This design comes from an exercise in tuning for a short achievable clock period and few clock cycles on the open sky130 flow, not from production work.
Function was checked by simulation only, so behaviour that the tests miss may differ from the original.
Not every run is shown, and edits may drop behaviour that the tests do not exercise.
Power figures rest on the tool's default switching activity, not on a simulated workload.

===== flow/config.mk =====
export PLATFORM = sky130hd
export DESIGN_NAME = CPU_RV32I
export DESIGN_NICKNAME = CPU_RV32I
export VERILOG_FILES = /design/flow/design.v
export SDC_FILE = /design/flow/constraint.sdc
export NUM_CORES = 4
export LEC_CHECK = 0
export CAP_MARGIN = 20
export CORE_MARGIN = 2
export CORE_UTILIZATION = 40
export SLEW_MARGIN = 20

===== flow/constraint.sdc =====
create_clock -name core_clock -period 8.0 [get_ports {clk}]
set_input_delay 1.6000 -clock core_clock [delete_from_list [all_inputs] [get_ports {clk}]]
set_output_delay 1.6000 -clock core_clock [all_outputs]
set_load 0.01 [all_outputs]

===== flow/design.v =====
`timescale 1ns / 1ps
module ControlUnit (
    input  logic        clk,
    input  logic        reset,
    input  logic [31:0] instrCode,
    output logic        PCEn,
    output logic        regFileWe,
    output logic [ 3:0] aluControl,
    output logic        aluSrcMuxSel,
    output logic        busWe,
    output logic [ 2:0] RFWDSrcMuxSel,
    output logic        branch,
    output logic        jal,
    output logic        jalr,
    output logic        transfer,
    input  logic        ready
);
    wire  [ 6:0] opcode = instrCode[6:0];
    wire  [ 3:0] operator = {instrCode[30], instrCode[14:12]};
    logic [10:0] signals;
    assign {PCEn, regFileWe, aluSrcMuxSel, busWe, RFWDSrcMuxSel, branch, jal, jalr, transfer} = signals;
    typedef enum {
        FETCH,
        DECODE,
        R_EXE,
        I_EXE,
        B_EXE,
        LU_EXE,
        AU_EXE,
        J_EXE,
        JL_EXE,
        S_EXE,
        S_MEM,
        L_EXE,
        L_MEM,
        L_WB
    } state_e;
    state_e state, next_state;
    always_ff @(posedge clk, posedge reset) begin
        if (reset) begin
            state <= FETCH;
        end else begin
            state <= next_state;
        end
    end
    always_comb begin
        next_state = state;
        case (state)
            FETCH:  next_state = DECODE;
            DECODE: begin
                case (opcode)
                    7'b0110011:  next_state = R_EXE;
                    7'b0010011:  next_state = I_EXE;
                    7'b1100011:  next_state = B_EXE;
                    7'b0110111: next_state = LU_EXE;
                    7'b0010111: next_state = AU_EXE;
                    7'b1101111:  next_state = J_EXE;
                    7'b1100111: next_state = JL_EXE;
                    7'b0100011:  next_state = S_EXE;
                    7'b0000011:  next_state = L_EXE;
                endcase
            end
            R_EXE:  next_state = FETCH;
            I_EXE:  next_state = FETCH;
            B_EXE:  next_state = FETCH;
            LU_EXE: next_state = FETCH;
            AU_EXE: next_state = FETCH;
            J_EXE:  next_state = FETCH;
            JL_EXE: next_state = FETCH;
            S_EXE:  next_state = S_MEM;
            S_MEM:  if (ready) next_state = FETCH;
            L_EXE:  next_state = L_MEM;
            L_MEM:  if (ready) next_state = L_WB;
            L_WB:   next_state = FETCH;
        endcase
    end
    always_comb begin
        signals = 11'b0;
        aluControl = 4'b0000;
        case (state)
            FETCH:  signals = 11'b1_0_0_0_000_0_0_0_0;
            DECODE: signals = 11'b0_0_0_0_000_0_0_0_0;
            R_EXE: begin
                signals = 11'b0_1_0_0_000_0_0_0_0;
                aluControl = operator;
            end
            I_EXE: begin
                signals = 11'b0_1_1_0_000_0_0_0_0;
                if (operator == 4'b1101) aluControl = operator;
                else aluControl = {1'b0, operator[2:0]};
            end
            B_EXE: begin
                signals = 11'b0_0_0_0_000_1_0_0_0;
                aluControl = operator;
            end
            LU_EXE: signals = 11'b0_1_0_0_010_0_0_0_0;
            AU_EXE: signals = 11'b0_1_0_0_011_0_0_0_0;
            J_EXE:  signals = 11'b0_1_0_0_100_0_1_0_0;
            JL_EXE: signals = 11'b0_1_0_0_100_0_1_1_0;
            S_EXE:  signals = 11'b0_0_1_0_000_0_0_0_0;
            S_MEM:  signals = 11'b0_0_1_1_000_0_0_0_1;
            L_EXE:  signals = 11'b0_0_1_0_001_0_0_0_0;
            L_MEM:  signals = 11'b0_0_1_0_001_0_0_0_1;
            L_WB:   signals = 11'b0_1_1_0_001_0_0_0_0;
        endcase
    end
endmodule
`timescale 1ns / 1ps
module DataPath (
    input  logic        clk,
    input  logic        reset,
    input  logic [31:0] instrCode,
    output logic [31:0] instrMemAddr,
    input  logic        PCEn,
    input  logic        regFileWe,
    input  logic [ 3:0] aluControl,
    input  logic        aluSrcMuxSel,
    input  logic [ 2:0] RFWDSrcMuxSel,
    input  logic        branch,
    input  logic        jal,
    input  logic        jalr,
    output logic [31:0] busAddr,
    output logic [31:0] busWData,
    input  logic [31:0] busRData
);
    logic [31:0] aluResult, ExeReg_aluResult;
    logic [31:0] RFData1, RFData2, DecReg_RFData1, DecReg_RFData2, ExeReg_RFData2;
    logic [31:0] PCSrcData, PCOutData, PC_Imm_AdderSrcMuxOut;
    logic [31:0] aluSrcMuxOut, immExt, DecReg_immExt, RFWDSrcMuxOut;
    logic [31:0] PC_4_AdderResult, PC_Imm_AdderResult, PCSrcMuxOut, ExeReg_PCSrcMuxOut;
    logic [31:0] MemAccReg_busRData;
    logic PCSrcMuxSel;
    logic btaken;
    assign instrMemAddr = PCOutData;
    assign busAddr = ExeReg_aluResult;
    assign busWData = ExeReg_RFData2;
    RegisterFile U_RegFile (
        .clk(clk),
        .we (regFileWe),
        .RA1(instrCode[19:15]),
        .RA2(instrCode[24:20]),
        .WA (instrCode[11:7]),
        .WD (RFWDSrcMuxOut),
        .RD1(RFData1),
        .RD2(RFData2)
    );
    register U_DecReg_RFRD1 (
        .clk  (clk),
        .reset(reset),
        .d    (RFData1),
        .q    (DecReg_RFData1)
    );
    register U_DecReg_RFRD2 (
        .clk  (clk),
        .reset(reset),
        .d    (RFData2),
        .q    (DecReg_RFData2)
    );
    register U_ExeReg_RFRD2 (
        .clk  (clk),
        .reset(reset),
        .d    (DecReg_RFData2),
        .q    (ExeReg_RFData2)
    );
    mux_2x1 U_AluSrcMux (
        .sel(aluSrcMuxSel),
        .x0 (DecReg_RFData2),
        .x1 (DecReg_immExt),
        .y  (aluSrcMuxOut)
    );
    register U_MemAccReg_ReadData (
        .clk  (clk),
        .reset(reset),
        .d    (busRData),
        .q    (MemAccReg_busRData)
    );
    mux_5x1 U_RFWDSrcMux (
        .sel(RFWDSrcMuxSel),
        .x0 (aluResult),
        .x1 (MemAccReg_busRData),
        .x2 (DecReg_immExt),
        .x3 (PC_Imm_AdderResult),
        .x4 (PC_4_AdderResult),
        .y  (RFWDSrcMuxOut)
    );
    alu U_ALU (
        .aluControl(aluControl),
        .a         (DecReg_RFData1),
        .b         (aluSrcMuxOut),
        .result    (aluResult),
        .btaken    (btaken)
    );
    register U_ExeReg_ALU (
        .clk  (clk),
        .reset(reset),
        .d    (aluResult),
        .q    (ExeReg_aluResult)
    );
    immExtend U_ImmExtend (
        .instrCode(instrCode),
        .immExt   (immExt)
    );
    register U_DecReg_ImmExtend (
        .clk  (clk),
        .reset(reset),
        .d    (immExt),
        .q    (DecReg_immExt)
    );
    mux_2x1 U_PC_Imm_AdderSrcMux (
        .sel(jalr),
        .x0 (PCOutData),
        .x1 (DecReg_RFData1),
        .y  (PC_Imm_AdderSrcMuxOut)
    );
    adder U_PC_Imm_Adder (
        .a(DecReg_immExt),
        .b(PC_Imm_AdderSrcMuxOut),
        .y(PC_Imm_AdderResult)
    );
    adder U_PC_4_Adder (
        .a(32'd4),
        .b(PCOutData),
        .y(PC_4_AdderResult)
    );
    assign PCSrcMuxSel = jal | (btaken & branch);
    mux_2x1 U_PCSrcMux (
        .sel(PCSrcMuxSel),
        .x0 (PC_4_AdderResult),
        .x1 (PC_Imm_AdderResult),
        .y  (PCSrcMuxOut)
    );
    register U_ExeReg_PCSrcMux (
        .clk  (clk),
        .reset(reset),
        .d    (PCSrcMuxOut),
        .q    (ExeReg_PCSrcMuxOut)
    );
    registerEn U_PC (
        .clk  (clk),
        .reset(reset),
        .en   (PCEn),
        .d    (ExeReg_PCSrcMuxOut),
        .q    (PCOutData)
    );
endmodule
module alu (
    input  logic [ 3:0] aluControl,
    input  logic [31:0] a,
    input  logic [31:0] b,
    output logic [31:0] result,
    output logic        btaken
);
    always_comb begin
        result = 32'bx;
        case (aluControl)
            4'b0000:  result = a + b;
            4'b1000:  result = a - b;
            4'b0001:  result = a << b[4:0];
            4'b0101:  result = a >> b[4:0];
            4'b1101:  result = $signed(a) >>> b[4:0];
            4'b0010:  result = ($signed(a) < $signed(b)) ? 1 : 0;
            4'b0011: result = (a < b) ? 1 : 0;
            4'b0100:  result = a ^ b;
            4'b0110:   result = a | b;
            4'b0111:  result = a & b;
        endcase
    end
    always_comb begin : branch
        btaken = 1'b0;
        case (aluControl[2:0])
            3'b000:  btaken = (a == b);
            3'b001:  btaken = (a != b);
            3'b100:  btaken = ($signed(a) < $signed(b));
            3'b101:  btaken = ($signed(a) >= $signed(b));
            3'b110: btaken = (a < b);
            3'b111: btaken = (a >= b);
        endcase
    end
endmodule
module RegisterFile (
    input  logic        clk,
    input  logic        we,
    input  logic [ 4:0] RA1,
    input  logic [ 4:0] RA2,
    input  logic [ 4:0] WA,
    input  logic [31:0] WD,
    output logic [31:0] RD1,
    output logic [31:0] RD2
);
    logic [31:0] mem[0:2**5-1];
    always_ff @(posedge clk) begin
        if (we) mem[WA] <= WD;
    end
    assign RD1 = (RA1 != 0) ? mem[RA1] : 32'b0;
    assign RD2 = (RA2 != 0) ? mem[RA2] : 32'b0;
endmodule
module registerEn (
    input  logic        clk,
    input  logic        reset,
    input  logic        en,
    input  logic [31:0] d,
    output logic [31:0] q
);
    always_ff @(posedge clk, posedge reset) begin
        if (reset) begin
            q <= 0;
        end else begin
            if (en) q <= d;
        end
    end
endmodule
module register (
    input  logic        clk,
    input  logic        reset,
    input  logic [31:0] d,
    output logic [31:0] q
);
    always_ff @(posedge clk, posedge reset) begin
        if (reset) begin
            q <= 0;
        end else begin
            q <= d;
        end
    end
endmodule
module adder (
    input  logic [31:0] a,
    input  logic [31:0] b,
    output logic [31:0] y
);
    assign y = a + b;
endmodule
module mux_2x1 (
    input  logic        sel,
    input  logic [31:0] x0,
    input  logic [31:0] x1,
    output logic [31:0] y
);
    always_comb begin
        y = 32'bx;
        case (sel)
            1'b0: y = x0;
            1'b1: y = x1;
        endcase
    end
endmodule
module mux_5x1 (
    input  logic [ 2:0] sel,
    input  logic [31:0] x0,
    input  logic [31:0] x1,
    input  logic [31:0] x2,
    input  logic [31:0] x3,
    input  logic [31:0] x4,
    output logic [31:0] y
);
    always_comb begin
        y = 32'bx;
        case (sel)
            3'b000: y = x0;
            3'b001: y = x1;
            3'b010: y = x2;
            3'b011: y = x3;
            3'b100: y = x4;
        endcase
    end
endmodule
module immExtend (
    input  logic [31:0] instrCode,
    output logic [31:0] immExt
);
    wire [6:0] opcode = instrCode[6:0];
    wire [2:0] func3 = instrCode[14:12];
    always_comb begin
        immExt = 32'bx;
        case (opcode)
            7'b0110011: immExt = 32'bx;   
            7'b0000011: immExt = {{20{instrCode[31]}}, instrCode[31:20]};
            7'b0100011:
            immExt = {
                {20{instrCode[31]}}, instrCode[31:25], instrCode[11:7]
            };   
            7'b0010011: begin
                case (func3)
                    3'b001:  immExt = {27'b0, instrCode[24:20]};   
                    3'b101:  immExt = {27'b0, instrCode[24:20]};   
                    3'b011:  immExt = {{20{instrCode[31]}}, instrCode[31:20]};   
                    default: immExt = {{20{instrCode[31]}}, instrCode[31:20]};
                endcase
            end
            7'b1100011:
            immExt = {
                {20{instrCode[31]}},
                instrCode[7],
                instrCode[30:25],
                instrCode[11:8],
                1'b0
            };
            7'b0110111: immExt = {instrCode[31:12], 12'b0};
            7'b0010111: immExt = {instrCode[31:12], 12'b0};
            7'b1101111:
            immExt = {
                {12{instrCode[31]}},
                instrCode[19:12],
                instrCode[20],
                instrCode[30:21],
                1'b0
            };
            7'b1100111: immExt = {{20{instrCode[31]}}, instrCode[31:20]};
        endcase
    end
endmodule
`timescale 1ns / 1ps
module CPU_RV32I (
    input  logic        clk,
    input  logic        reset,
    input  logic [31:0] instrCode,
    output logic [31:0] instrMemAddr,
    output logic        busWe,
    output logic [31:0] busAddr,
    output logic [31:0] busWData,
    input  logic [31:0] busRData,
    output logic        transfer,
    input  logic        ready
);
    logic       PCEn;
    logic       regFileWe;
    logic [3:0] aluControl;
    logic       aluSrcMuxSel;
    logic [2:0] RFWDSrcMuxSel;
    logic       branch;
    logic       jal;
    logic       jalr;
    ControlUnit U_ControlUnit (.*);
    DataPath U_DataPath (.*);
endmodule

===== flow/run.sh =====
#!/bin/bash
# synth_recipe.tcl (not shown) runs the flow's synth.tcl, then flattens the netlist and writes it again
# the make line also repeats each setting of config.mk as NAME=value (left out here)
make -C /OpenROAD-flow-scripts/flow DESIGN_CONFIG=/design/flow/config.mk WORK_HOME=/design/flow/orfs CLKGATE_MAP_FILE= SYNTH_SCRIPT=/design/flow/synth_recipe.tcl finish

==> summary.txt, run 1 <==
Final layout
  • Final net count: 4885
  • Clkbuf count: 192
  • Share of layout cells above drive strength 1: 0.254
  • Clock network share of area: 0.0590
  • Fraction of area in multi-input gates: 0.380
  • Multi-input gates: 2814
  • Fill count: 14775
  • Seq area share: 0.480

Placed design
  • Setup WS pre-CTS: 944 ps
  • PortBufs: 164

Drt
  • DR pass1 iterations: 9
  • Drt wl/cell: 37.5 µm
  • Vias: 46708
  • Antenna Nets Post-Route: 0
  • Residual DRC count: 0

Min path
  • Min-Delay Path Class: register to register
  • Hold worst-path end: U_DataPath.U_ExeReg_RFRD2.q[4]$_DFF_PP0_

Worst setup path
  • Required @ worst endpoint: 8370 ps
  • Worst R2R End: U_DataPath.U_RegFile.mem[24][26]$_DFFE_PP_
  • Worst Setup End Kind: register
  • Worst setup endpoint: U_DataPath.U_RegFile.mem[24][26]$_DFFE_PP_
  • Crit path max fanout: 32
  • Worst setup path class: register to register
  • Startpoint types: register

Timing
  • Final Hold Fails: 0
  • Clock skew: 45.3 ps
  • Worst slew margin: 0.178
  • RSZ-0062 raised after global routing: false

Floorplan
  • Chip height: 417 µm
  • Full die area: 174000 µm²
  • Die width: 417 µm
  • Core ar.: 169000 µm²
  • I/O pin count: 165

Yosys
  • Number of synthesized flops with an enable pin: 1024
  • Adder-cell share of the synthesized area: 0.0230
  • Largest family of logic cells by synthesized area: multiplexers
  • Mux contribution to synthesized area: 0.245
  • Mapped cell area: 68100 µm²
  • Synth cell types: 98
  • Ys async rst share: 0.202
  • Seq/Total Area, Yosys: 0.547
  • Simple-gate share of the synthesized area: 0.0567
  • Synth Area in Compound Gates: 0.0926
  • Syn Area/Cell: 14.9 µm²

Clocking
  • Hold_buf cts: 0
  • CTS tree: done
  • CTS root buffer: clkbuf_16
  • CTS H-tree depth: 4

Global route
  • Vias in the first global route: 46480

Pwr
  • PwrDens: 343 nW/µm²
  • Pleak: 0.0265 µW

Outcome
  • Outcome: complete, no violations
Testbench counts for the RTL of run 1, summed over its fixed seeds: cycles 151,838.
==> run 1: routing by layer <==
metal  global-route usage  vias to the layer above  routed length (µm)
met5                    0                        -                   8
met1                0.376                    24588               97000
met2                0.491                     2657              127000
li1                     -                    18833                   -
met3               0.0524                      628               20500
met4                0.186                        2               19300
==> run 1: cell usage after synthesis, types with 92 or more instances <==
library cell  instances  area [µm²]
nand3_1              92         460
nor2_1              318        1190
dfrtp_1             260        6510
edfxtp_1           1024       30700
inv_1               119         447
o21ai_0             187         936
ha_1                122        1530
mux4_2              640       14400
clkbuf_1            216         811
mux2i_1             120        1200
mux2_2               95        1070
nand2_1             175         657
a21oi_1             224        1120
==> run 1: where the power goes <==
group	internal, µW	total [µW]	switching [µW]
combinational	2970	10100	7100
sequential	9490	10000	545
clock	3690	6490	2790
==> run 1: metrics by stage <==
stage,std cells,util,area (µm²),hold WS [ps]
final,7036,0.458,77600,432
after global routing,7029,0.458,77500,457
after CTS,7028,0.458,77500,448
after detailed placement,6767,0.431,73000,429
after global placement,6764,0.431,72900,441
after floorplan,4557,-,68100,349
==> run 1: flip-flops by register name (all words and copies together), names as in the netlist <==
register,cells
U_DataPath.U_RegFile.mem,1024
U_DataPath.U_ExeReg_PCSrcMux.q,32
U_DataPath.U_PC.q,32
U_DataPath.U_ExeReg_RFRD2.q,32
U_DataPath.U_DecReg_RFRD1.q,32
U_DataPath.U_ExeReg_ALU.q,32
U_DataPath.U_MemAccReg_ReadData.q,32
U_ControlUnit.state,4
U_DataPath.U_DecReg_RFRD2.q,32
U_DataPath.U_DecReg_ImmExtend.q,32
==> run 1: cells in the final DEF, fill, tap and decap left out, types with 118 or more instances in the layout <==
| cell type | Yosys | routed |
|---|---|---|
| a21oi_1 | 224 | 223 |
| buf_4 | 3 | 156 |
| clkbuf_16 | 0 | 149 |
| clkdlybuf4s50_1 | 0 | 154 |
| dfrtp_1 | 260 | 260 |
| edfxtp_1 | 1024 | 1024 |
| ha_1 | 122 | 122 |
| inv_1 | 119 | 118 |
| mux2i_1 | 120 | 120 |
| mux4_2 | 640 | 640 |
| nand2_1 | 175 | 175 |
| nor2_1 | 318 | 282 |
| o21ai_0 | 187 | 186 |
Figure 1. Clock wiring as the flow saved it (run 1).
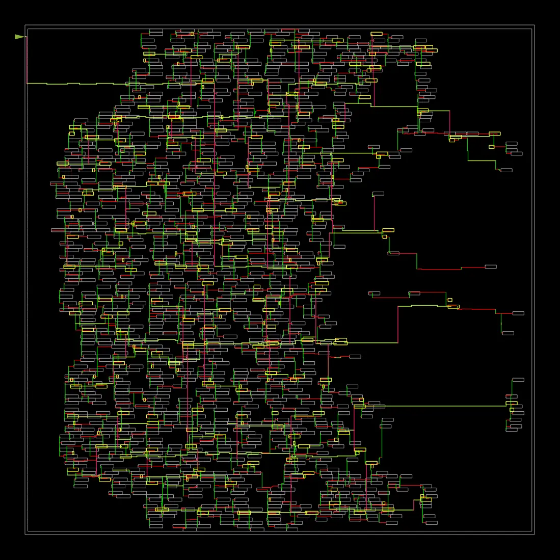
cts bufs inserted: 142
FFs & Latches: 1284

Figure 2. Met4 routing (run 1).
(1.5 px per µm) Supply wires on this layer in gray.
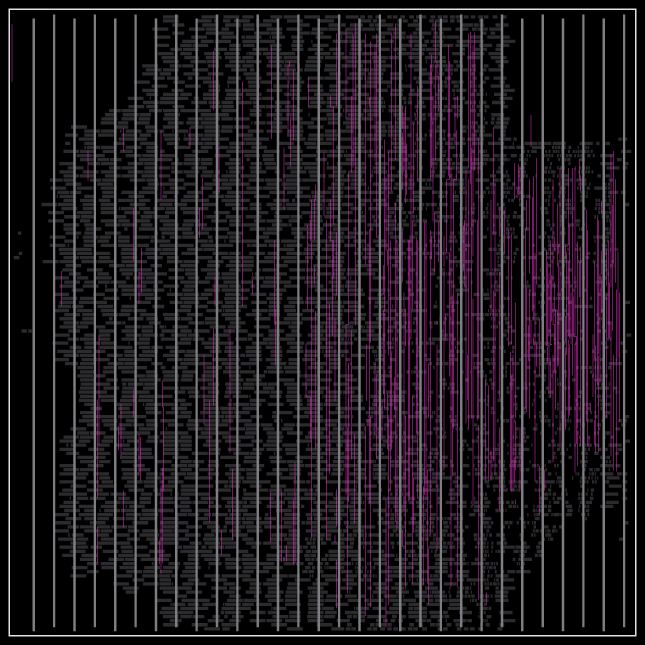
The wires run mostly vertical. 215 nets have wire on it. The layer holds 7.3% of the routed length. The layer carries 19300 µm of wire.

Figure 3. Path with the least slack (run 1).
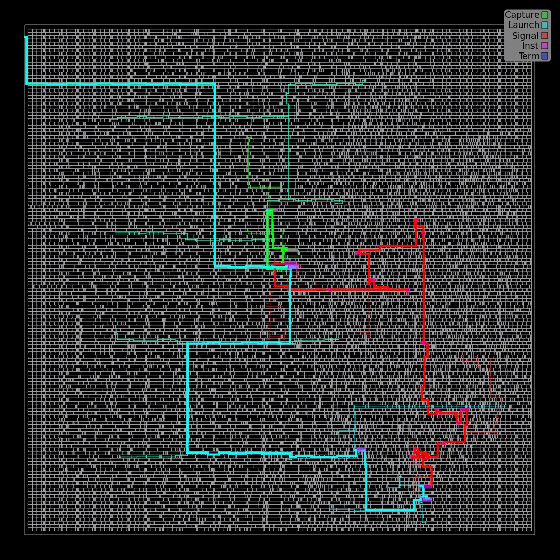
min cycle time layout: 7250 ps
Fin Setup TNS: 0 ps

==> run 2: a larger rewrite; changed files in full <==
==> flow/design.v <==
`timescale 1ns / 1ps
module CPU_RV32I (
    input  logic        clk,
    input  logic        reset,
    input  logic [31:0] instrCode,
    output logic [31:0] instrMemAddr,
    output logic        busWe,
    output logic [31:0] busAddr,
    output logic [31:0] busWData,
    input  logic [31:0] busRData,
    output logic        transfer,
    input  logic        ready
);
    logic [31:0] pc;                  
    logic        v_d;                 
    logic [31:0] ir, pc_d;
    logic        v_e;
    logic [31:0] a_e, b_e, sd_e, alt_e;
    logic [ 4:0] rd_e;
    logic        wr_e;                
    logic        ld_e, st_e, br_e, jalr_e, pred_e;
    logic [ 2:0] f3_e;
    logic        sub_e, arith_e;
    logic        r_sum, r_slt, r_sltu, r_xor, r_or, r_and, r_sll, r_sr, r_link;
    logic        v_w;
    logic [ 4:0] rd_w;
    logic [31:0] res_w;
    logic        q_v, q_we, q_rdv;
    logic [ 4:0] q_rd;
    logic [31:0] q_addr, q_wdata;
    logic        b_rdv;
    logic [ 4:0] b_rd;
    logic        ldv;
    logic [ 4:0] ld_rd;
    logic [31:0] ldr;
    assign instrMemAddr = pc;
    logic [31:0] rfv[0:31];
    assign rfv[0] = 32'b0;
    genvar gi;
    generate
        for (gi = 1; gi < 32; gi++) begin : g_rf
            logic [31:0] r;
            always_ff @(posedge clk) begin
                if (v_w && rd_w == gi) r <= res_w;
                else if (ldv && ld_rd == gi) r <= ldr;
            end
            assign rfv[gi] = r;
        end
    endgenerate
    wire [6:0] opc = ir[6:0];
    wire [4:0] rd = ir[11:7];
    wire [2:0] f3 = ir[14:12];
    wire [4:0] rs1 = ir[19:15];
    wire [4:0] rs2 = ir[24:20];
    wire is_r = (opc == 7'b0110011);
    wire is_i = (opc == 7'b0010011);
    wire is_l = (opc == 7'b0000011);
    wire is_s = (opc == 7'b0100011);
    wire is_b = (opc == 7'b1100011);
    wire is_lui = (opc == 7'b0110111);
    wire is_auipc = (opc == 7'b0010111);
    wire is_jal = (opc == 7'b1101111);
    wire is_jalr = (opc == 7'b1100111);
    wire use1 = (is_r | is_i | is_l | is_s | is_b | is_jalr) & (rs1 != 5'd0);
    wire use2 = (is_r | is_s | is_b) & (rs2 != 5'd0);
    wire wrd = (is_r | is_i | is_l | is_lui | is_auipc | is_jal | is_jalr) & (rd != 5'd0);
    wire [31:0] immI = {{20{ir[31]}}, ir[31:20]};
    wire [31:0] immS = {{20{ir[31]}}, ir[31:25], ir[11:7]};
    wire [31:0] immB = {{20{ir[31]}}, ir[7], ir[30:25], ir[11:8], 1'b0};
    wire [31:0] immU = {ir[31:12], 12'b0};
    wire [31:0] immJ = {{12{ir[31]}}, ir[19:12], ir[20], ir[30:21], 1'b0};
    wire [31:0] pc4_d = pc_d + 32'd4;
    wire [31:0] tgt_d = pc_d + (is_jal ? immJ : immB);
    wire        dpred = is_jal | (is_b & ir[31]);    
    wire pe_v = v_e & ld_e & wr_e;
    wire pq_v = q_v & q_rdv;
    wire pb_v = transfer & b_rdv;
    function automatic logic pend(input logic [4:0] x);
        pend = (pe_v && rd_e == x) || (pq_v && q_rd == x) || (pb_v && b_rd == x);
    endfunction
    wire hazard_d = v_d & ((use1 & pend(rs1)) | (use2 & pend(rs2)) | (wrd & pend(rd)));
    logic [31:0] alu_res;
    wire [31:0] bx = sub_e ? ~b_e : b_e;
    wire [32:0] sum33 = {1'b0, a_e} + {1'b0, bx} + {32'b0, sub_e};
    wire [31:0] sum = sum33[31:0];
    wire ltu = ~sum33[32];
    wire lt = (a_e[31] ^ b_e[31]) ? a_e[31] : sum[31];
    wire eq = (a_e == b_e);
    wire [31:0] sll = a_e << b_e[4:0];
    wire [31:0] srx = 32'($signed({arith_e & a_e[31], a_e}) >>> b_e[4:0]);
    assign alu_res = ({32{r_sum}} & sum) | ({32{r_xor}} & (a_e ^ b_e)) | ({32{r_or}} & (a_e | b_e)) |
                     ({32{r_and}} & (a_e & b_e)) | ({32{r_sll}} & sll) | ({32{r_sr}} & srx) |
                     {31'b0, (r_slt & lt) | (r_sltu & ltu)} | ({32{r_link}} & alt_e);
    logic taken;
    always_comb begin
        case (f3_e)
            3'b000:    taken = eq;
            3'b001:    taken = ~eq;
            3'b100:    taken = lt;
            3'b101:    taken = ~lt;
            3'b110:   taken = ltu;
            3'b111:   taken = ~ltu;
            default: taken = 1'b0;
        endcase
    end
    wire redir_e = v_e & ((br_e & (taken ^ pred_e)) | jalr_e);
    wire [31:0] redir_pc = jalr_e ? sum : alt_e;
    wire mem_e = v_e & (ld_e | st_e);
    wire stall_e = mem_e & q_v;
    wire e_mem_go = mem_e & ~q_v;
    wire ebyp_v = v_e & wr_e & ~ld_e;
    function automatic logic [31:0] rd_early(input logic [4:0] x);
        if (v_w && rd_w == x) rd_early = res_w;
        else if (ldv && ld_rd == x) rd_early = ldr;
        else rd_early = rfv[x];
    endfunction
    wire [31:0] r1_early = rd_early(rs1);
    wire [31:0] r2_early = rd_early(rs2);
    wire byp1 = ebyp_v & (rd_e == rs1);
    wire byp2 = ebyp_v & (rd_e == rs2);
    wire [31:0] a_early = is_lui ? 32'b0 : is_auipc ? pc_d : r1_early;
    wire selA_e = byp1 & ~is_lui & ~is_auipc;
    wire [31:0] b_early = (is_r | is_b) ? r2_early : is_s ? immS : (is_lui | is_auipc) ? immU : immI;
    wire selB_e = byp2 & (is_r | is_b);
    wire [31:0] a_next = selA_e ? alu_res : a_early;
    wire [31:0] b_next = selB_e ? alu_res : b_early;
    wire [31:0] sd_next = byp2 ? alu_res : r2_early;
    wire d_ok = v_d & ~hazard_d & ~stall_e;      
    wire f_take = ~v_d | d_ok;                   
    wire dredir = d_ok & dpred;
    always_ff @(posedge clk, posedge reset) begin
        if (reset) begin
            pc  <= 32'b0;
            v_d <= 1'b0;
        end else if (redir_e) begin
            pc  <= redir_pc;
            v_d <= 1'b0;
        end else if (f_take) begin
            if (dredir) begin
                pc  <= tgt_d;
                v_d <= 1'b0;
            end else begin
                pc  <= pc + 32'd4;
                v_d <= 1'b1;
            end
        end
    end
    always_ff @(posedge clk) begin
        if (f_take) begin
            ir   <= instrCode;
            pc_d <= pc;
        end
    end
    always_ff @(posedge clk, posedge reset) begin
        if (reset) v_e <= 1'b0;
        else if (!stall_e) v_e <= d_ok & ~redir_e;
    end
    always_ff @(posedge clk) begin
        if (!stall_e) begin
            a_e    <= a_next;
            b_e    <= b_next;
            sd_e   <= sd_next;
            alt_e  <= (is_b & ~ir[31]) ? tgt_d : pc4_d;
            rd_e   <= rd;
            wr_e   <= wrd;
            ld_e   <= is_l;
            st_e   <= is_s;
            br_e   <= is_b;
            jalr_e <= is_jalr;
            pred_e <= ir[31];
            f3_e   <= f3;
            sub_e  <= is_b | (is_r & ir[30] & f3 == 3'b000) | ((is_r | is_i) & (f3 == 3'b010 || f3 == 3'b011));
            arith_e <= ir[30];
            r_sum  <= ((is_r | is_i) & f3 == 3'b000) | is_lui | is_auipc | is_l | is_s;
            r_slt  <= (is_r | is_i) & f3 == 3'b010;
            r_sltu <= (is_r | is_i) & f3 == 3'b011;
            r_xor  <= (is_r | is_i) & f3 == 3'b100;
            r_or   <= (is_r | is_i) & f3 == 3'b110;
            r_and  <= (is_r | is_i) & f3 == 3'b111;
            r_sll  <= (is_r | is_i) & f3 == 3'b001;
            r_sr   <= (is_r | is_i) & f3 == 3'b101;
            r_link <= is_jal | is_jalr;
        end
    end
    always_ff @(posedge clk, posedge reset) begin
        if (reset) v_w <= 1'b0;
        else v_w <= v_e & wr_e & ~ld_e & ~st_e;
    end
    always_ff @(posedge clk) begin
        rd_w  <= rd_e;
        res_w <= alu_res;
    end
    wire bfree = ~transfer | ready;
    always_ff @(posedge clk, posedge reset) begin
        if (reset) begin
            transfer <= 1'b0;
            q_v      <= 1'b0;
            ldv      <= 1'b0;
        end else begin
            ldv <= transfer & ready & b_rdv;
            if (bfree) begin
                transfer <= q_v | e_mem_go;
                q_v      <= 1'b0;
            end else if (e_mem_go) begin
                q_v <= 1'b1;
            end
        end
    end
    always_ff @(posedge clk) begin
        ldr   <= busRData;
        ld_rd <= b_rd;
        if (!q_v) begin
            q_we    <= st_e;
            q_addr  <= sum;
            q_wdata <= sd_e;
            q_rd    <= rd_e;
            q_rdv   <= ld_e & wr_e;
        end
        if (bfree) begin
            if (q_v) begin
                busWe    <= q_we;
                busAddr  <= q_addr;
                busWData <= q_wdata;
                b_rd     <= q_rd;
                b_rdv    <= q_rdv;
            end else begin
                busWe    <= st_e;
                busAddr  <= sum;
                busWData <= sd_e;
                b_rd     <= rd_e;
                b_rdv    <= ld_e & wr_e;
            end
        end
    end
endmodule
Figure 4. Met4 routing (run 2).
(1.5 px per µm) Supply wires on this layer in gray.
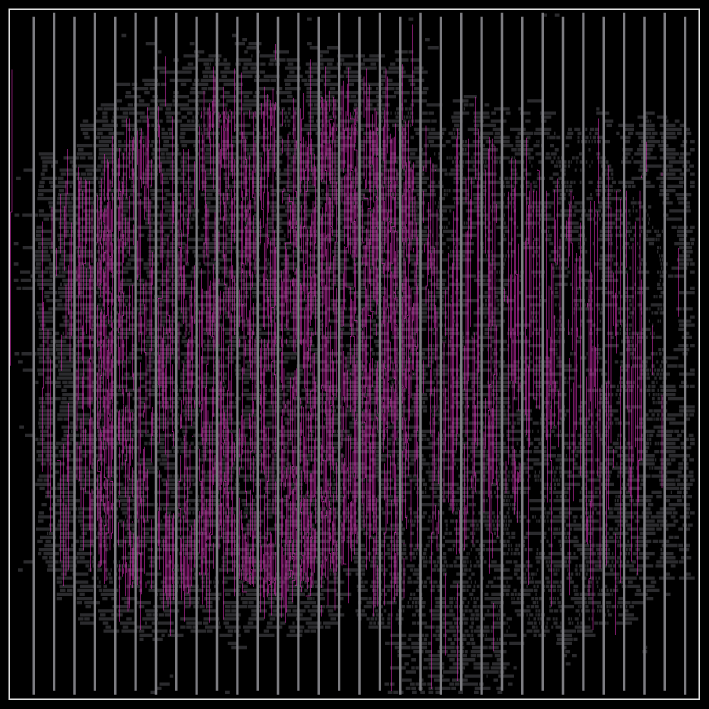
387 nets have wire on it. The wires run mostly vertical. The layer carries 49.0 mm of wire. The longest straight run is 229 µm. The layer holds 11% of the routed length.

Figure 5. Clock wiring as the flow saved it (run 2).
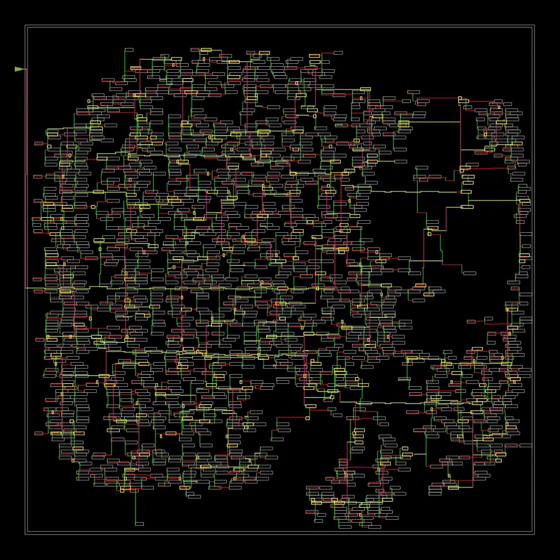
CTS sink count: 1463
cts bufs inserted: 165
clock latency on the worst-skew pair: 880 ps
clkbuf count: 225
clock skew: 91.8 ps

==> summary.txt, run 2 <==
Yosys
  • Synth Warn #: 2 (was 8)
  • Syn Nets: 7273 (was 4748)
  • Synth top area cells: edfxtp_1 46%, mux2_2 14%, a22oi_1 7.5% (was edfxtp_1 45%, mux4_2 21%, dfrtp_1 9.6%)
  • Area leader, netlist: edfxtp_1 (unchanged)
  • Syn Area/Cell: 11.7 µm² (was 14.9 µm²)
  • Synth top area share: 0.464 (was 0.451)
  • Seq/Total Area, Yosys: 0.511 (was 0.547)
  • Synth Register Bits: 1463 (was 1284)
  • Synth cell types: 77 (was 98)
  • Synth Flop Type: edfxtp_1 (unchanged)
  • Ys async rst share: 0.0260 (was 0.202)
  • Cells after synthesis: 7076 (was 4557)
  • Mapped cell area: 82800 µm² (was 68100 µm²)
  • Number of synthesized flops with an enable pin: 1280 (was 1024)
  • Synth cell count leaders: 1280 x edfxtp_1, 1060 x mux2_2, 832 x a22oi_1 (was 1024 x edfxtp_1, 640 x mux4_2, 318 x nor2_1)
  • Count leader, synth: edfxtp_1 (unchanged)

Timing
  • RSZ-0062 raised after global routing: false (unchanged)
  • Pins Over Slew Limit: 0 (unchanged)
  • Min cycle time layout: 6260 ps (was 7250 ps)
  • Worst slew margin: 0.0766 (was 0.178)
  • Fmax: 160 MHz (was 138 MHz)
  • Setup Viol. Count Final: 0 (unchanged)
  • Final Cycle Share: 0.783 (was 0.907)
  • Fin Setup TNS: 0 ps (unchanged)
  • Slew @ Worst Pin: 1390 ps (was 1220 ps)
  • Final Hold Fails: 0 (unchanged)

Worst setup path
  • Worst setup path class: register to register (unchanged)
  • Worst Reg-to-Reg Cells: 11 (was 17)
  • Required @ worst endpoint: 8550 ps (was 8370 ps)
  • Worst EP arrival: 6810 ps (was 7620 ps)
  • Reg2reg start: ir[17]$_DFFE_PP_ (was U_ControlUnit.state[1]$_DFFE_PP0P_)
  • Worst Setup End Kind: register (unchanged)
  • Crit path max fanout: 32 (unchanged)
  • CP Launch Point: ir[17]$_DFFE_PP_ (was U_ControlUnit.state[1]$_DFFE_PP0P_)
  • Startpoint types: register (unchanged)

Drt
  • DR pass1 iterations: 14 (was 9)
  • Vias per inst: 7.50 (was 6.64)
  • Residual DRC count: 0 (unchanged)
  • Antenna Nets Post-Route: 0 (unchanged)
  • Initial DRC count: 15409 (was 5624)

Final layout
  • Synth-to-Final Area Change: 12.9% (was 13.9%)
  • Fill count: 18955 (was 14775)
  • Commonest non-fill, non-tap cell in the layout: edfxtp_1 (unchanged)
  • Largest Register: g_rf.r (was U_DataPath.U_RegFile.mem)
  • Share of layout cells above drive strength 1: 0.260 (was 0.254)
  • Final net count: 7149 (was 4885)
  • FF/Latch Area: 42300 µm² (was 37300 µm²)
  • Most frequent cells in the layout: 1280 x edfxtp_1, 1060 x mux2_2, 832 x a22oi_1 (was 1024 x edfxtp_1, 640 x mux4_2, 282 x nor2_1)
  • Max reg flops: 992 (was 1024)
  • Area of the multi-input gates: 38000 µm² (was 29500 µm²)

Pwr
  • Worst vdd ir: 0.252 mV (was 0.178 mV)
  • Clock group share of total power: 0.348 (was 0.244)
  • Pleak: 0.0330 µW (was 0.0265 µW)
  • Sw Pwr: 7380 µW (was 10400 µW)
  • Power Internal: 15300 µW (was 16100 µW)
  • Flop pwr share: 0.446 (was 0.377)
  • PwrDens: 242 nW/µm² (was 343 nW/µm²)
  • Net Sw Frac: 0.326 (was 0.393)
  • Gate power share: 0.206 (was 0.379)

Clocking
  • Clock transition at the registers of the reported paths: 60 ps (about the same)
  • Setup bufs post-CTS: 0 (unchanged)
  • PostCTS Resize Cnt: 0 (unchanged)
  • CTS root buffer: clkbuf_16 (unchanged)
  • CTS H-tree depth: 4 (unchanged)
  • Clock buffer depth: 3 (unchanged)
  • Hold_buf cts: 0 (unchanged)
  • CTS tree: done (unchanged)

Flow run
  • Max_cap viols: 0 (unchanged)

Floorplan
  • Die width: 459 µm (was 417 µm)
  • Num rows: 167 (was 151)
  • Starting Density: 0.401 (was 0.402)
  • I/O pin count: 165 (unchanged)
  • Full die area: 211000 µm² (was 174000 µm²)
  • Chip height: 459 µm (was 417 µm)
  • Core ar.: 206000 µm² (was 169000 µm²)

Placed design
  • Setup WS pre-CTS: 2640 ps (was 944 ps)
  • Routability cong.: 1.00 (was 1.02)
  • PortBufs: 164 (unchanged)
  • Detail Placement HPWL: 253 mm (was 176 mm)

Global route
  • Initial antenna violation count: 28 (was 7)
  • First-pass GRT wire length: 582 mm (was 367 mm)
  • Congestion Overflow GR: 0 (unchanged)
  • Largest net degree at the start of global routing: 85 (was 120)
  • Vias in the first global route: 67567 (was 46480)

Min path
  • Hold Crit Start: q_wdata[1]$_DFF_P_ (was U_DataPath.U_DecReg_RFRD2.q[4]$_DFF_PP0_)
  • Min-Delay Path Class: register to register (unchanged)
  • Hold Path Depth: 1 (was 0)

Outcome
  • Outcome: complete, no violations (unchanged)
Testbench counts for the RTL of run 2, summed over its fixed seeds: cycles 54,767.
Figure 6. Path with the least slack (run 2).
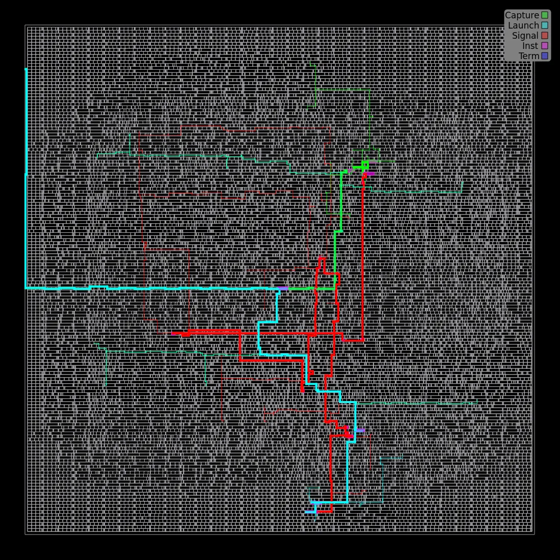
Core Util, Final: 0.453
Finished Layout Cells: 9822
setup ws final: 1740 ps

Figure 7. Metal layers overlaid (run 2).
(1 px per µm)
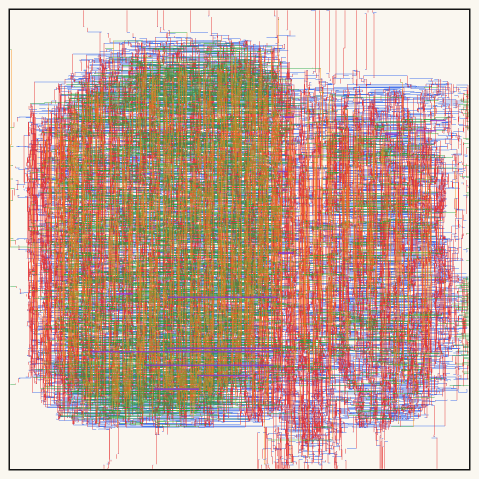
Green is met3, wire length 73.4 mm. Purple is met5, wire length 709 µm. Blue is met1, wire length 146 mm. Orange is met4, wire length 49.0 mm. Red is met2, wire length 170 mm.
All-Layer GR Usage: 0.402
drt wl/cell: 44.7 µm
Total Wirelength: 439 mm
vias: 73702

## run 2: per-layer routing
metal / up-vias / wire (µm) / part of all wire / GRT usage
met1: 35755 / 146000 / 0.33 / 0.477
met4: 26 / 49000 / 0.11 / 0.327
met5: - / 709 / 0.0016 / 0.0255
li1: 27327 / - / - / -
met2: 7868 / 170000 / 0.39 / 0.547
met3: 2726 / 73400 / 0.17 / 0.193
## run 2: layout make-up
cell class | count | share of cell area
diodes | 26 | 0.000696
clock buffers | 225 | 0.0494
clock inverters | 82 | 0.00924
repair buffers | 440 | 0.0402
inverters | 123 | 0.00495
multi-input cells | 4759 | 0.407
well taps | 2704 | 0.0362
flip-flops and latches | 1463 | 0.453
## run 2: kinds of logic after synthesis
kind of cell | after synthesis | share of synthesized area
muxes | 1239 | 0.174
DFF | 1463 | 0.511
buffers and inverters | 854 | 0.0394
adders and majority gates | 130 | 0.0198
and+or+nand+nor | 1423 | 0.0808
xor gates and xnor gates | 186 | 0.0197
AOI/OAI and AO/OA | 1781 | 0.156
## run 2: worst paths after layout
| path | end | slack [ps] |
|---|---|---|
| hold reg to reg | q_wdata[1]$_DFF_P_ | 470 |
| min in group asynchronous | v_d$_DFFE_PP0P_ | 1310 |
| setup / recovery | a_e[1]$_DFFE_PN_ | 1740 |
| max in group asynchronous | q_v$_DFFE_PP0P_ | 5980 |
| hold / removal | q_wdata[1]$_DFF_P_ | 470 |
| setup reg to reg | a_e[1]$_DFFE_PN_ | 1740 |
## run 2: metrics by stage
stage | area (µm²) | hold slack [ps] | total power [µW] | std cells
finish | 93500 | 469 | 22700 | 9822
global route | 93400 | 481 | 23100 | 9798
detailed placement | 87900 | 457 | 14600 | 9485
floorplan | 82800 | 424 | 12200 | 7076
global placement | 87800 | 447 | 14600 | 9481
CTS | 93300 | 471 | 22400 | 9792
## run 2: worst max-delay path, cell delays in order (launching register included)
cell and delay, ps:
edfxtp_1 930, xor2_1 150, nor4_1 310, and3_2 220, buf_4 500, inv_1 180, nand2_1 990, inv_2 460
a221oi_1 1240, nor3_1 140, a31oi_1 600, a21oi_1 170
## run 2: power by group through the flow
stage | clock [µW] | sequential [µW] | combinational (µW)
after floorplan | 0 | 9600 | 2560
after global placement | 0 | 10200 | 4410
after detailed placement | 0 | 10200 | 4450
after CTS | 7850 | 10000 | 4470
after global routing | 8140 | 10100 | 4850
final | 7890 | 10100 | 4660
==> run 3, diff against run 2 <==
--- a/flow/config.mk
+++ b/flow/config.mk
@@ -5,7 +5,9 @@
 export SDC_FILE = /design/flow/constraint.sdc
 export NUM_CORES = 4
 export LEC_CHECK = 0
+export ABC_CLOCK_PERIOD_IN_PS = 3000
 export CAP_MARGIN = 20
 export CORE_MARGIN = 2
 export CORE_UTILIZATION = 40
+export SETUP_SLACK_MARGIN = 5
 export SLEW_MARGIN = 20
Figure 8. Path with the least slack (run 3).
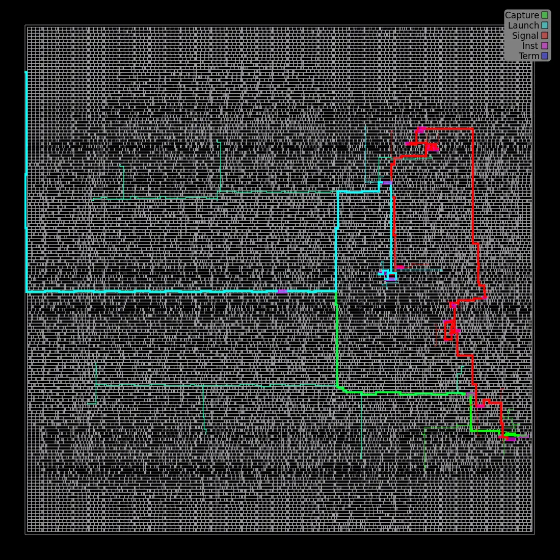
Core Util, Final: 0.501
setup ws final: 4030 ps
Finished Layout Cells: 10340
min cycle time layout: 3970 ps

Figure 9. Clock wiring as the flow saved it (run 3).
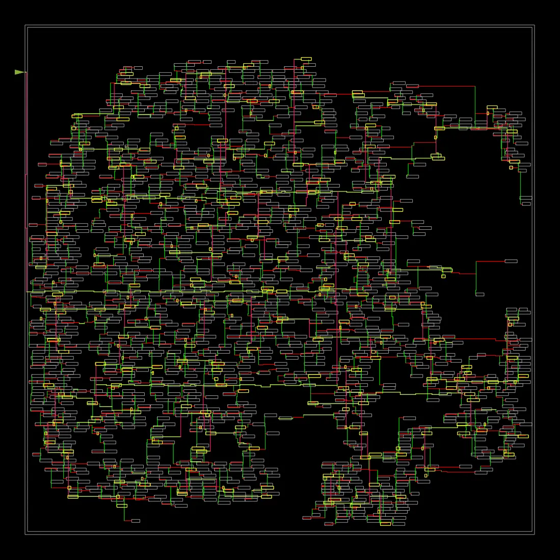
clock skew: 55.2 ps
clkbuf count: 216
Clock Power: 7850 µW
FFs & Latches: 1463
cts bufs inserted: 163

==> summary.txt, run 3 <==
Drt
  • Vias: 78007 (was 73702)
  • Residual DRC count: 0 (unchanged)
  • Total Wirelength: 462 mm (was 439 mm)
  • Highest Signal Layer: met5 (unchanged)
  • WL met3: 77.9 mm (was 73.4 mm)
  • DR WL met2: 180 mm (was 170 mm)
  • DR pass1 iterations: 13 (was 14)
  • Post-Route M1 WL: 149 mm (was 146 mm)

Pwr
  • Worst vdd ir: 0.271 mV (was 0.252 mV)
  • PwrDens: 234 nW/µm² (was 242 nW/µm²)

Clocking
  • CTS H-tree depth: 4 (unchanged)
  • Clock buffer depth: 3 (unchanged)
  • CTS root buffer: clkbuf_16 (unchanged)
  • Clock latency on the worst-skew pair: 880 ps (about the same)
  • CTS sink count: 1463 (unchanged)

Worst setup path
  • Crit path max fanout: 11 (was 32)
  • Reg2reg start: sub_e$_DFFE_PN_ (was ir[17]$_DFFE_PP_)
  • CP max stage delay: 420 ps (was 1240 ps)
  • Required @ worst endpoint: 8680 ps (was 8550 ps)
  • Slowest CP cell: edfxtp_1 (was a221oi_1)
  • Worst setup endpoint: pc[30]$_DFFE_PP0P_ (was a_e[1]$_DFFE_PN_)
  • Worst reg2reg setup slack: 4030 ps (was 1740 ps)
  • Worst R2R End: pc[30]$_DFFE_PP0P_ (was a_e[1]$_DFFE_PN_)
  • CP Launch Point: sub_e$_DFFE_PN_ (was ir[17]$_DFFE_PP_)

Timing
  • Worst slew margin: 0.0866 (was 0.0766)
  • Final Cycle Share: 0.496 (was 0.783)
  • Fin Setup TNS: 0 ps (unchanged)

Global route
  • GR Layer Usage met2: 0.566 (was 0.547)
  • Initial antenna violation count: 36 (was 28)
  • GR peak layer: met2 (unchanged)
  • Congestion Overflow GR: 0 (unchanged)
  • First-pass GRT wire length: 605 mm (was 582 mm)
  • All-Layer GR Usage: 0.417 (was 0.402)
  • Met3 Track Usage GR: 0.208 (was 0.193)

Floorplan
  • Num rows: 167 (unchanged)
  • Starting Density: 0.401 (unchanged)
  • Core ar.: 206000 µm² (unchanged)
  • Die width: 459 µm (unchanged)
  • Chip height: 459 µm (unchanged)

Placed design
  • Detail Placement HPWL: 254 mm (was 253 mm)
  • Routability cong.: 1.02 (was 1.00)
  • DP Area: 88300 µm² (was 87900 µm²)

Final layout
  • FF/Latch Area: 42300 µm² (about the same)
  • Post-route cell area: 103000 µm² (was 93500 µm²)
  • Final net count: 7654 (was 7149)
  • Most frequent cells in the layout: 1280 x edfxtp_1, 1050 x mux2_2, 777 x a22oi_1 (was 1280 x edfxtp_1, 1060 x mux2_2, 832 x a22oi_1)
  • Area of the multi-input gates: 41900 µm² (was 38000 µm²)
  • Fill count: 17969 (was 18955)

Yosys
  • Syn Nets: 7273 (unchanged)
  • Synth Register Bits: 1463 (unchanged)
  • Synth cell count leaders: 1280 x edfxtp_1, 1060 x mux2_2, 832 x a22oi_1 (unchanged)
  • Mapped cell area: 82800 µm² (unchanged)
  • Synth cell types: 77 (unchanged)
  • Synth top area cells: edfxtp_1 46%, mux2_2 14%, a22oi_1 7.5% (unchanged)
  • Synth top area share: 0.464 (unchanged)
  • Seq/Total Area, Yosys: 0.511 (unchanged)

Outcome
  • Outcome: complete, no violations (unchanged)
Figure 10. Clock network drawn from the DEF (run 3).
(1 px per µm)
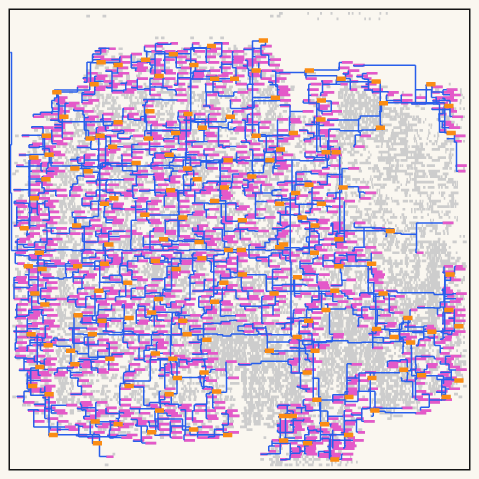
Orange is cells driving clock nets, count 163. Magenta is flip-flops, count 1463. Blue is clock wires, length 20.5 mm.
There are 164 routed clock nets.

Figure 11. Metal layers overlaid (run 3).
(1 px per µm)
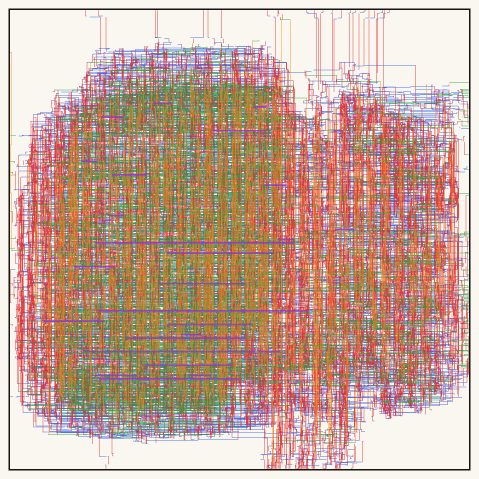
Green is met3, wire length 77.9 mm. Purple is met5, wire length 1610 µm. Orange is met4, wire length 53.3 mm. Red is met2, wire length 180 mm. Blue is met1, wire length 149 mm.

run 3: cell count changes in the layout (fill, tap and decap cells not counted), moves of 60 or more:
cell             change
buf_12              +85
buf_2               +72
buf_4              +247
buf_6              +128
clkdlybuf4s50_1     -98
o21ai_0             -85
o21ai_1             +60
run 3: worst min-delay path by stage:
stage / end / startpoint / cells past startpoint
2_1_floorplan: rd_e[0]$_DFFE_PN_ / ir[7]$_DFFE_PP_ / 0
3_3_place_gp: q_wdata[2]$_DFF_P_ / q_wdata[2]$_DFF_P_ / 1
3_5_place_dp: q_addr[27]$_DFF_P_ / q_addr[27]$_DFF_P_ / 1
4_1_cts: q_wdata[0]$_DFF_P_ / q_wdata[0]$_DFF_P_ / 1
5_1_grt: q_wdata[0]$_DFF_P_ / q_wdata[0]$_DFF_P_ / 1
6_report: q_wdata[0]$_DFF_P_ / q_wdata[0]$_DFF_P_ / 1
run 3: kinds of logic after synthesis:
| kind of cell | synth area share |
|---|---|
| compound gates | 0.156 |
| xor+xnor | 0.0197 |
| fa+ha+maj | 0.0198 |
| buf+inv | 0.0394 |
| flops | 0.511 |
| mux | 0.174 |
| simple gates | 0.0808 |
run 3: timing repair:
action | 4_1_cts | 5_1_grt
hold buffers | 0 | 0
resized for setup | 1145 | 327
pin swaps | 261 | 222
gates cloned | 19 | 14
endpoints found under the setup margin | 1408 | 488
setup buffers | 327 | 149
run 3: report_power, final:
part / internal [µW] / leakage (µW) / switching [µW]
sequential: 9020 / 0.0137 / 933
combinational: 2750 / 0.0208 / 3590
clock: 4400 / 0.00262 / 3460
total: 16200 / 0.0372 / 7980
run 3: area by class of cell:
| cell class | instances | area share |
|---|---|---|
| clock buffers | 216 | 0.0430 |
| flip-flops and latches | 1463 | 0.410 |
| repair buffers | 942 | 0.0941 |
| inverters | 123 | 0.00493 |
| clock inverters | 85 | 0.00932 |
| diodes | 43 | 0.00104 |
| repair inverters | 1 | 0.000157 |
| well taps | 2704 | 0.0327 |
| multi-input cells | 4763 | 0.405 |
run 3: stage by stage:
step | instances | setup slack (ps) | utilization
2_1_floorplan | 7076 | 4320 | -
3_3_place_gp | 9484 | 2000 | 0.428
3_5_place_dp | 9486 | 2430 | 0.428
4_1_cts | 10133 | 4060 | 0.486
5_1_grt | 10305 | 3920 | 0.500
6_report | 10340 | 4030 | 0.501
--- run 4 (changed files replaced; the others as in run 3) ---
==> flow/design.v <==
`timescale 1ns / 1ps
module CPU_RV32I (
    input  logic        clk,
    input  logic        reset,
    input  logic [31:0] instrCode,
    output logic [31:0] instrMemAddr,
    output logic        busWe,
    output logic [31:0] busAddr,
    output logic [31:0] busWData,
    input  logic [31:0] busRData,
    output logic        transfer,
    input  logic        ready
);
    localparam int QN = 4;            
    localparam int QW = 2;
    logic [31:0] pc;                  
    logic        btb_v;
    logic [31:2] btb_pc;
    logic [31:0] btb_tgt;
    logic        v_d;
    logic [31:0] ir, pc_d, pc4_d, immx_d, immbj_d;
    logic [31:1] s1_d, s2_d;          
    logic        pf_d, dpred_d, fjal_d;
    logic [31:12] phi_p1_d, phi_m1_d;  
    logic        r_d, i_d, l_d, s_d, b_d, lui_d, aui_d, jal_d, jalr_d;
    logic        v_e;
    logic [31:0] a_e, bx_e, sd_e, alt_e;
    logic [ 4:0] rd_e;
    logic        wr_e, ld_e, st_e, jalr_e, sub_e, arith_e;
    logic        c_eq, c_ne, c_lt, c_ge, c_ltu, c_geu;
    logic        r_sum, r_slt, r_sltu, r_xor, r_or, r_and, r_sll, r_sr, r_link;
    logic        v_w;
    logic [ 4:0] rd_w;
    logic [31:0] res_w;
    logic [QN-1:0]       qv, qwe, qrdv;
    logic [QN-1:0][4:0]  qrd;
    logic [QN-1:0][31:0] qaddr, qwdata;
    logic [QW-1:0]       qh, qt;
    logic [QW:0]         qc;
    logic                b_rdv;
    logic [ 4:0]         b_rd;
    logic        ldv;
    logic [ 4:0] ld_rd;
    logic [31:0] ldr;
    assign instrMemAddr = pc;
    logic [31:0] rfv[1:31];
    genvar gi;
    generate
        for (gi = 1; gi < 32; gi++) begin : g_rf
            logic [31:0] r;
            always_ff @(posedge clk) begin
                if (v_w && rd_w == gi) r <= res_w;
                else if (ldv && ld_rd == gi) r <= ldr;
            end
            assign rfv[gi] = r;
        end
    endgenerate
    wire [6:0] f_opc = instrCode[6:0];
    wire f_r = (f_opc == 7'b0110011);
    wire f_i = (f_opc == 7'b0010011);
    wire f_l = (f_opc == 7'b0000011);
    wire f_s = (f_opc == 7'b0100011);
    wire f_b = (f_opc == 7'b1100011);
    wire f_lui = (f_opc == 7'b0110111);
    wire f_aui = (f_opc == 7'b0010111);
    wire f_jal = (f_opc == 7'b1101111);
    wire f_jalr = (f_opc == 7'b1100111);
    wire [31:0] f_immI = {{20{instrCode[31]}}, instrCode[31:20]};
    wire [31:0] f_immS = {{20{instrCode[31]}}, instrCode[31:25], instrCode[11:7]};
    wire [31:0] f_immB = {{20{instrCode[31]}}, instrCode[7], instrCode[30:25], instrCode[11:8], 1'b0};
    wire [31:0] f_immU = {instrCode[31:12], 12'b0};
    wire [31:0] f_immJ = {{12{instrCode[31]}}, instrCode[19:12], instrCode[20], instrCode[30:21], 1'b0};
    logic [31:1] f_s1, f_s2;
    always_comb begin
        for (int i = 1; i < 32; i++) begin
            f_s1[i] = (instrCode[19:15] == i[4:0]);
            f_s2[i] = (instrCode[24:20] == i[4:0]);
        end
    end
    wire [31:0] pc4 = pc + 32'd4;
    wire f_jal_near = f_jal & (instrCode[31] ? &instrCode[19:12] : ~|instrCode[19:12]);
    wire [4:0] rd = ir[11:7];
    wire [2:0] f3 = ir[14:12];
    wire [4:0] rs1 = ir[19:15];
    wire [4:0] rs2 = ir[24:20];
    wire use1 = (r_d | i_d | l_d | s_d | b_d | jalr_d) & (rs1 != 5'd0);
    wire use2 = (r_d | s_d | b_d) & (rs2 != 5'd0);
    wire wrd = (r_d | i_d | l_d | lui_d | aui_d | jal_d | jalr_d) & (rd != 5'd0);
    wire mem_d = l_d | s_d;
    wire [12:0] tlo = {1'b0, pc_d[11:0]} + {1'b0, immbj_d[11:0]};
    wire [31:12] thi = immbj_d[31] ? (tlo[12] ? pc_d[31:12] : phi_m1_d) : (tlo[12] ? phi_p1_d : pc_d[31:12]);
    wire [31:0] tgt_d = {thi, tlo[11:0]};
    wire pe_v = v_e & ld_e & wr_e;
    wire pb_v = transfer & b_rdv;
    function automatic logic pend(input logic [4:0] x);
        pend = (pe_v && rd_e == x) || (pb_v && b_rd == x);
        for (int i = 0; i < QN; i++) if (qv[i] && qrdv[i] && qrd[i] == x) pend = 1'b1;
    endfunction
    wire qroom = ({1'b0, qc} + {{QW{1'b0}}, v_e & (ld_e | st_e)}) < QN;
    wire hold_d = v_d & ((use1 & pend(rs1)) | (use2 & pend(rs2)) | (wrd & pend(rd)) | (mem_d & ~qroom));
    wire [32:0] sum33 = {1'b0, a_e} + {1'b0, bx_e} + {32'b0, sub_e};
    wire [31:0] sum = sum33[31:0];
    wire ltu = ~sum33[32];
    wire lt = (a_e[31] == bx_e[31]) ? a_e[31] : sum[31];
    wire eq = &(a_e ^ bx_e);
    wire [31:0] sll = a_e << bx_e[4:0];
    wire [31:0] srx = 32'($signed({arith_e & a_e[31], a_e}) >>> bx_e[4:0]);
    wire [31:0] res_other = ({32{r_xor}} & (a_e ^ bx_e)) | ({32{r_or}} & (a_e | bx_e)) |
                            ({32{r_and}} & (a_e & bx_e)) | ({32{r_sll}} & sll) | ({32{r_sr}} & srx) |
                            ({32{r_link}} & alt_e) | {31'b0, (r_slt & lt) | (r_sltu & ltu)};
    wire [31:0] alu_res = r_sum ? sum : res_other;
    wire redir_br = (c_eq & eq) | (c_ne & ~eq) | (c_lt & lt) | (c_ge & ~lt) | (c_ltu & ltu) | (c_geu & ~ltu);
    wire redir_jr = v_e & jalr_e;        
    wire redir_e = redir_br | redir_jr;
    wire mem_e = v_e & (ld_e | st_e);
    wire ebyp = v_e & wr_e & ~ld_e;
    wire wb1 = v_w & (rd_w == rs1);
    wire wb2 = v_w & (rd_w == rs2);
    wire lb1 = ldv & (ld_rd == rs1);
    wire lb2 = ldv & (ld_rd == rs2);
    logic [31:0] rf1, rf2;
    always_comb begin
        rf1 = 32'b0;
        rf2 = 32'b0;
        for (int i = 1; i < 32; i++) begin
            rf1 = rf1 | ({32{s1_d[i]}} & rfv[i]);
            rf2 = rf2 | ({32{s2_d[i]}} & rfv[i]);
        end
    end
    wire [31:0] r1_early = wb1 ? res_w : lb1 ? ldr : rf1;
    wire [31:0] r2_early = wb2 ? res_w : lb2 ? ldr : rf2;
    wire byp1 = ebyp & (rd_e == rs1);
    wire byp2 = ebyp & (rd_e == rs2);
    wire sub_d = b_d | (r_d & ir[30] & f3 == 3'b000) | ((r_d | i_d) & (f3 == 3'b010 || f3 == 3'b011));
    wire b_rs2 = r_d | b_d;
    wire [31:0] a_early = lui_d ? 32'b0 : (aui_d | fjal_d) ? pc_d : r1_early;
    wire [31:0] b_early = b_rs2 ? r2_early : fjal_d ? immbj_d : immx_d;
    wire selA_e = byp1 & ~lui_d & ~aui_d & ~fjal_d;
    wire selB_e = byp2 & b_rs2;
    wire [31:0] a_next = selA_e ? alu_res : a_early;
    wire [31:0] bx_next = (selB_e ? alu_res : b_early) ^ {32{sub_d}};
    wire [31:0] sd_next = byp2 ? alu_res : r2_early;
    wire d_go = v_d & ~hold_d;                   
    wire f_take = ~v_d | d_go;                   
    wire dredir = d_go & (dpred_d ^ pf_d);
    wire [31:0] dredir_pc = pf_d ? pc4_d : tgt_d;
    wire btb_hit = btb_v & (btb_pc == pc[31:2]);
    always_ff @(posedge clk, posedge reset) begin
        if (reset) begin
            pc  <= 32'b0;
            v_d <= 1'b0;
        end else if (redir_e) begin
            pc  <= redir_jr ? sum : alt_e;
            v_d <= 1'b0;
        end else if (f_take) begin
            if (dredir) begin
                pc  <= dredir_pc;
                v_d <= 1'b0;
            end else begin
                pc  <= btb_hit ? btb_tgt : pc4;
                v_d <= 1'b1;
            end
        end
    end
    always_ff @(posedge clk, posedge reset) begin
        if (reset) btb_v <= 1'b0;
        else if (v_d && dpred_d && !pf_d) btb_v <= 1'b1;
    end
    always_ff @(posedge clk) begin
        if (f_take) begin
            ir      <= instrCode;
            pc_d    <= pc;
            pc4_d   <= pc4;
            pf_d    <= btb_hit;
            s1_d    <= f_s1;
            s2_d    <= f_s2;
            immx_d  <= f_s ? f_immS : (f_lui | f_aui) ? f_immU : f_immI;
            immbj_d <= f_jal ? f_immJ : f_immB;
            dpred_d <= f_jal_near | (f_b & instrCode[31]);
            fjal_d  <= f_jal & ~f_jal_near;
            phi_p1_d <= pc[31:12] + 20'd1;
            phi_m1_d <= pc[31:12] - 20'd1;
            r_d     <= f_r;
            i_d     <= f_i;
            l_d     <= f_l;
            s_d     <= f_s;
            b_d     <= f_b;
            lui_d   <= f_lui;
            aui_d   <= f_aui;
            jal_d   <= f_jal;
            jalr_d  <= f_jalr;
        end
        if (v_d && dpred_d && !pf_d) begin
            btb_pc  <= pc_d[31:2];
            btb_tgt <= tgt_d;
        end
    end
    wire e_in = d_go & ~redir_e;
    always_ff @(posedge clk, posedge reset) begin
        if (reset) v_e <= 1'b0;
        else v_e <= e_in;
    end
    always_ff @(posedge clk) begin
        a_e     <= a_next;
        bx_e    <= bx_next;
        sd_e    <= sd_next;
        alt_e   <= (b_d & ~ir[31]) ? tgt_d : pc4_d;
        rd_e    <= rd;
        wr_e    <= wrd;
        ld_e    <= l_d;
        st_e    <= s_d;
        jalr_e  <= jalr_d | fjal_d;
        c_eq    <= e_in & b_d & ((f3 == 3'b000 && !ir[31]) || (f3 == 3'b001 && ir[31]));
        c_ne    <= e_in & b_d & ((f3 == 3'b001 && !ir[31]) || (f3 == 3'b000 && ir[31]));
        c_lt    <= e_in & b_d & ((f3 == 3'b100 && !ir[31]) || (f3 == 3'b101 && ir[31]));
        c_ge    <= e_in & b_d & ((f3 == 3'b101 && !ir[31]) || (f3 == 3'b100 && ir[31]));
        c_ltu   <= e_in & b_d & ((f3 == 3'b110 && !ir[31]) || (f3 == 3'b111 && ir[31]));
        c_geu   <= e_in & b_d & ((f3 == 3'b111 && !ir[31]) || (f3 == 3'b110 && ir[31]));
        sub_e   <= sub_d;
        arith_e <= ir[30];
        r_sum   <= ((r_d | i_d) & f3 == 3'b000) | lui_d | aui_d | l_d | s_d;
        r_slt   <= (r_d | i_d) & f3 == 3'b010;
        r_sltu  <= (r_d | i_d) & f3 == 3'b011;
        r_xor   <= (r_d | i_d) & f3 == 3'b100;
        r_or    <= (r_d | i_d) & f3 == 3'b110;
        r_and   <= (r_d | i_d) & f3 == 3'b111;
        r_sll   <= (r_d | i_d) & f3 == 3'b001;
        r_sr    <= (r_d | i_d) & f3 == 3'b101;
        r_link  <= jal_d | jalr_d;
    end
    always_ff @(posedge clk, posedge reset) begin
        if (reset) v_w <= 1'b0;
        else v_w <= v_e & wr_e & ~ld_e;
    end
    always_ff @(posedge clk) begin
        rd_w  <= rd_e;
        res_w <= alu_res;
    end
    wire q_empty = (qc == '0);
    wire bfree = ~transfer | ready;
    wire pop = bfree & ~q_empty;
    wire push = mem_e & ~(bfree & q_empty);
    always_ff @(posedge clk, posedge reset) begin
        if (reset) begin
            transfer <= 1'b0;
            ldv      <= 1'b0;
            qv       <= '0;
            qh       <= '0;
            qt       <= '0;
            qc       <= '0;
        end else begin
            ldv <= transfer & ready & b_rdv;
            if (bfree) transfer <= ~q_empty | mem_e;
            if (pop) begin
                qv[qh] <= 1'b0;
                qh     <= qh + 1'b1;
            end
            if (push) begin
                qv[qt] <= 1'b1;
                qt     <= qt + 1'b1;
            end
            qc <= qc + {{QW{1'b0}}, push} - {{QW{1'b0}}, pop};
        end
    end
    always_ff @(posedge clk) begin
        ldr   <= busRData;
        ld_rd <= b_rd;
        for (int i = 0; i < QN; i++) begin
            if (qt == i[QW-1:0] && !qv[i]) begin
                qwe[i]    <= st_e;
                qaddr[i]  <= sum;
                qwdata[i] <= sd_e;
                qrd[i]    <= rd_e;
                qrdv[i]   <= ld_e & wr_e;
            end
        end
        if (bfree) begin
            if (!q_empty) begin
                busWe    <= qwe[qh];
                busAddr  <= qaddr[qh];
                busWData <= qwdata[qh];
                b_rd     <= qrd[qh];
                b_rdv    <= qrdv[qh];
            end else begin
                busWe    <= st_e;
                busAddr  <= sum;
                busWData <= sd_e;
                b_rd     <= rd_e;
                b_rdv    <= ld_e & wr_e;
            end
        end
    end
endmodule
==> flow/config.mk <==
export PLATFORM = sky130hd
export DESIGN_NAME = CPU_RV32I
export DESIGN_NICKNAME = CPU_RV32I
export VERILOG_FILES = /design/flow/design.v
export SDC_FILE = /design/flow/constraint.sdc
export NUM_CORES = 4
export LEC_CHECK = 0
export CAP_MARGIN = 20
export CORE_MARGIN = 2
export CORE_UTILIZATION = 30
export PLACE_DENSITY = 0.5
export SETUP_SLACK_MARGIN = 4.5
export SLEW_MARGIN = 20
Figure 12. Path with the least slack (run 4).
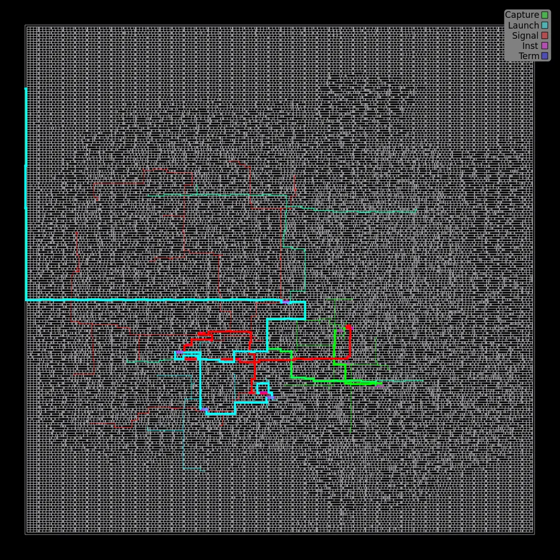
min cycle time layout: 3860 ps
Core Util, Final: 0.354
Finished Layout Cells: 12525
setup ws final: 4140 ps

Figure 13. Metal layers overlaid (run 4).
(1 px per µm)
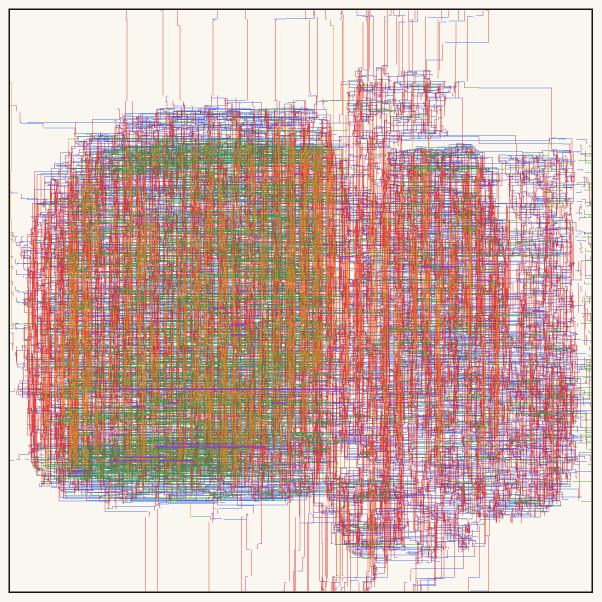
Blue is met1, wire length 190 mm. Green is met3, wire length 73.5 mm. Red is met2, wire length 222 mm. Orange is met4, wire length 47.8 mm. Purple is met5, wire length 711 µm.
vias: 82999
Total Wirelength: 534 mm
All-Layer GR Usage: 0.303
drt wl/cell: 42.6 µm

==> summary.txt, run 4 <==
Yosys
  • Syn Nets: 7991 (was 7273)
  • Synth Register Bits: 1930 (was 1463)
  • Synth top area share: 0.496 (was 0.464)
  • Ys async rst share: 0.0254 (was 0.0260)
  • Count leader, synth: edfxtp_1 (unchanged)
  • Area leader, netlist: edfxtp_1 (unchanged)
  • Syn Area/Cell: 12.8 µm² (was 11.7 µm²)
  • Synth Warn #: 2 (unchanged)
  • Synth top area cells: edfxtp_1 50%, mux2_2 11%, dfxtp_1 4.6% (was edfxtp_1 46%, mux2_2 14%, a22oi_1 7.5%)
  • Cells after synthesis: 7828 (was 7076)
  • Seq/Total Area, Yosys: 0.554 (was 0.511)
  • Number of synthesized flops with an enable pin: 1653 (was 1280)
  • Synth Flop Type: edfxtp_1 (unchanged)
  • Mapped cell area: 100000 µm² (was 82800 µm²)

Pwr
  • Pleak: 0.0408 µW (was 0.0372 µW)
  • Worst vdd ir: 0.212 mV (was 0.271 mV)
  • Seq group: 15700 µW (was 9950 µW)
  • Net Sw Frac: 0.384 (was 0.331)
  • Gate power share: 0.341 (was 0.262)
  • Clock group share of total power: 0.265 (was 0.325)
  • Power Internal: 24600 µW (was 16200 µW)
  • Combinational power: 13600 µW (was 6330 µW)
  • Sw Pwr: 15400 µW (was 7980 µW)

Worst setup path
  • Required @ worst endpoint: 8900 ps (was 8680 ps)
  • Crit path max fanout: 15 (was 11)
  • Reg2reg start: s1_d[16]$_DFFE_PP_ (was sub_e$_DFFE_PN_)
  • Worst-path cell chain: buf_4 > buf_4 > a22o_1 > a221oi_1 > nand3_1 > nor3_1 > a211oi_1 > a21oi_1 > o21ai_0 > a22o_1 (was buf_12 > buf_4 > xor2_1 > ha_1 > nor2_1 > a21oi_4 > a211oi_2 > o211ai_4 > buf_12 > a41o_1 > a21o_1 > a311oi_2 > buf_4 > o31a_1 > o31ai_4 > buf_12 > buf_12 > mux2i_1)
  • Worst Reg-to-Reg Cells: 10 (was 18)
  • Top delay family on crit path: compound AO/OA/AOI/OAI gates (unchanged)
  • Slowest CP cell: edfxtp_1 (unchanged)
  • Worst reg2reg setup slack: 4140 ps (was 4030 ps)
  • Worst Setup End Kind: register (unchanged)
  • CP max stage delay: 810 ps (was 420 ps)
  • Worst path bufs/invs: 2 (was 6)

Clocking
  • Clock transition at the registers of the reported paths: 60 ps (about the same)
  • CTS H-tree depth: 4 (unchanged)
  • Setup bufs post-CTS: 108 (was 327)
  • Clock buffer depth: 4 (was 3)
  • CTS root buffer: clkbuf_16 (unchanged)
  • Hold_buf cts: 0 (unchanged)

Global route
  • Congestion Overflow GR: 0 (unchanged)
  • First-pass GRT wire length: 702 mm (was 605 mm)
  • Largest net degree at the start of global routing: 73 (was 85)

Min path
  • Hold Crit Start: l_d$_DFFE_PP_ (was q_wdata[0]$_DFF_P_)
  • Hold Path Depth: 0 (was 1)

Drt
  • Initial DRC count: 15666 (was 16555)
  • DR pass1 iterations: 14 (was 13)
  • Vias per inst: 6.63 (was 7.54)

Timing
  • Clock skew: 113 ps (was 55.2 ps)
  • Slew @ Worst Pin: 1350 ps (was 1370 ps)
  • Fmax: 259 MHz (was 252 MHz)
  • RSZ-0062 raised after global routing: true (unchanged)
  • Final Cycle Share: 0.482 (was 0.496)
  • Fin Setup TNS: 0 ps (unchanged)

Floorplan
  • Core ar.: 333000 µm² (was 206000 µm²)
  • Full die area: 338000 µm² (was 211000 µm²)
  • Chip height: 582 µm (was 459 µm)
  • Die width: 582 µm (was 459 µm)
  • I/O pin count: 165 (unchanged)

Placed design
  • Placed cell count: 11954 (was 9486)
  • Detail Placement HPWL: 310 mm (was 254 mm)
  • Routability cong.: 0.966 (was 1.02)

Final layout
  • Max reg flops: 992 (unchanged)
  • Synth-to-Final Area Change: 17.6% (was 24.8%)
  • Most frequent cells in the layout: 1653 x edfxtp_1, 1019 x mux2_2, 422 x buf_4 (was 1280 x edfxtp_1, 1050 x mux2_2, 777 x a22oi_1)
  • Fill count: 32199 (was 17969)
  • Final net count: 8102 (was 7654)
  • Commonest non-fill, non-tap cell in the layout: edfxtp_1 (unchanged)
  • Largest Register: g_rf.r (unchanged)
  • Post-route cell area: 118000 µm² (was 103000 µm²)

Flow run
  • Max_cap viols: 0 (unchanged)

Outcome
  • Outcome: complete, no violations (unchanged)
Testbench counts for the RTL of run 4, summed over its fixed seeds: cycles 51,353.
Figure 14. Clock network drawn from the DEF (run 4).
(1 px per µm)
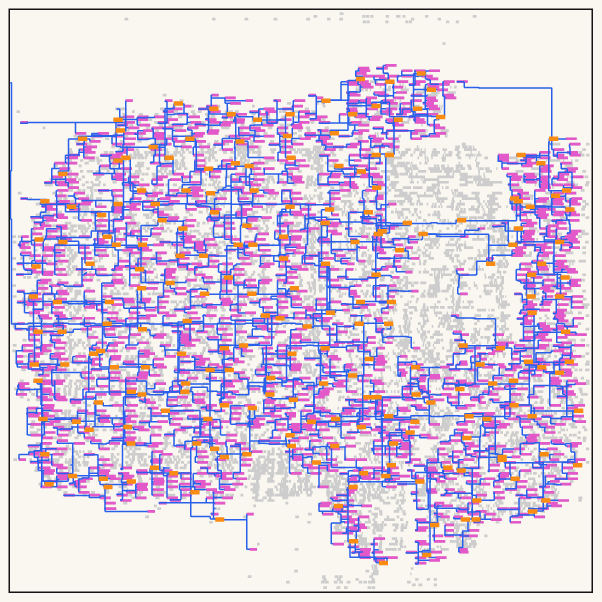
Blue is clock wires, length 27.8 mm. Orange is cells driving clock nets, count 220. Magenta is flip-flops, count 1930.
There are 221 routed clock nets.

Figure 15. Clock wiring as the flow saved it (run 4).
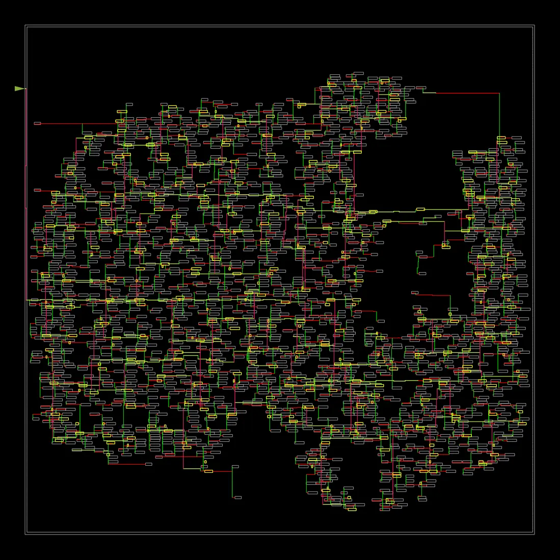
FFs & Latches: 1930
cts bufs inserted: 220
CTS sink count: 1930
clock latency on the worst-skew pair: 960 ps

## run 4: cell type report
| type | instances | area (µm²) | share of cell area |
|---|---|---|---|
| Inverter | 188 | 738 | 0.00627 |
| Multi-Input combinational cell | 4951 | 42700 | 0.363 |
| Sequential cell | 1930 | 55600 | 0.472 |
| Timing Repair inverter | 1 | 8.76 | 0.0000744 |
| Clock inverter | 115 | 1200 | 0.0102 |
| Antenna cell | 20 | 50.0 | 0.000425 |
| Clock buffer | 286 | 6180 | 0.0525 |
| Tap cell | 4387 | 5490 | 0.0466 |
| Timing Repair Buffer | 647 | 5780 | 0.0491 |
## run 4: cells by family (layout without fill, tap and decap cells)
kind of cell / count (synthesis) / after routing / share of synthesized area
xor+xnor: 264 / 264 / 0.0231
fa+ha+maj: 96 / 96 / 0.0123
buf+inv: 950 / 1237 / 0.0379
simple gates: 1458 / 1461 / 0.0695
compound gates: 1761 / 1761 / 0.136
flops: 1930 / 1930 / 0.554
other cells: 0 / 20 / 0
mux: 1369 / 1369 / 0.167
## run 4: layer usage
layer | GRT usage | vias up | wire, µm
met3 | 0.113 | 2431 | 73500
li1 | - | 31118 | -
met5 | 0.00978 | - | 710
met1 | 0.371 | 41656 | 190000
met2 | 0.440 | 7748 | 222000
met4 | 0.207 | 46 | 47800
## run 4: how the worst max path moves through the flow
stage / from / to / slack [ps] / cells after the start
floorplan: ldv$_DFF_PP0_ / g_rf[10].r[0]$_DFFE_PP_ / 4380 / 4
global placement: bx_e[4]$_DFF_P_ / sd_e[25]$_DFF_P_ / 2910 / 12
detailed placement: bx_e[4]$_DFF_P_ / sd_e[25]$_DFF_P_ / 2950 / 12
CTS: bx_e[4]$_DFF_P_ / bx_e[7]$_DFF_P_ / 4370 / 13
global route: s2_d[17]$_DFFE_PP_ / bx_e[13]$_DFF_P_ / 4340 / 12
finish: s1_d[16]$_DFFE_PP_ / a_e[31]$_DFF_P_ / 4140 / 10
## run 4: metrics by stage
| step | power [µW] | utilization | worst slack (ps) |
|---|---|---|---|
| floorplan | 21700 | - | 4380 |
| global placement | 27900 | 0.323 | 2910 |
| detailed placement | 28000 | 0.323 | 2950 |
| CTS | 39300 | 0.351 | 4370 |
| global route | 41000 | 0.354 | 4340 |
| finish | 40000 | 0.354 | 4140 |
==> run 5, diff against run 4 <==
--- a/flow/design.v
+++ b/flow/design.v
@@ -21,6 +21,8 @@
     logic [31:0] ir, pc_d, pc4_d, immx_d, immbj_d;
     logic [31:1] s1_d, s2_d;          
     logic        pf_d, dpred_d, fjal_d;
+    logic        jr_pend;             
+    logic [31:0] jt;
     logic [31:12] phi_p1_d, phi_m1_d;  
     logic        r_d, i_d, l_d, s_d, b_d, lui_d, aui_d, jal_d, jalr_d;
     logic        v_e;
@@ -70,13 +72,6 @@
     wire [31:0] f_immB = {{20{instrCode[31]}}, instrCode[7], instrCode[30:25], instrCode[11:8], 1'b0};
     wire [31:0] f_immU = {instrCode[31:12], 12'b0};
     wire [31:0] f_immJ = {{12{instrCode[31]}}, instrCode[19:12], instrCode[20], instrCode[30:21], 1'b0};
-    logic [31:1] f_s1, f_s2;
-    always_comb begin
-        for (int i = 1; i < 32; i++) begin
-            f_s1[i] = (instrCode[19:15] == i[4:0]);
-            f_s2[i] = (instrCode[24:20] == i[4:0]);
-        end
-    end
     wire [31:0] pc4 = pc + 32'd4;
     wire f_jal_near = f_jal & (instrCode[31] ? &instrCode[19:12] : ~|instrCode[19:12]);
     wire [4:0] rd = ir[11:7];
@@ -100,8 +95,35 @@
     wire hold_d = v_d & ((use1 & pend(rs1)) | (use2 & pend(rs2)) | (wrd & pend(rd)) | (mem_d & ~qroom));
     wire [32:0] sum33 = {1'b0, a_e} + {1'b0, bx_e} + {32'b0, sub_e};
     wire [31:0] sum = sum33[31:0];
-    wire ltu = ~sum33[32];
-    wire lt = (a_e[31] == bx_e[31]) ? a_e[31] : sum[31];
+    wire [31:0] cb = ~bx_e;
+    logic ltu;
+    always_comb begin
+        logic [31:0] l0, e0;
+        logic [15:0] l1, e1;
+        logic [7:0] l2, e2;
+        logic [3:0] l3, e3;
+        logic [1:0] l4, e4;
+        l0 = ~a_e & cb;
+        e0 = ~(a_e ^ cb);
+        for (int i = 0; i < 16; i++) begin
+            l1[i] = l0[2*i+1] | (e0[2*i+1] & l0[2*i]);
+            e1[i] = e0[2*i+1] & e0[2*i];
+        end
+        for (int i = 0; i < 8; i++) begin
+            l2[i] = l1[2*i+1] | (e1[2*i+1] & l1[2*i]);
+            e2[i] = e1[2*i+1] & e1[2*i];
+        end
+        for (int i = 0; i < 4; i++) begin
+            l3[i] = l2[2*i+1] | (e2[2*i+1] & l2[2*i]);
+            e3[i] = e2[2*i+1] & e2[2*i];
+        end
+        for (int i = 0; i < 2; i++) begin
+            l4[i] = l3[2*i+1] | (e3[2*i+1] & l3[2*i]);
+            e4[i] = e3[2*i+1] & e3[2*i];
+        end
+        ltu = l4[1] | (e4[1] & l4[0]);
+    end
+    wire lt = (a_e[31] != cb[31]) ? a_e[31] : ltu;
     wire eq = &(a_e ^ bx_e);
     wire [31:0] sll = a_e << bx_e[4:0];
     wire [31:0] srx = 32'($signed({arith_e & a_e[31], a_e}) >>> bx_e[4:0]);
@@ -109,8 +131,8 @@
                             ({32{r_and}} & (a_e & bx_e)) | ({32{r_sll}} & sll) | ({32{r_sr}} & srx) |
                             ({32{r_link}} & alt_e) | {31'b0, (r_slt & lt) | (r_sltu & ltu)};
     wire [31:0] alu_res = r_sum ? sum : res_other;
-    wire redir_br = (c_eq & eq) | (c_ne & ~eq) | (c_lt & lt) | (c_ge & ~lt) | (c_ltu & ltu) | (c_geu & ~ltu);
-    wire redir_jr = v_e & jalr_e;        
+    wire redir_br = v_e & ((c_eq & eq) | (c_ne & ~eq) | (c_lt & lt) | (c_ge & ~lt) | (c_ltu & ltu) | (c_geu & ~ltu));
+    wire redir_jr = v_e & jalr_e;
     wire redir_e = redir_br | redir_jr;
     wire mem_e = v_e & (ld_e | st_e);
     wire ebyp = v_e & wr_e & ~ld_e;
@@ -143,14 +165,28 @@
     wire d_go = v_d & ~hold_d;                   
     wire f_take = ~v_d | d_go;                   
     wire dredir = d_go & (dpred_d ^ pf_d);
+    wire [4:0] n_rs1 = f_take ? instrCode[19:15] : ir[19:15];
+    wire [4:0] n_rs2 = f_take ? instrCode[24:20] : ir[24:20];
+    logic [31:1] f_s1, f_s2;
+    always_comb begin
+        for (int i = 1; i < 32; i++) begin
+            f_s1[i] = (n_rs1 == i[4:0]);
+            f_s2[i] = (n_rs2 == i[4:0]);
+        end
+    end
     wire [31:0] dredir_pc = pf_d ? pc4_d : tgt_d;
     wire btb_hit = btb_v & (btb_pc == pc[31:2]);
     always_ff @(posedge clk, posedge reset) begin
         if (reset) begin
             pc  <= 32'b0;
             v_d <= 1'b0;
-        end else if (redir_e) begin
-            pc  <= redir_jr ? sum : alt_e;
+        end else if (redir_br) begin
+            pc  <= alt_e;
+            v_d <= 1'b0;
+        end else if (jr_pend) begin
+            pc  <= jt;
+            v_d <= 1'b0;
+        end else if (redir_jr) begin
             v_d <= 1'b0;
         end else if (f_take) begin
             if (dredir) begin
@@ -163,17 +199,22 @@
         end
     end
     always_ff @(posedge clk, posedge reset) begin
+        if (reset) jr_pend <= 1'b0;
+        else jr_pend <= redir_jr;
+    end
+    always_ff @(posedge clk) jt <= sum;
+    always_ff @(posedge clk, posedge reset) begin
         if (reset) btb_v <= 1'b0;
         else if (v_d && dpred_d && !pf_d) btb_v <= 1'b1;
     end
     always_ff @(posedge clk) begin
+        s1_d <= f_s1;
+        s2_d <= f_s2;
         if (f_take) begin
             ir      <= instrCode;
             pc_d    <= pc;
             pc4_d   <= pc4;
             pf_d    <= btb_hit;
-            s1_d    <= f_s1;
-            s2_d    <= f_s2;
             immx_d  <= f_s ? f_immS : (f_lui | f_aui) ? f_immU : f_immI;
             immbj_d <= f_jal ? f_immJ : f_immB;
             dpred_d <= f_jal_near | (f_b & instrCode[31]);
@@ -210,12 +251,12 @@
         ld_e    <= l_d;
         st_e    <= s_d;
         jalr_e  <= jalr_d | fjal_d;
-        c_eq    <= e_in & b_d & ((f3 == 3'b000 && !ir[31]) || (f3 == 3'b001 && ir[31]));
-        c_ne    <= e_in & b_d & ((f3 == 3'b001 && !ir[31]) || (f3 == 3'b000 && ir[31]));
-        c_lt    <= e_in & b_d & ((f3 == 3'b100 && !ir[31]) || (f3 == 3'b101 && ir[31]));
-        c_ge    <= e_in & b_d & ((f3 == 3'b101 && !ir[31]) || (f3 == 3'b100 && ir[31]));
-        c_ltu   <= e_in & b_d & ((f3 == 3'b110 && !ir[31]) || (f3 == 3'b111 && ir[31]));
-        c_geu   <= e_in & b_d & ((f3 == 3'b111 && !ir[31]) || (f3 == 3'b110 && ir[31]));
+        c_eq    <= d_go & b_d & ((f3 == 3'b000 && !ir[31]) || (f3 == 3'b001 && ir[31]));
+        c_ne    <= d_go & b_d & ((f3 == 3'b001 && !ir[31]) || (f3 == 3'b000 && ir[31]));
+        c_lt    <= d_go & b_d & ((f3 == 3'b100 && !ir[31]) || (f3 == 3'b101 && ir[31]));
+        c_ge    <= d_go & b_d & ((f3 == 3'b101 && !ir[31]) || (f3 == 3'b100 && ir[31]));
+        c_ltu   <= d_go & b_d & ((f3 == 3'b110 && !ir[31]) || (f3 == 3'b111 && ir[31]));
+        c_geu   <= d_go & b_d & ((f3 == 3'b111 && !ir[31]) || (f3 == 3'b110 && ir[31]));
         sub_e   <= sub_d;
         arith_e <= ir[30];
         r_sum   <= ((r_d | i_d) & f3 == 3'b000) | lui_d | aui_d | l_d | s_d;
Figure 16. Met4 routing (run 5).
(1 px per µm) Supply wires on this layer in gray.
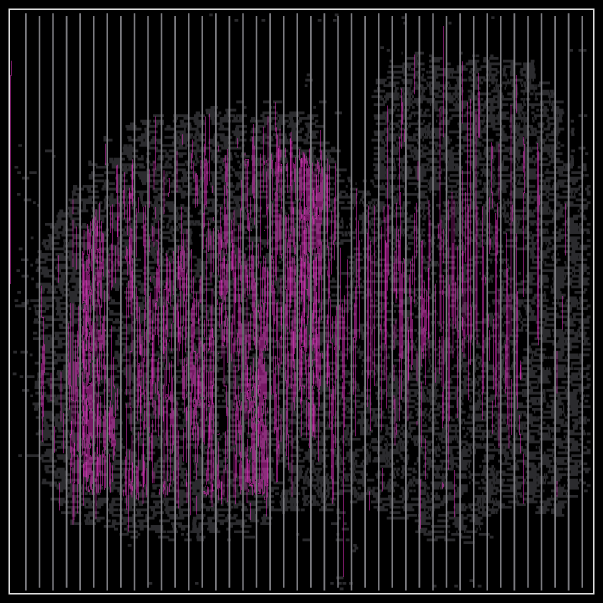
The wires run mostly vertical. 419 nets have wire on it. The longest straight run is 270 µm. The layer carries 45.0 mm of wire. The layer holds 8.2% of the routed length.
Total Wirelength: 547 mm
vias: 84415

Figure 17. Clock network drawn from the DEF (run 5).
(1 px per µm)
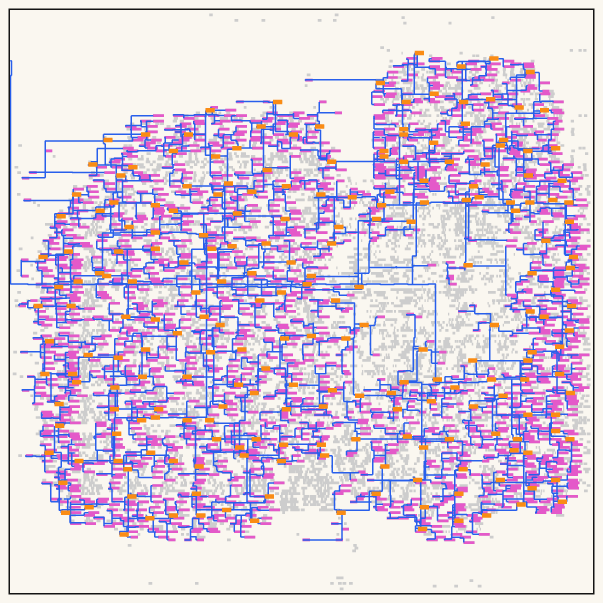
Magenta is flip-flops, count 1963. Orange is cells driving clock nets, count 223. Blue is clock wires, length 28.4 mm.
There are 224 routed clock nets.

==> summary.txt, run 5 <==
Final layout
  • Multi-input gates: 5031 (was 4951)
  • Synth-to-Final Area Change: 17.8% (was 17.6%)
  • Most frequent cells in the layout: 1591 x edfxtp_1, 1037 x mux2_2, 414 x buf_4 (was 1653 x edfxtp_1, 1019 x mux2_2, 422 x buf_4)
  • ANT cells: 39 (was 20)
  • Biggest regs: g_rf.r: 992 flops, qaddr: 128 flops, qwdata: 128 flops (unchanged)
  • Largest Register: g_rf.r (unchanged)
  • Share of layout cells above drive strength 1: 0.297 (was 0.296)
  • Fill count: 32303 (was 32199)
  • Non-clock buffer count: 634 (was 647)
  • Clkbuf count: 287 (was 286)
  • Post-route cell area: 118000 µm² (about the same)
  • FFs & Latches: 1963 (was 1930)
  • Final net count: 8226 (was 8102)
  • Area of the multi-input gates: 43100 µm² (was 42700 µm²)
  • FF/Latch Area: 55700 µm² (was 55600 µm²)
  • Clock network share of area: 0.0637 (was 0.0627)
  • Core Util, Final: 0.355 (was 0.354)
  • Data buffer area share: 0.0485 (was 0.0491)
  • Invs w/o clock: 210 (was 189)
  • Fraction of area in multi-input gates: 0.363 (about the same)
  • Top class by area: sequential cells (unchanged)
  • Commonest non-fill, non-tap cell in the layout: edfxtp_1 (unchanged)
  • Max reg flops: 992 (unchanged)
  • Seq area share: 0.470 (was 0.472)

Yosys
  • Count leader, synth: edfxtp_1 (unchanged)
  • Synth top area share: 0.475 (was 0.496)
  • Area leader, netlist: edfxtp_1 (unchanged)
  • Mapped cell area: 101000 µm² (was 100000 µm²)
  • Syn Area/Cell: 12.6 µm² (was 12.8 µm²)
  • Synth cell types: 87 (was 106)
  • Number of synthesized flops with an enable pin: 1591 (was 1653)
  • Ys async rst share: 0.0255 (was 0.0254)
  • Synth Register Bits: 1963 (was 1930)
  • Synth Flop Type: edfxtp_1 (unchanged)
  • Synth top area cells: edfxtp_1 48%, mux2_2 12%, dfxtp_1 6.4% (was edfxtp_1 50%, mux2_2 11%, dfxtp_1 4.6%)
  • Seq/Total Area, Yosys: 0.552 (was 0.554)
  • Cells after synthesis: 7981 (was 7828)
  • Synth cell count leaders: 1591 x edfxtp_1, 1037 x mux2_2, 607 x clkbuf_1 (was 1653 x edfxtp_1, 1019 x mux2_2, 608 x clkbuf_1)
  • Syn Nets: 8144 (was 7991)
  • Synth Warn #: 2 (unchanged)

Timing
  • Final Cycle Share: 0.480 (was 0.482)
  • Fin Setup TNS: 0 ps (unchanged)
  • Setup Viol. Count Final: 0 (unchanged)
  • Pins Over Slew Limit: 0 (unchanged)
  • Slew @ Worst Pin: 1360 ps (was 1350 ps)
  • RSZ-0062 raised after global routing: true (unchanged)
  • Fmax: 260 MHz (was 259 MHz)
  • Final Hold Fails: 0 (unchanged)
  • Clock skew: 64.2 ps (was 113 ps)
  • Setup ws final: 4160 ps (was 4140 ps)

Global route
  • Largest net degree at the start of global routing: 104 (was 73)
  • Vias in the first global route: 78561 (was 77774)
  • Initial antenna violation count: 50 (was 38)
  • First-pass GRT wire length: 719 mm (was 702 mm)
  • Congestion Overflow GR: 0 (unchanged)
  • All-Layer GR Usage: 0.309 (was 0.303)

Floorplan
  • I/O pin count: 165 (unchanged)
  • Full die area: 340000 µm² (was 338000 µm²)
  • Chip height: 583 µm (was 582 µm)
  • Die width: 583 µm (was 582 µm)
  • Num rows: 212 (unchanged)
  • Taps Inserted: 4387 (unchanged)
  • Core ar.: 333000 µm² (about the same)
  • Starting Density: 0.302 (was 0.301)

Min path
  • Hold worst-path end: ld_e$_DFF_P_ (unchanged)
  • Min-Delay Path Class: register to register (unchanged)
  • Hold Crit Start: l_d$_DFFE_PN_ (was l_d$_DFFE_PP_)
  • Hold Path Depth: 0 (unchanged)

Clocking
  • CTS H-tree depth: 4 (unchanged)
  • CTS tree: done (unchanged)
  • CTS sink count: 1963 (was 1930)
  • Clock transition at the registers of the reported paths: 60 ps (about the same)
  • Hold_buf cts: 0 (unchanged)
  • Cts bufs inserted: 223 (was 220)
  • Setup bufs post-CTS: 97 (was 108)
  • Clock buffer depth: 4 (unchanged)
  • Clock latency on the worst-skew pair: 940 ps (was 960 ps)
  • CTS root buffer: clkbuf_16 (unchanged)

Worst setup path
  • Most used cell, CP: a21oi_1
  • Worst path bufs/invs: 1 (was 2)
  • Slowest CP cell: dfxtp_2 (was edfxtp_1)
  • Worst reg2reg setup slack: 4160 ps (was 4140 ps)
  • Worst R2R End: a_e[26]$_DFF_P_ (was a_e[31]$_DFF_P_)
  • Worst Setup End Kind: register (unchanged)
  • Startpoint types: register (unchanged)
  • Worst EP arrival: 4640 ps (was 4750 ps)
  • Top delay family on crit path: compound AO/OA/AOI/OAI gates (unchanged)
  • Reg2reg start: s1_d[7]$_DFF_P_ (was s1_d[16]$_DFFE_PP_)
  • Worst setup path class: register to register (unchanged)
  • CP max stage delay: 1130 ps (was 810 ps)
  • Worst Reg-to-Reg Cells: 10 (unchanged)
  • Crit path max fanout: 18 (was 15)
  • Worst-path cell chain: buf_4 > a22o_1 > a221oi_1 > nand3_1 > nor3_1 > a211oi_2 > a21oi_1 > nor2_1 > a21oi_1 > o22ai_1 (was buf_4 > buf_4 > a22o_1 > a221oi_1 > nand3_1 > nor3_1 > a211oi_1 > a21oi_1 > o21ai_0 > a22o_1)

Placed design
  • DP Area: 108000 µm² (was 107000 µm²)
  • Routability cong.: 1.01 (was 0.966)
  • Placed cell count: 12083 (was 11954)
  • Setup WS pre-CTS: 2910 ps (was 2950 ps)
  • Detail Placement HPWL: 327 mm (was 310 mm)
  • PortBufs: 164 (unchanged)

Pwr
  • PwrDens: 314 nW/µm² (was 340 nW/µm²)
  • Worst vdd ir: 0.191 mV (was 0.212 mV)
  • Pleak: 0.0411 µW (was 0.0408 µW)

Drt
  • Residual DRC count: 0 (unchanged)
  • Vias per inst: 6.66 (was 6.63)
  • Drt wl/cell: 43.1 µm (was 42.6 µm)
  • Initial DRC count: 15731 (was 15666)
  • Antenna Nets Post-Route: 0 (unchanged)
  • DR pass1 iterations: 11 (was 14)

Outcome
  • Outcome: complete, no violations (unchanged)

Flow run
  • Max_cap viols: 0 (unchanged)
Testbench counts for the RTL of run 5, summed over its fixed seeds: cycles 51,571.
Figure 18. Metal layers overlaid (run 5).
(1 px per µm)
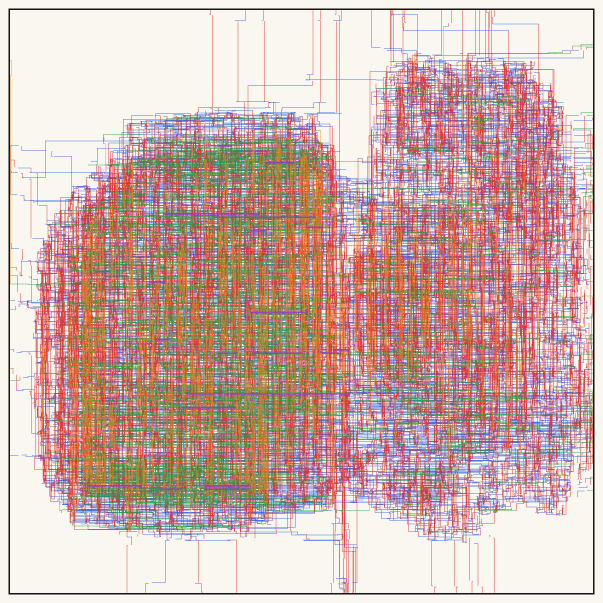
Green is met3, wire length 76.7 mm. Red is met2, wire length 225 mm. Orange is met4, wire length 45.0 mm. Blue is met1, wire length 199 mm. Purple is met5, wire length 864 µm.

Figure 19. Path with the least slack (run 5).
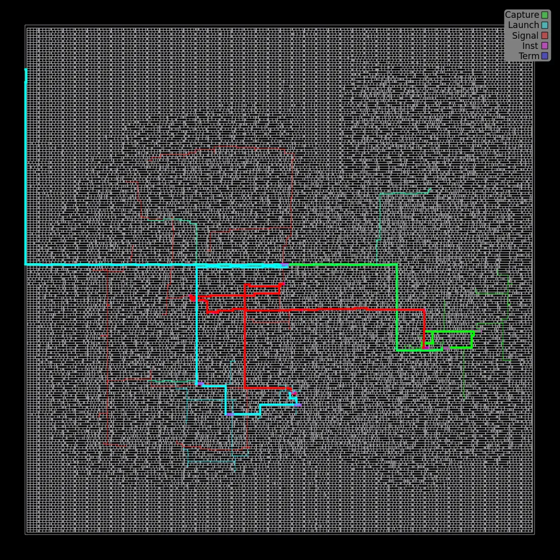
Finished Layout Cells: 12673
min cycle time layout: 3840 ps

[run 5: cell types whose count changed after synthesis, sizes merged, moves of 16 or more]
cell | previous run | this run
inv | 184 | 207
buf | 148 | 172
edfxtp | 1653 | 1591
nand3 | 105 | 82
a22oi | 216 | 200
o22ai | 46 | 62
xnor2 | 161 | 136
xor2 | 103 | 122
a21oi | 206 | 225
o21ai | 157 | 192
dfxtp | 228 | 322
mux2 | 1020 | 1037
or3 | 44 | 17
[run 5: cells by family after synthesis]
family | count (synthesis) | share of synthesized area
AO/OA/AOI/OAI | 1842 | 0.140
flip-flops | 1963 | 0.552
AND/OR/NAND/NOR | 1457 | 0.0690
adder cells (fa/ha/maj) | 96 | 0.0122
multiplexers | 1377 | 0.167
XOR/XNOR | 258 | 0.0225
buffers and inverters | 988 | 0.0382
[run 5: worst max-delay path by stage]
stage | depth (start not counted) | slack, ps | to | startpoint
2_1_floorplan | 9 | 3070 | aui_d$_DFFE_PN_ | ir[17]$_DFFE_PN_
3_3_place_gp | 10 | 2920 | bx_e[7]$_DFF_P_ | bx_e[0]$_DFF_P_
3_5_place_dp | 10 | 2910 | bx_e[7]$_DFF_P_ | bx_e[0]$_DFF_P_
4_1_cts | 11 | 4330 | bx_e[7]$_DFF_P_ | bx_e[0]$_DFF_P_
5_1_grt | 9 | 4450 | a_e[0]$_DFF_P_ | ir[17]$_DFFE_PN_
6_report | 10 | 4160 | a_e[26]$_DFF_P_ | s1_d[7]$_DFF_P_
[run 5: stage by stage]
stage / power [µW] / hold slack [ps]
final: 37200 / 431
after global routing: 38100 / 447
after CTS: 36600 / 422
after detailed placement: 25300 / 404
after global placement: 25200 / 416
after floorplan: 20300 / 343
[run 5: power breakdown]
group          total, µW  switching (µW)  internal (µW)
Clock              10900            4580           6320
Sequential         15500            1950          13600
Combinational      10800            6790           3970
[run 5: metal layers]
layer / part of all wire / vias up / global-route usage / wire length (µm)
li1: - / 31580 / - / -
met1: 0.36 / 42424 / 0.388 / 199000
met2: 0.41 / 8028 / 0.444 / 225000
met3: 0.14 / 2338 / 0.114 / 76700
met4: 0.082 / 45 / 0.199 / 45000
met5: 0.0016 / - / 0.000850 / 863
[run 5: worst register-to-register path, delay by kind of cell, from the launching register on]
kind / cells / cell delay, ps
simple gates: 3 / 670
buf+inv: 1 / 710
flops: 1 / 1130
compound gates: 6 / 1210
==> run 6, diff against run 5 <==
--- a/flow/design.v
+++ b/flow/design.v
@@ -149,19 +149,33 @@
             rf2 = rf2 | ({32{s2_d[i]}} & rfv[i]);
         end
     end
-    wire [31:0] r1_early = wb1 ? res_w : lb1 ? ldr : rf1;
-    wire [31:0] r2_early = wb2 ? res_w : lb2 ? ldr : rf2;
     wire byp1 = ebyp & (rd_e == rs1);
     wire byp2 = ebyp & (rd_e == rs2);
     wire sub_d = b_d | (r_d & ir[30] & f3 == 3'b000) | ((r_d | i_d) & (f3 == 3'b010 || f3 == 3'b011));
     wire b_rs2 = r_d | b_d;
-    wire [31:0] a_early = lui_d ? 32'b0 : (aui_d | fjal_d) ? pc_d : r1_early;
-    wire [31:0] b_early = b_rs2 ? r2_early : fjal_d ? immbj_d : immx_d;
-    wire selA_e = byp1 & ~lui_d & ~aui_d & ~fjal_d;
-    wire selB_e = byp2 & b_rs2;
-    wire [31:0] a_next = selA_e ? alu_res : a_early;
-    wire [31:0] bx_next = (selB_e ? alu_res : b_early) ^ {32{sub_d}};
-    wire [31:0] sd_next = byp2 ? alu_res : r2_early;
+    wire a_rs = ~lui_d & ~aui_d & ~fjal_d;
+    wire sA_E = a_rs & byp1;
+    wire sA_W = a_rs & ~byp1 & wb1;
+    wire sA_L = a_rs & ~byp1 & ~wb1 & lb1;
+    wire sA_R = a_rs & ~byp1 & ~wb1 & ~lb1;
+    wire sA_P = aui_d | fjal_d;
+    wire sB_E = b_rs2 & byp2;
+    wire sB_W = b_rs2 & ~byp2 & wb2;
+    wire sB_L = b_rs2 & ~byp2 & ~wb2 & lb2;
+    wire sB_R = b_rs2 & ~byp2 & ~wb2 & ~lb2;
+    wire sB_I = ~b_rs2 & ~fjal_d;
+    wire sB_J = fjal_d;
+    wire sS_E = byp2;
+    wire sS_W = ~byp2 & wb2;
+    wire sS_L = ~byp2 & ~wb2 & lb2;
+    wire sS_R = ~byp2 & ~wb2 & ~lb2;
+    wire [31:0] a_next = ({32{sA_E}} & alu_res) | ({32{sA_W}} & res_w) | ({32{sA_L}} & ldr) |
+                         ({32{sA_R}} & rf1) | ({32{sA_P}} & pc_d);
+    wire [31:0] b_pre = ({32{sB_E}} & alu_res) | ({32{sB_W}} & res_w) | ({32{sB_L}} & ldr) |
+                        ({32{sB_R}} & rf2) | ({32{sB_I}} & immx_d) | ({32{sB_J}} & immbj_d);
+    wire [31:0] bx_next = b_pre ^ {32{sub_d}};
+    wire [31:0] sd_next = ({32{sS_E}} & alu_res) | ({32{sS_W}} & res_w) | ({32{sS_L}} & ldr) |
+                          ({32{sS_R}} & rf2);
     wire d_go = v_d & ~hold_d;                   
     wire f_take = ~v_d | d_go;                   
     wire dredir = d_go & (dpred_d ^ pf_d);
Figure 20. Met4 routing (run 6).
(1 px per µm) Supply wires on this layer in gray.
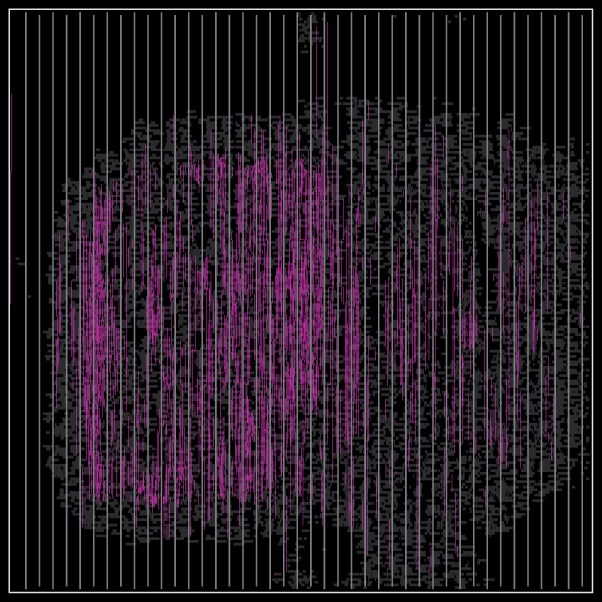
374 nets have wire on it. The longest straight run is 288 µm. The layer holds 7.4% of the routed length. The wires run mostly vertical. The layer carries 38.8 mm of wire.

Figure 21. Clock network drawn from the DEF (run 6).
(1 px per µm)
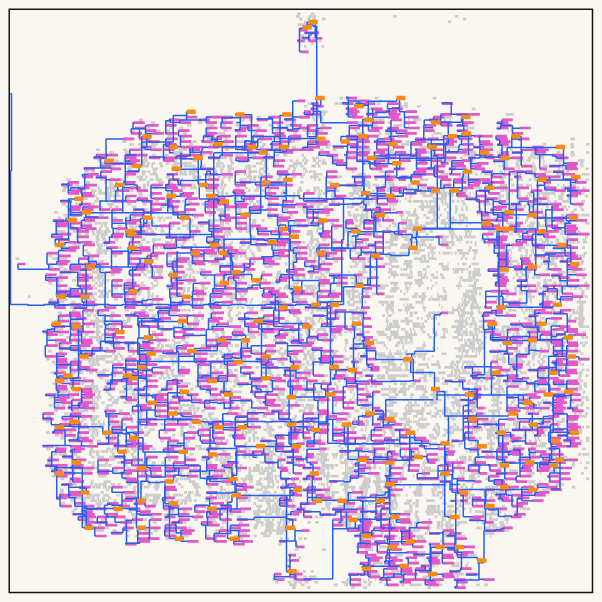
Magenta is flip-flops, count 1963. Blue is clock wires, length 28.4 mm. Orange is cells driving clock nets, count 222.
Position of the flops: spread over the die. There are 223 routed clock nets.
clock skew: 113 ps
clock group share of total power: 0.292
clock latency on the worst-skew pair: 990 ps

==> summary.txt, run 6 <==
Global route
  • Initial antenna violation count: 46 (was 50)
  • Met3 Track Usage GR: 0.107 (was 0.114)
  • GR peak layer: met2 (unchanged)
  • First-pass GRT wire length: 692 mm (was 719 mm)
  • GR Layer Usage met2: 0.442 (was 0.444)
  • Largest net degree at the start of global routing: 119 (was 104)
  • Congestion Overflow GR: 0 (unchanged)
  • M1 GR Usage: 0.368 (was 0.388)
  • Vias in the first global route: 77447 (was 78561)

Floorplan
  • Chip height: 582 µm (was 583 µm)
  • Starting Density: 0.301 (was 0.302)
  • I/O pin count: 165 (unchanged)
  • Die width: 582 µm (was 583 µm)
  • Full die area: 338000 µm² (was 340000 µm²)
  • Num rows: 212 (unchanged)
  • Core ar.: 333000 µm² (about the same)

Final layout
  • Largest Register: g_rf.r (unchanged)
  • Share of layout cells above drive strength 1: 0.294 (was 0.297)
  • Synth-to-Final Area Change: 17.6% (was 17.8%)
  • Max reg flops: 992 (unchanged)
  • FF/Latch Area: 55800 µm² (was 55700 µm²)
  • Final net count: 8004 (was 8226)
  • Biggest regs: g_rf.r: 992 flops, qaddr: 128 flops, qwdata: 128 flops (unchanged)
  • Commonest non-fill, non-tap cell in the layout: edfxtp_1 (unchanged)
  • Area of the multi-input gates: 42600 µm² (was 43100 µm²)
  • Fill count: 32197 (was 32303)
  • Most frequent cells in the layout: 1591 x edfxtp_1, 1023 x mux2_2, 407 x nand2_1 (was 1591 x edfxtp_1, 1037 x mux2_2, 414 x buf_4)

Drt
  • WL met3: 70.2 mm (was 76.7 mm)
  • Residual DRC count: 0 (unchanged)
  • Post-Route M1 WL: 191 mm (was 199 mm)
  • DR pass1 iterations: 12 (was 11)
  • Highest Signal Layer: met5 (unchanged)
  • DR WL met2: 223 mm (was 225 mm)
  • Vias per inst: 6.63 (was 6.66)
  • Antenna Nets Post-Route: 0 (unchanged)
  • Initial DRC count: 15297 (was 15731)

Timing
  • Slew @ Worst Pin: 1320 ps (was 1360 ps)
  • Worst slew margin: 0.119 (was 0.0940)
  • Min cycle time layout: 3700 ps (was 3840 ps)
  • Fin Setup TNS: 0 ps (unchanged)
  • Setup Viol. Count Final: 0 (unchanged)
  • Final Hold Fails: 0 (unchanged)
  • RSZ-0062 raised after global routing: true (unchanged)
  • Fmax: 270 MHz (was 260 MHz)
  • Pins Over Slew Limit: 0 (unchanged)
  • Hold Worst Slack: 426 ps (was 431 ps)
  • Final Cycle Share: 0.463 (was 0.480)

Yosys
  • Area leader, netlist: edfxtp_1 (unchanged)
  • Number of synthesized flops with an enable pin: 1591 (unchanged)
  • Count leader, synth: edfxtp_1 (unchanged)
  • Synth Flop Type: edfxtp_1 (unchanged)
  • Synth cell count leaders: 1591 x edfxtp_1, 1023 x mux2_2, 624 x clkbuf_1 (was 1591 x edfxtp_1, 1037 x mux2_2, 607 x clkbuf_1)
  • Synth Warn #: 2 (unchanged)
  • Mapped cell area: 100000 µm² (was 101000 µm²)
  • Synth Register Bits: 1963 (unchanged)
  • Seq/Total Area, Yosys: 0.554 (was 0.552)
  • Synth cell types: 98 (was 87)
  • Syn Area/Cell: 12.8 µm² (was 12.6 µm²)
  • Synth top area share: 0.477 (was 0.475)
  • Ys async rst share: 0.0255 (unchanged)
  • Syn Nets: 7962 (was 8144)
  • Synth top area cells: edfxtp_1 48%, mux2_2 12%, dfxtp_1 6.4% (unchanged)
  • Cells after synthesis: 7799 (was 7981)

Worst setup path
  • CP max stage delay: 540 ps (was 1130 ps)
  • Worst setup path class: register to register (unchanged)
  • Startpoint types: register (unchanged)
  • Worst-path cell chain: buf_4 > a22o_1 > a221oi_1 > nand4_1 > nor3_1 > buf_4 > nor3_1 > a211oi_1 > a21oi_4 > a221oi_2 > xnor2_1 (was buf_4 > a22o_1 > a221oi_1 > nand3_1 > nor3_1 > a211oi_2 > a21oi_1 > nor2_1 > a21oi_1 > o22ai_1)
  • Worst EP arrival: 4570 ps (was 4640 ps)
  • Slowest CP cell: nor3_1 (was dfxtp_2)
  • Worst Setup End Kind: register (unchanged)
  • Crit path max fanout: 23 (was 18)
  • Required @ worst endpoint: 8870 ps (was 8800 ps)

Placed design
  • Detail Placement HPWL: 305 mm (was 327 mm)
  • PortBufs: 164 (unchanged)
  • Routability cong.: 0.975 (was 1.01)

Clocking
  • Hold_buf cts: 0 (unchanged)
  • CTS H-tree depth: 4 (unchanged)
  • CTS root buffer: clkbuf_16 (unchanged)
  • Clock buffer depth: 4 (unchanged)
  • CTS tree: done (unchanged)
  • Clock transition at the registers of the reported paths: 60 ps (about the same)

Outcome
  • Outcome: complete, no violations (unchanged)

Pwr
  • PwrDens: 316 nW/µm² (was 314 nW/µm²)
  • Pleak: 0.0407 µW (was 0.0411 µW)
  • Worst vdd ir: 0.253 mV (was 0.191 mV)

Flow run
  • Max_cap viols: 0 (unchanged)

Min path
  • Min-Delay Path Class: register to register (unchanged)
Testbench counts for the RTL of run 6, summed over its fixed seeds: cycles 51,571.
Figure 22. Clock wiring as the flow saved it (run 6).
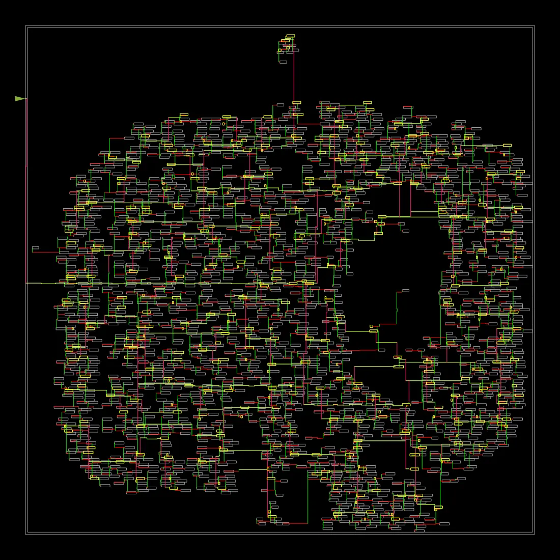
CTS sink count: 1963
FFs & Latches: 1963
cts bufs inserted: 222
Clock Power: 10900 µW

Figure 23. Metal layers overlaid (run 6).
(1 px per µm)
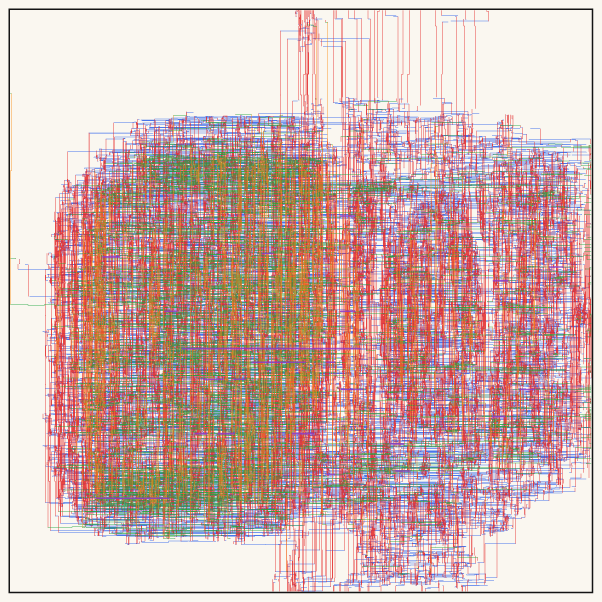
Blue is met1, wire length 191 mm. Purple is met5, wire length 558 µm. Orange is met4, wire length 38.8 mm. Green is met3, wire length 70.2 mm. Red is met2, wire length 223 mm.
Total Wirelength: 523 mm
drt wl/cell: 42.1 µm
vias: 82437
All-Layer GR Usage: 0.296

[run 6: cell type report]
| class | instances | share of cell area |
|---|---|---|
| tap | 4387 | 0.0466 |
| timing repair buffer | 595 | 0.0466 |
| multi-input combinational | 4872 | 0.362 |
| antenna | 23 | 0.000489 |
| timing repair inverter | 1 | 0.000138 |
| clock buffer | 303 | 0.0528 |
| clock inverter | 108 | 0.0117 |
| inverter | 186 | 0.00633 |
| sequential | 1963 | 0.473 |
[run 6: timing repair]
item | CTS | global route
setup buffers | 98 | 38
pin swaps | 27 | 17
resized for setup | 306 | 130
endpoints found under the setup margin | 759 | 306
gates cloned | 9 | 4
[run 6: kinds of logic (layout without fill, tap and decap cells)]
logic type      Yosys count  after routing  share of synthesized area
xor+xnor                275            275                     0.0241
compound gates         1811           1813                      0.143
simple gates           1370           1370                     0.0660
buf+inv                 966           1193                     0.0380
flops                  1963           1963                      0.554
fa+ha+maj                96             96                     0.0123
other cells               0             23                          0
mux                    1318           1318                      0.163
[run 6: final timing paths]
path | startpoint | end | slack [ps] | depth (start not counted)
setup / recovery | s2_d[10]$_DFF_P_ | bx_e[14]$_DFF_P_ | 4300 | 11
hold / removal | pc4_d[18]$_DFFE_PN_ | alt_e[18]$_DFF_P_ | 430 | 2
setup reg to reg | s2_d[10]$_DFF_P_ | bx_e[14]$_DFF_P_ | 4300 | 11
hold reg to reg | pc4_d[18]$_DFFE_PN_ | alt_e[18]$_DFF_P_ | 430 | 2
max in group asynchronous | reset | qh[0]$_DFFE_PP0P_ | 6070 | 3
min in group asynchronous | reset | pc[2]$_DFFE_PP0P_ | 1250 | 3
[run 6: stage by stage]
step / instance area (µm²) / instances / power, µW / util / setup WS (ps)
after floorplan: 100000 / 7799 / 20400 / - / 4340
final: 118000 / 12438 / 37200 / 0.354 / 4300
after global routing: 118000 / 12418 / 38300 / 0.354 / 4430
after detailed placement: 107000 / 11853 / 25400 / 0.322 / 2840
after global placement: 107000 / 11852 / 25300 / 0.322 / 2870
after CTS: 117000 / 12371 / 36700 / 0.351 / 4470
[run 6: critical path, delay by kind of cell, from the launching register on]
family,cells,cell delay (ps)
buffers and inverters,2,810
DFF,1,520
AOI/OAI and AO/OA,5,1360
and+or+nand+nor,3,760
xor gates and xnor gates,1,150
[run 6: power by group]
part           switching [µW]  internal (µW)
Clock                    4600           6290
Sequential               1880          13600
Combinational            6860           4010
==> run 7, diff against run 6 <==
--- a/flow/design.v
+++ b/flow/design.v
@@ -27,6 +27,7 @@
     logic        r_d, i_d, l_d, s_d, b_d, lui_d, aui_d, jal_d, jalr_d;
     logic        v_e;
     logic [31:0] a_e, bx_e, sd_e, alt_e;
+    logic [31:0] ax_e, bxx_e;         
     logic [ 4:0] rd_e;
     logic        wr_e, ld_e, st_e, jalr_e, sub_e, arith_e;
     logic        c_eq, c_ne, c_lt, c_ge, c_ltu, c_geu;
@@ -46,13 +47,14 @@
     logic [31:0] ldr;
     assign instrMemAddr = pc;
     logic [31:0] rfv[1:31];
+    logic [31:1] wsel, lsel;          
     genvar gi;
     generate
         for (gi = 1; gi < 32; gi++) begin : g_rf
             logic [31:0] r;
             always_ff @(posedge clk) begin
-                if (v_w && rd_w == gi) r <= res_w;
-                else if (ldv && ld_rd == gi) r <= ldr;
+                if (wsel[gi]) r <= res_w;
+                else if (lsel[gi]) r <= ldr;
             end
             assign rfv[gi] = r;
         end
@@ -93,9 +95,9 @@
     endfunction
     wire qroom = ({1'b0, qc} + {{QW{1'b0}}, v_e & (ld_e | st_e)}) < QN;
     wire hold_d = v_d & ((use1 & pend(rs1)) | (use2 & pend(rs2)) | (wrd & pend(rd)) | (mem_d & ~qroom));
-    wire [32:0] sum33 = {1'b0, a_e} + {1'b0, bx_e} + {32'b0, sub_e};
-    wire [31:0] sum = sum33[31:0];
-    wire [31:0] cb = ~bx_e;
+    wire [32:0] sum33 = {a_e, 1'b1} + {bx_e, sub_e};
+    wire [31:0] sum = sum33[32:1];
+    wire [31:0] cb = ~bxx_e;
     logic ltu;
     always_comb begin
         logic [31:0] l0, e0;
@@ -103,8 +105,8 @@
         logic [7:0] l2, e2;
         logic [3:0] l3, e3;
         logic [1:0] l4, e4;
-        l0 = ~a_e & cb;
-        e0 = ~(a_e ^ cb);
+        l0 = ~ax_e & cb;
+        e0 = ~(ax_e ^ cb);
         for (int i = 0; i < 16; i++) begin
             l1[i] = l0[2*i+1] | (e0[2*i+1] & l0[2*i]);
             e1[i] = e0[2*i+1] & e0[2*i];
@@ -123,12 +125,12 @@
         end
         ltu = l4[1] | (e4[1] & l4[0]);
     end
-    wire lt = (a_e[31] != cb[31]) ? a_e[31] : ltu;
-    wire eq = &(a_e ^ bx_e);
-    wire [31:0] sll = a_e << bx_e[4:0];
-    wire [31:0] srx = 32'($signed({arith_e & a_e[31], a_e}) >>> bx_e[4:0]);
-    wire [31:0] res_other = ({32{r_xor}} & (a_e ^ bx_e)) | ({32{r_or}} & (a_e | bx_e)) |
-                            ({32{r_and}} & (a_e & bx_e)) | ({32{r_sll}} & sll) | ({32{r_sr}} & srx) |
+    wire lt = (ax_e[31] != cb[31]) ? ax_e[31] : ltu;
+    wire eq = &(ax_e ^ bxx_e);
+    wire [31:0] sll = ax_e << bxx_e[4:0];
+    wire [31:0] srx = 32'($signed({arith_e & ax_e[31], ax_e}) >>> bxx_e[4:0]);
+    wire [31:0] res_other = ({32{r_xor}} & (ax_e ^ bxx_e)) | ({32{r_or}} & (ax_e | bxx_e)) |
+                            ({32{r_and}} & (ax_e & bxx_e)) | ({32{r_sll}} & sll) | ({32{r_sr}} & srx) |
                             ({32{r_link}} & alt_e) | {31'b0, (r_slt & lt) | (r_sltu & ltu)};
     wire [31:0] alu_res = r_sum ? sum : res_other;
     wire redir_br = v_e & ((c_eq & eq) | (c_ne & ~eq) | (c_lt & lt) | (c_ge & ~lt) | (c_ltu & ltu) | (c_geu & ~ltu));
@@ -169,12 +171,13 @@
     wire sS_W = ~byp2 & wb2;
     wire sS_L = ~byp2 & ~wb2 & lb2;
     wire sS_R = ~byp2 & ~wb2 & ~lb2;
-    wire [31:0] a_next = ({32{sA_E}} & alu_res) | ({32{sA_W}} & res_w) | ({32{sA_L}} & ldr) |
+    wire [31:0] a_next = ({32{sA_E & r_sum}} & sum) | ({32{sA_E & ~r_sum}} & res_other) | ({32{sA_W}} & res_w) | ({32{sA_L}} & ldr) |
                          ({32{sA_R}} & rf1) | ({32{sA_P}} & pc_d);
-    wire [31:0] b_pre = ({32{sB_E}} & alu_res) | ({32{sB_W}} & res_w) | ({32{sB_L}} & ldr) |
+    wire [31:0] b_pre = ({32{sB_E & r_sum}} & sum) | ({32{sB_E & ~r_sum}} & res_other) | ({32{sB_W}} & res_w) | ({32{sB_L}} & ldr) |
                         ({32{sB_R}} & rf2) | ({32{sB_I}} & immx_d) | ({32{sB_J}} & immbj_d);
     wire [31:0] bx_next = b_pre ^ {32{sub_d}};
-    wire [31:0] sd_next = ({32{sS_E}} & alu_res) | ({32{sS_W}} & res_w) | ({32{sS_L}} & ldr) |
+    wire aux_d = b_d | ((r_d | i_d) & (f3 != 3'b000));
+    wire [31:0] sd_next = ({32{sS_E & r_sum}} & sum) | ({32{sS_E & ~r_sum}} & res_other) | ({32{sS_W}} & res_w) | ({32{sS_L}} & ldr) |
                           ({32{sS_R}} & rf2);
     wire d_go = v_d & ~hold_d;                   
     wire f_take = ~v_d | d_go;                   
@@ -258,6 +261,8 @@
     always_ff @(posedge clk) begin
         a_e     <= a_next;
         bx_e    <= bx_next;
+        ax_e    <= a_next & {32{aux_d}};
+        bxx_e   <= bx_next & {32{aux_d}};
         sd_e    <= sd_next;
         alt_e   <= (b_d & ~ir[31]) ? tgt_d : pc4_d;
         rd_e    <= rd;
@@ -291,6 +296,17 @@
         rd_w  <= rd_e;
         res_w <= alu_res;
     end
+    always_ff @(posedge clk, posedge reset) begin
+        if (reset) begin
+            wsel <= '0;
+            lsel <= '0;
+        end else begin
+            for (int i = 1; i < 32; i++) begin
+                wsel[i] <= v_e & wr_e & ~ld_e & (rd_e == i[4:0]);
+                lsel[i] <= transfer & ready & b_rdv & (b_rd == i[4:0]);
+            end
+        end
+    end
     wire q_empty = (qc == '0);
     wire bfree = ~transfer | ready;
     wire pop = bfree & ~q_empty;
Figure 24. Met4 routing (run 7).
(1 px per µm) Supply wires on this layer in gray.
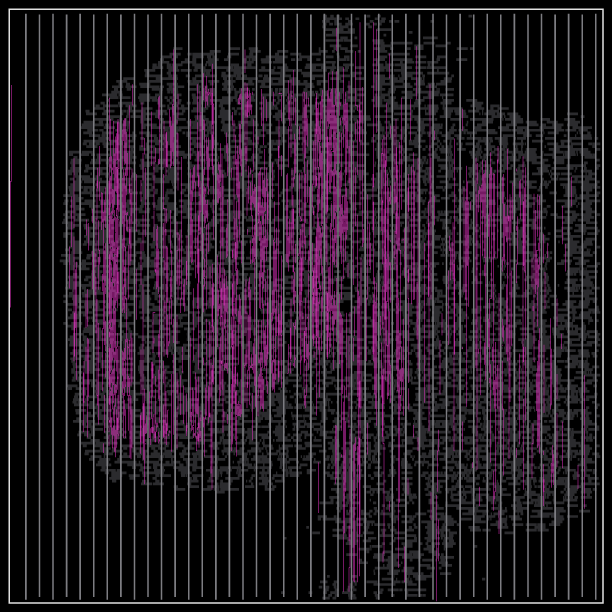
The layer carries 48.0 mm of wire. 430 nets have wire on it.
vias: 85449
Total Wirelength: 552 mm

Figure 25. Clock wiring as the flow saved it (run 7).
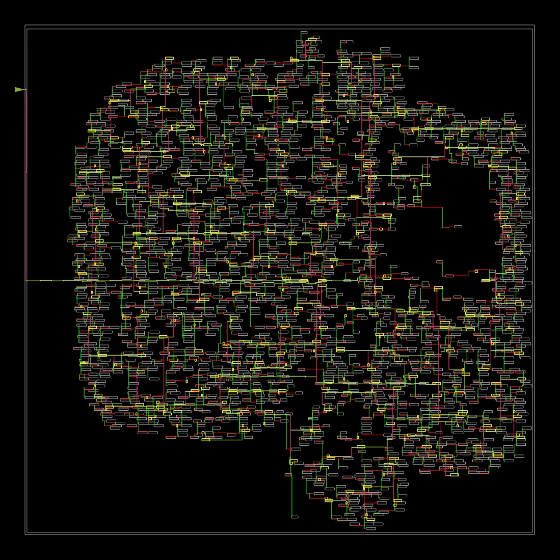
clkbuf count: 291
FFs & Latches: 2089
clock latency on the worst-skew pair: 1000 ps
clock skew: 116 ps
CTS sink count: 2089

==> summary.txt, run 7 <==
Outcome
  • Outcome: complete, no violations (unchanged)

Floorplan
  • Starting Density: 0.302 (was 0.301)
  • Core ar.: 344000 µm² (was 333000 µm²)

Yosys
  • Synth top area share: 0.460 (was 0.477)
  • Number of synthesized flops with an enable pin: 1591 (unchanged)
  • Synth Flop Type: edfxtp_1 (unchanged)

Worst setup path
  • Crit path max fanout: 20 (was 23)
  • Worst Reg-to-Reg Cells: 11 (unchanged)

Clocking
  • Cts bufs inserted: 235 (was 222)
  • CTS H-tree depth: 4 (unchanged)

Global route
  • First-pass GRT wire length: 725 mm (was 692 mm)
Testbench counts for the RTL of run 7, summed over its fixed seeds: cycles 51,571.
Figure 26. Path with the least slack (run 7).
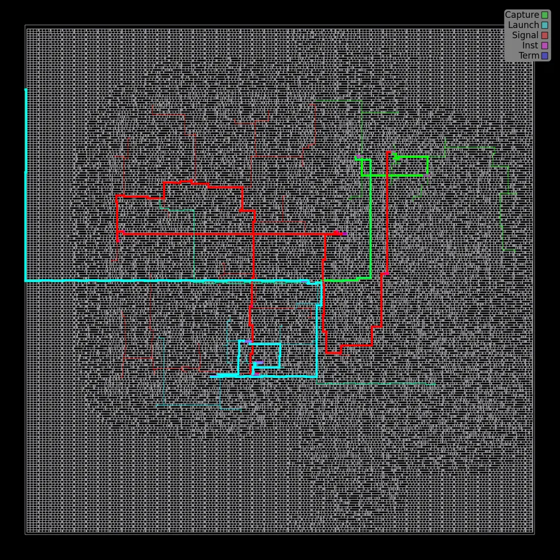
Finished Layout Cells: 13073
min cycle time layout: 3700 ps

Figure 27. Clock network drawn from the DEF (run 7).
(1 px per µm)
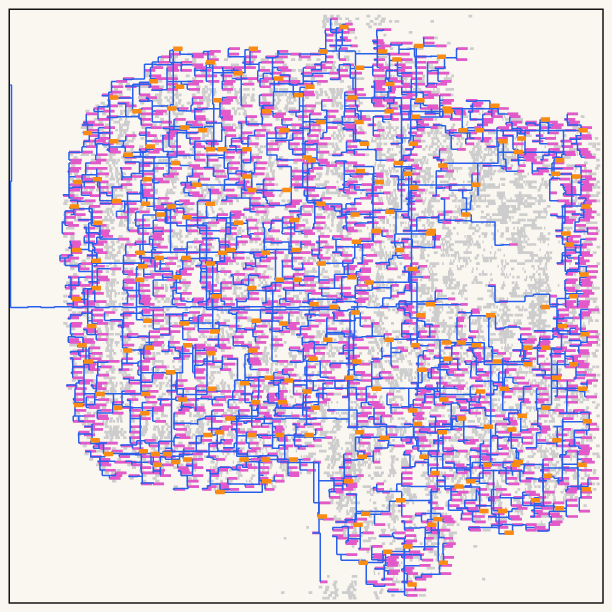
Blue is clock wires, length 30.1 mm. Orange is cells driving clock nets, count 235. Magenta is flip-flops, count 2089.
There are 236 routed clock nets.

-- run 7: final timing paths --
path / start / end
min in group asynchronous: reset / wsel[4]$_DFF_PP0_
hold reg to reg: l_d$_DFFE_PN_ / ld_e$_DFF_P_
setup reg to reg: s2_d[10]$_DFF_P_ / bx_e[3]$_DFF_P_
hold / removal: l_d$_DFFE_PN_ / ld_e$_DFF_P_
setup / recovery: s2_d[10]$_DFF_P_ / bx_e[3]$_DFF_P_
max in group asynchronous: reset / pc[19]$_DFFE_PP0P_
-- run 7: area by class of cell --
class / instances / share of cell area
clock buffers: 291 / 0.0517
flip-flops and latches: 2089 / 0.480
multi-input cells: 5104 / 0.352
well taps: 4557 / 0.0467
diodes: 37 / 0.000758
clock inverters: 149 / 0.0123
repair buffers: 661 / 0.0497
inverters: 185 / 0.00609
-- run 7: repair_timing --
action / in CTS / in global routing
endpoints found under the setup margin: 553 / 257
cloned: 7 / 5
setup buffers: 141 / 38
pin swaps: 33 / 39
resized for setup: 332 / 139

==> what the ideal ports hide <==
Ports are ideal in the flow. The routed layouts listed here were re-timed in OpenROAD.
Step 1, drivers: a clkbuf_16 drives clk and a buf_2 each remaining input, both assumed.
Step 2 moves the port delays by t, midway between the first and last clock arrival at a register: inputs arrive t later, outputs are due t later. That takes back most of the time a late clock gives input paths.
Slacks: no drivers / after step 1 / after step 2; pairs: no drivers / after step 1.
run	shift t [ns]	setup WS [ns]	worst hold slack (ns)
run 1	0.879	0.746 / 0.746 / 0.746	0.432 / 0.432 / 0.432
run 2	0.921	1.740 / 1.740 / 1.740	0.469 / 0.469 / 0.469
run 3	0.943	4.029 / 4.029 / 4.029	0.470 / 0.470 / 0.470
run 4	1.016	4.142 / 4.142 / 3.765	0.444 / 0.444 / 0.444
run 5	1.006	4.160 / 4.160 / 3.704	0.431 / 0.431 / 0.431
run 6	1.019	4.298 / 4.298 / 3.738	0.426 / 0.426 / 0.426
run 7	1.056	4.304 / 4.304 / 3.683	0.420 / 0.420 / 0.420
After both steps every run listed still meets setup and hold. For run 7, which loses most, drivers alone change the setup slack by 0.000 ns; drivers and shift together by -0.621 ns.
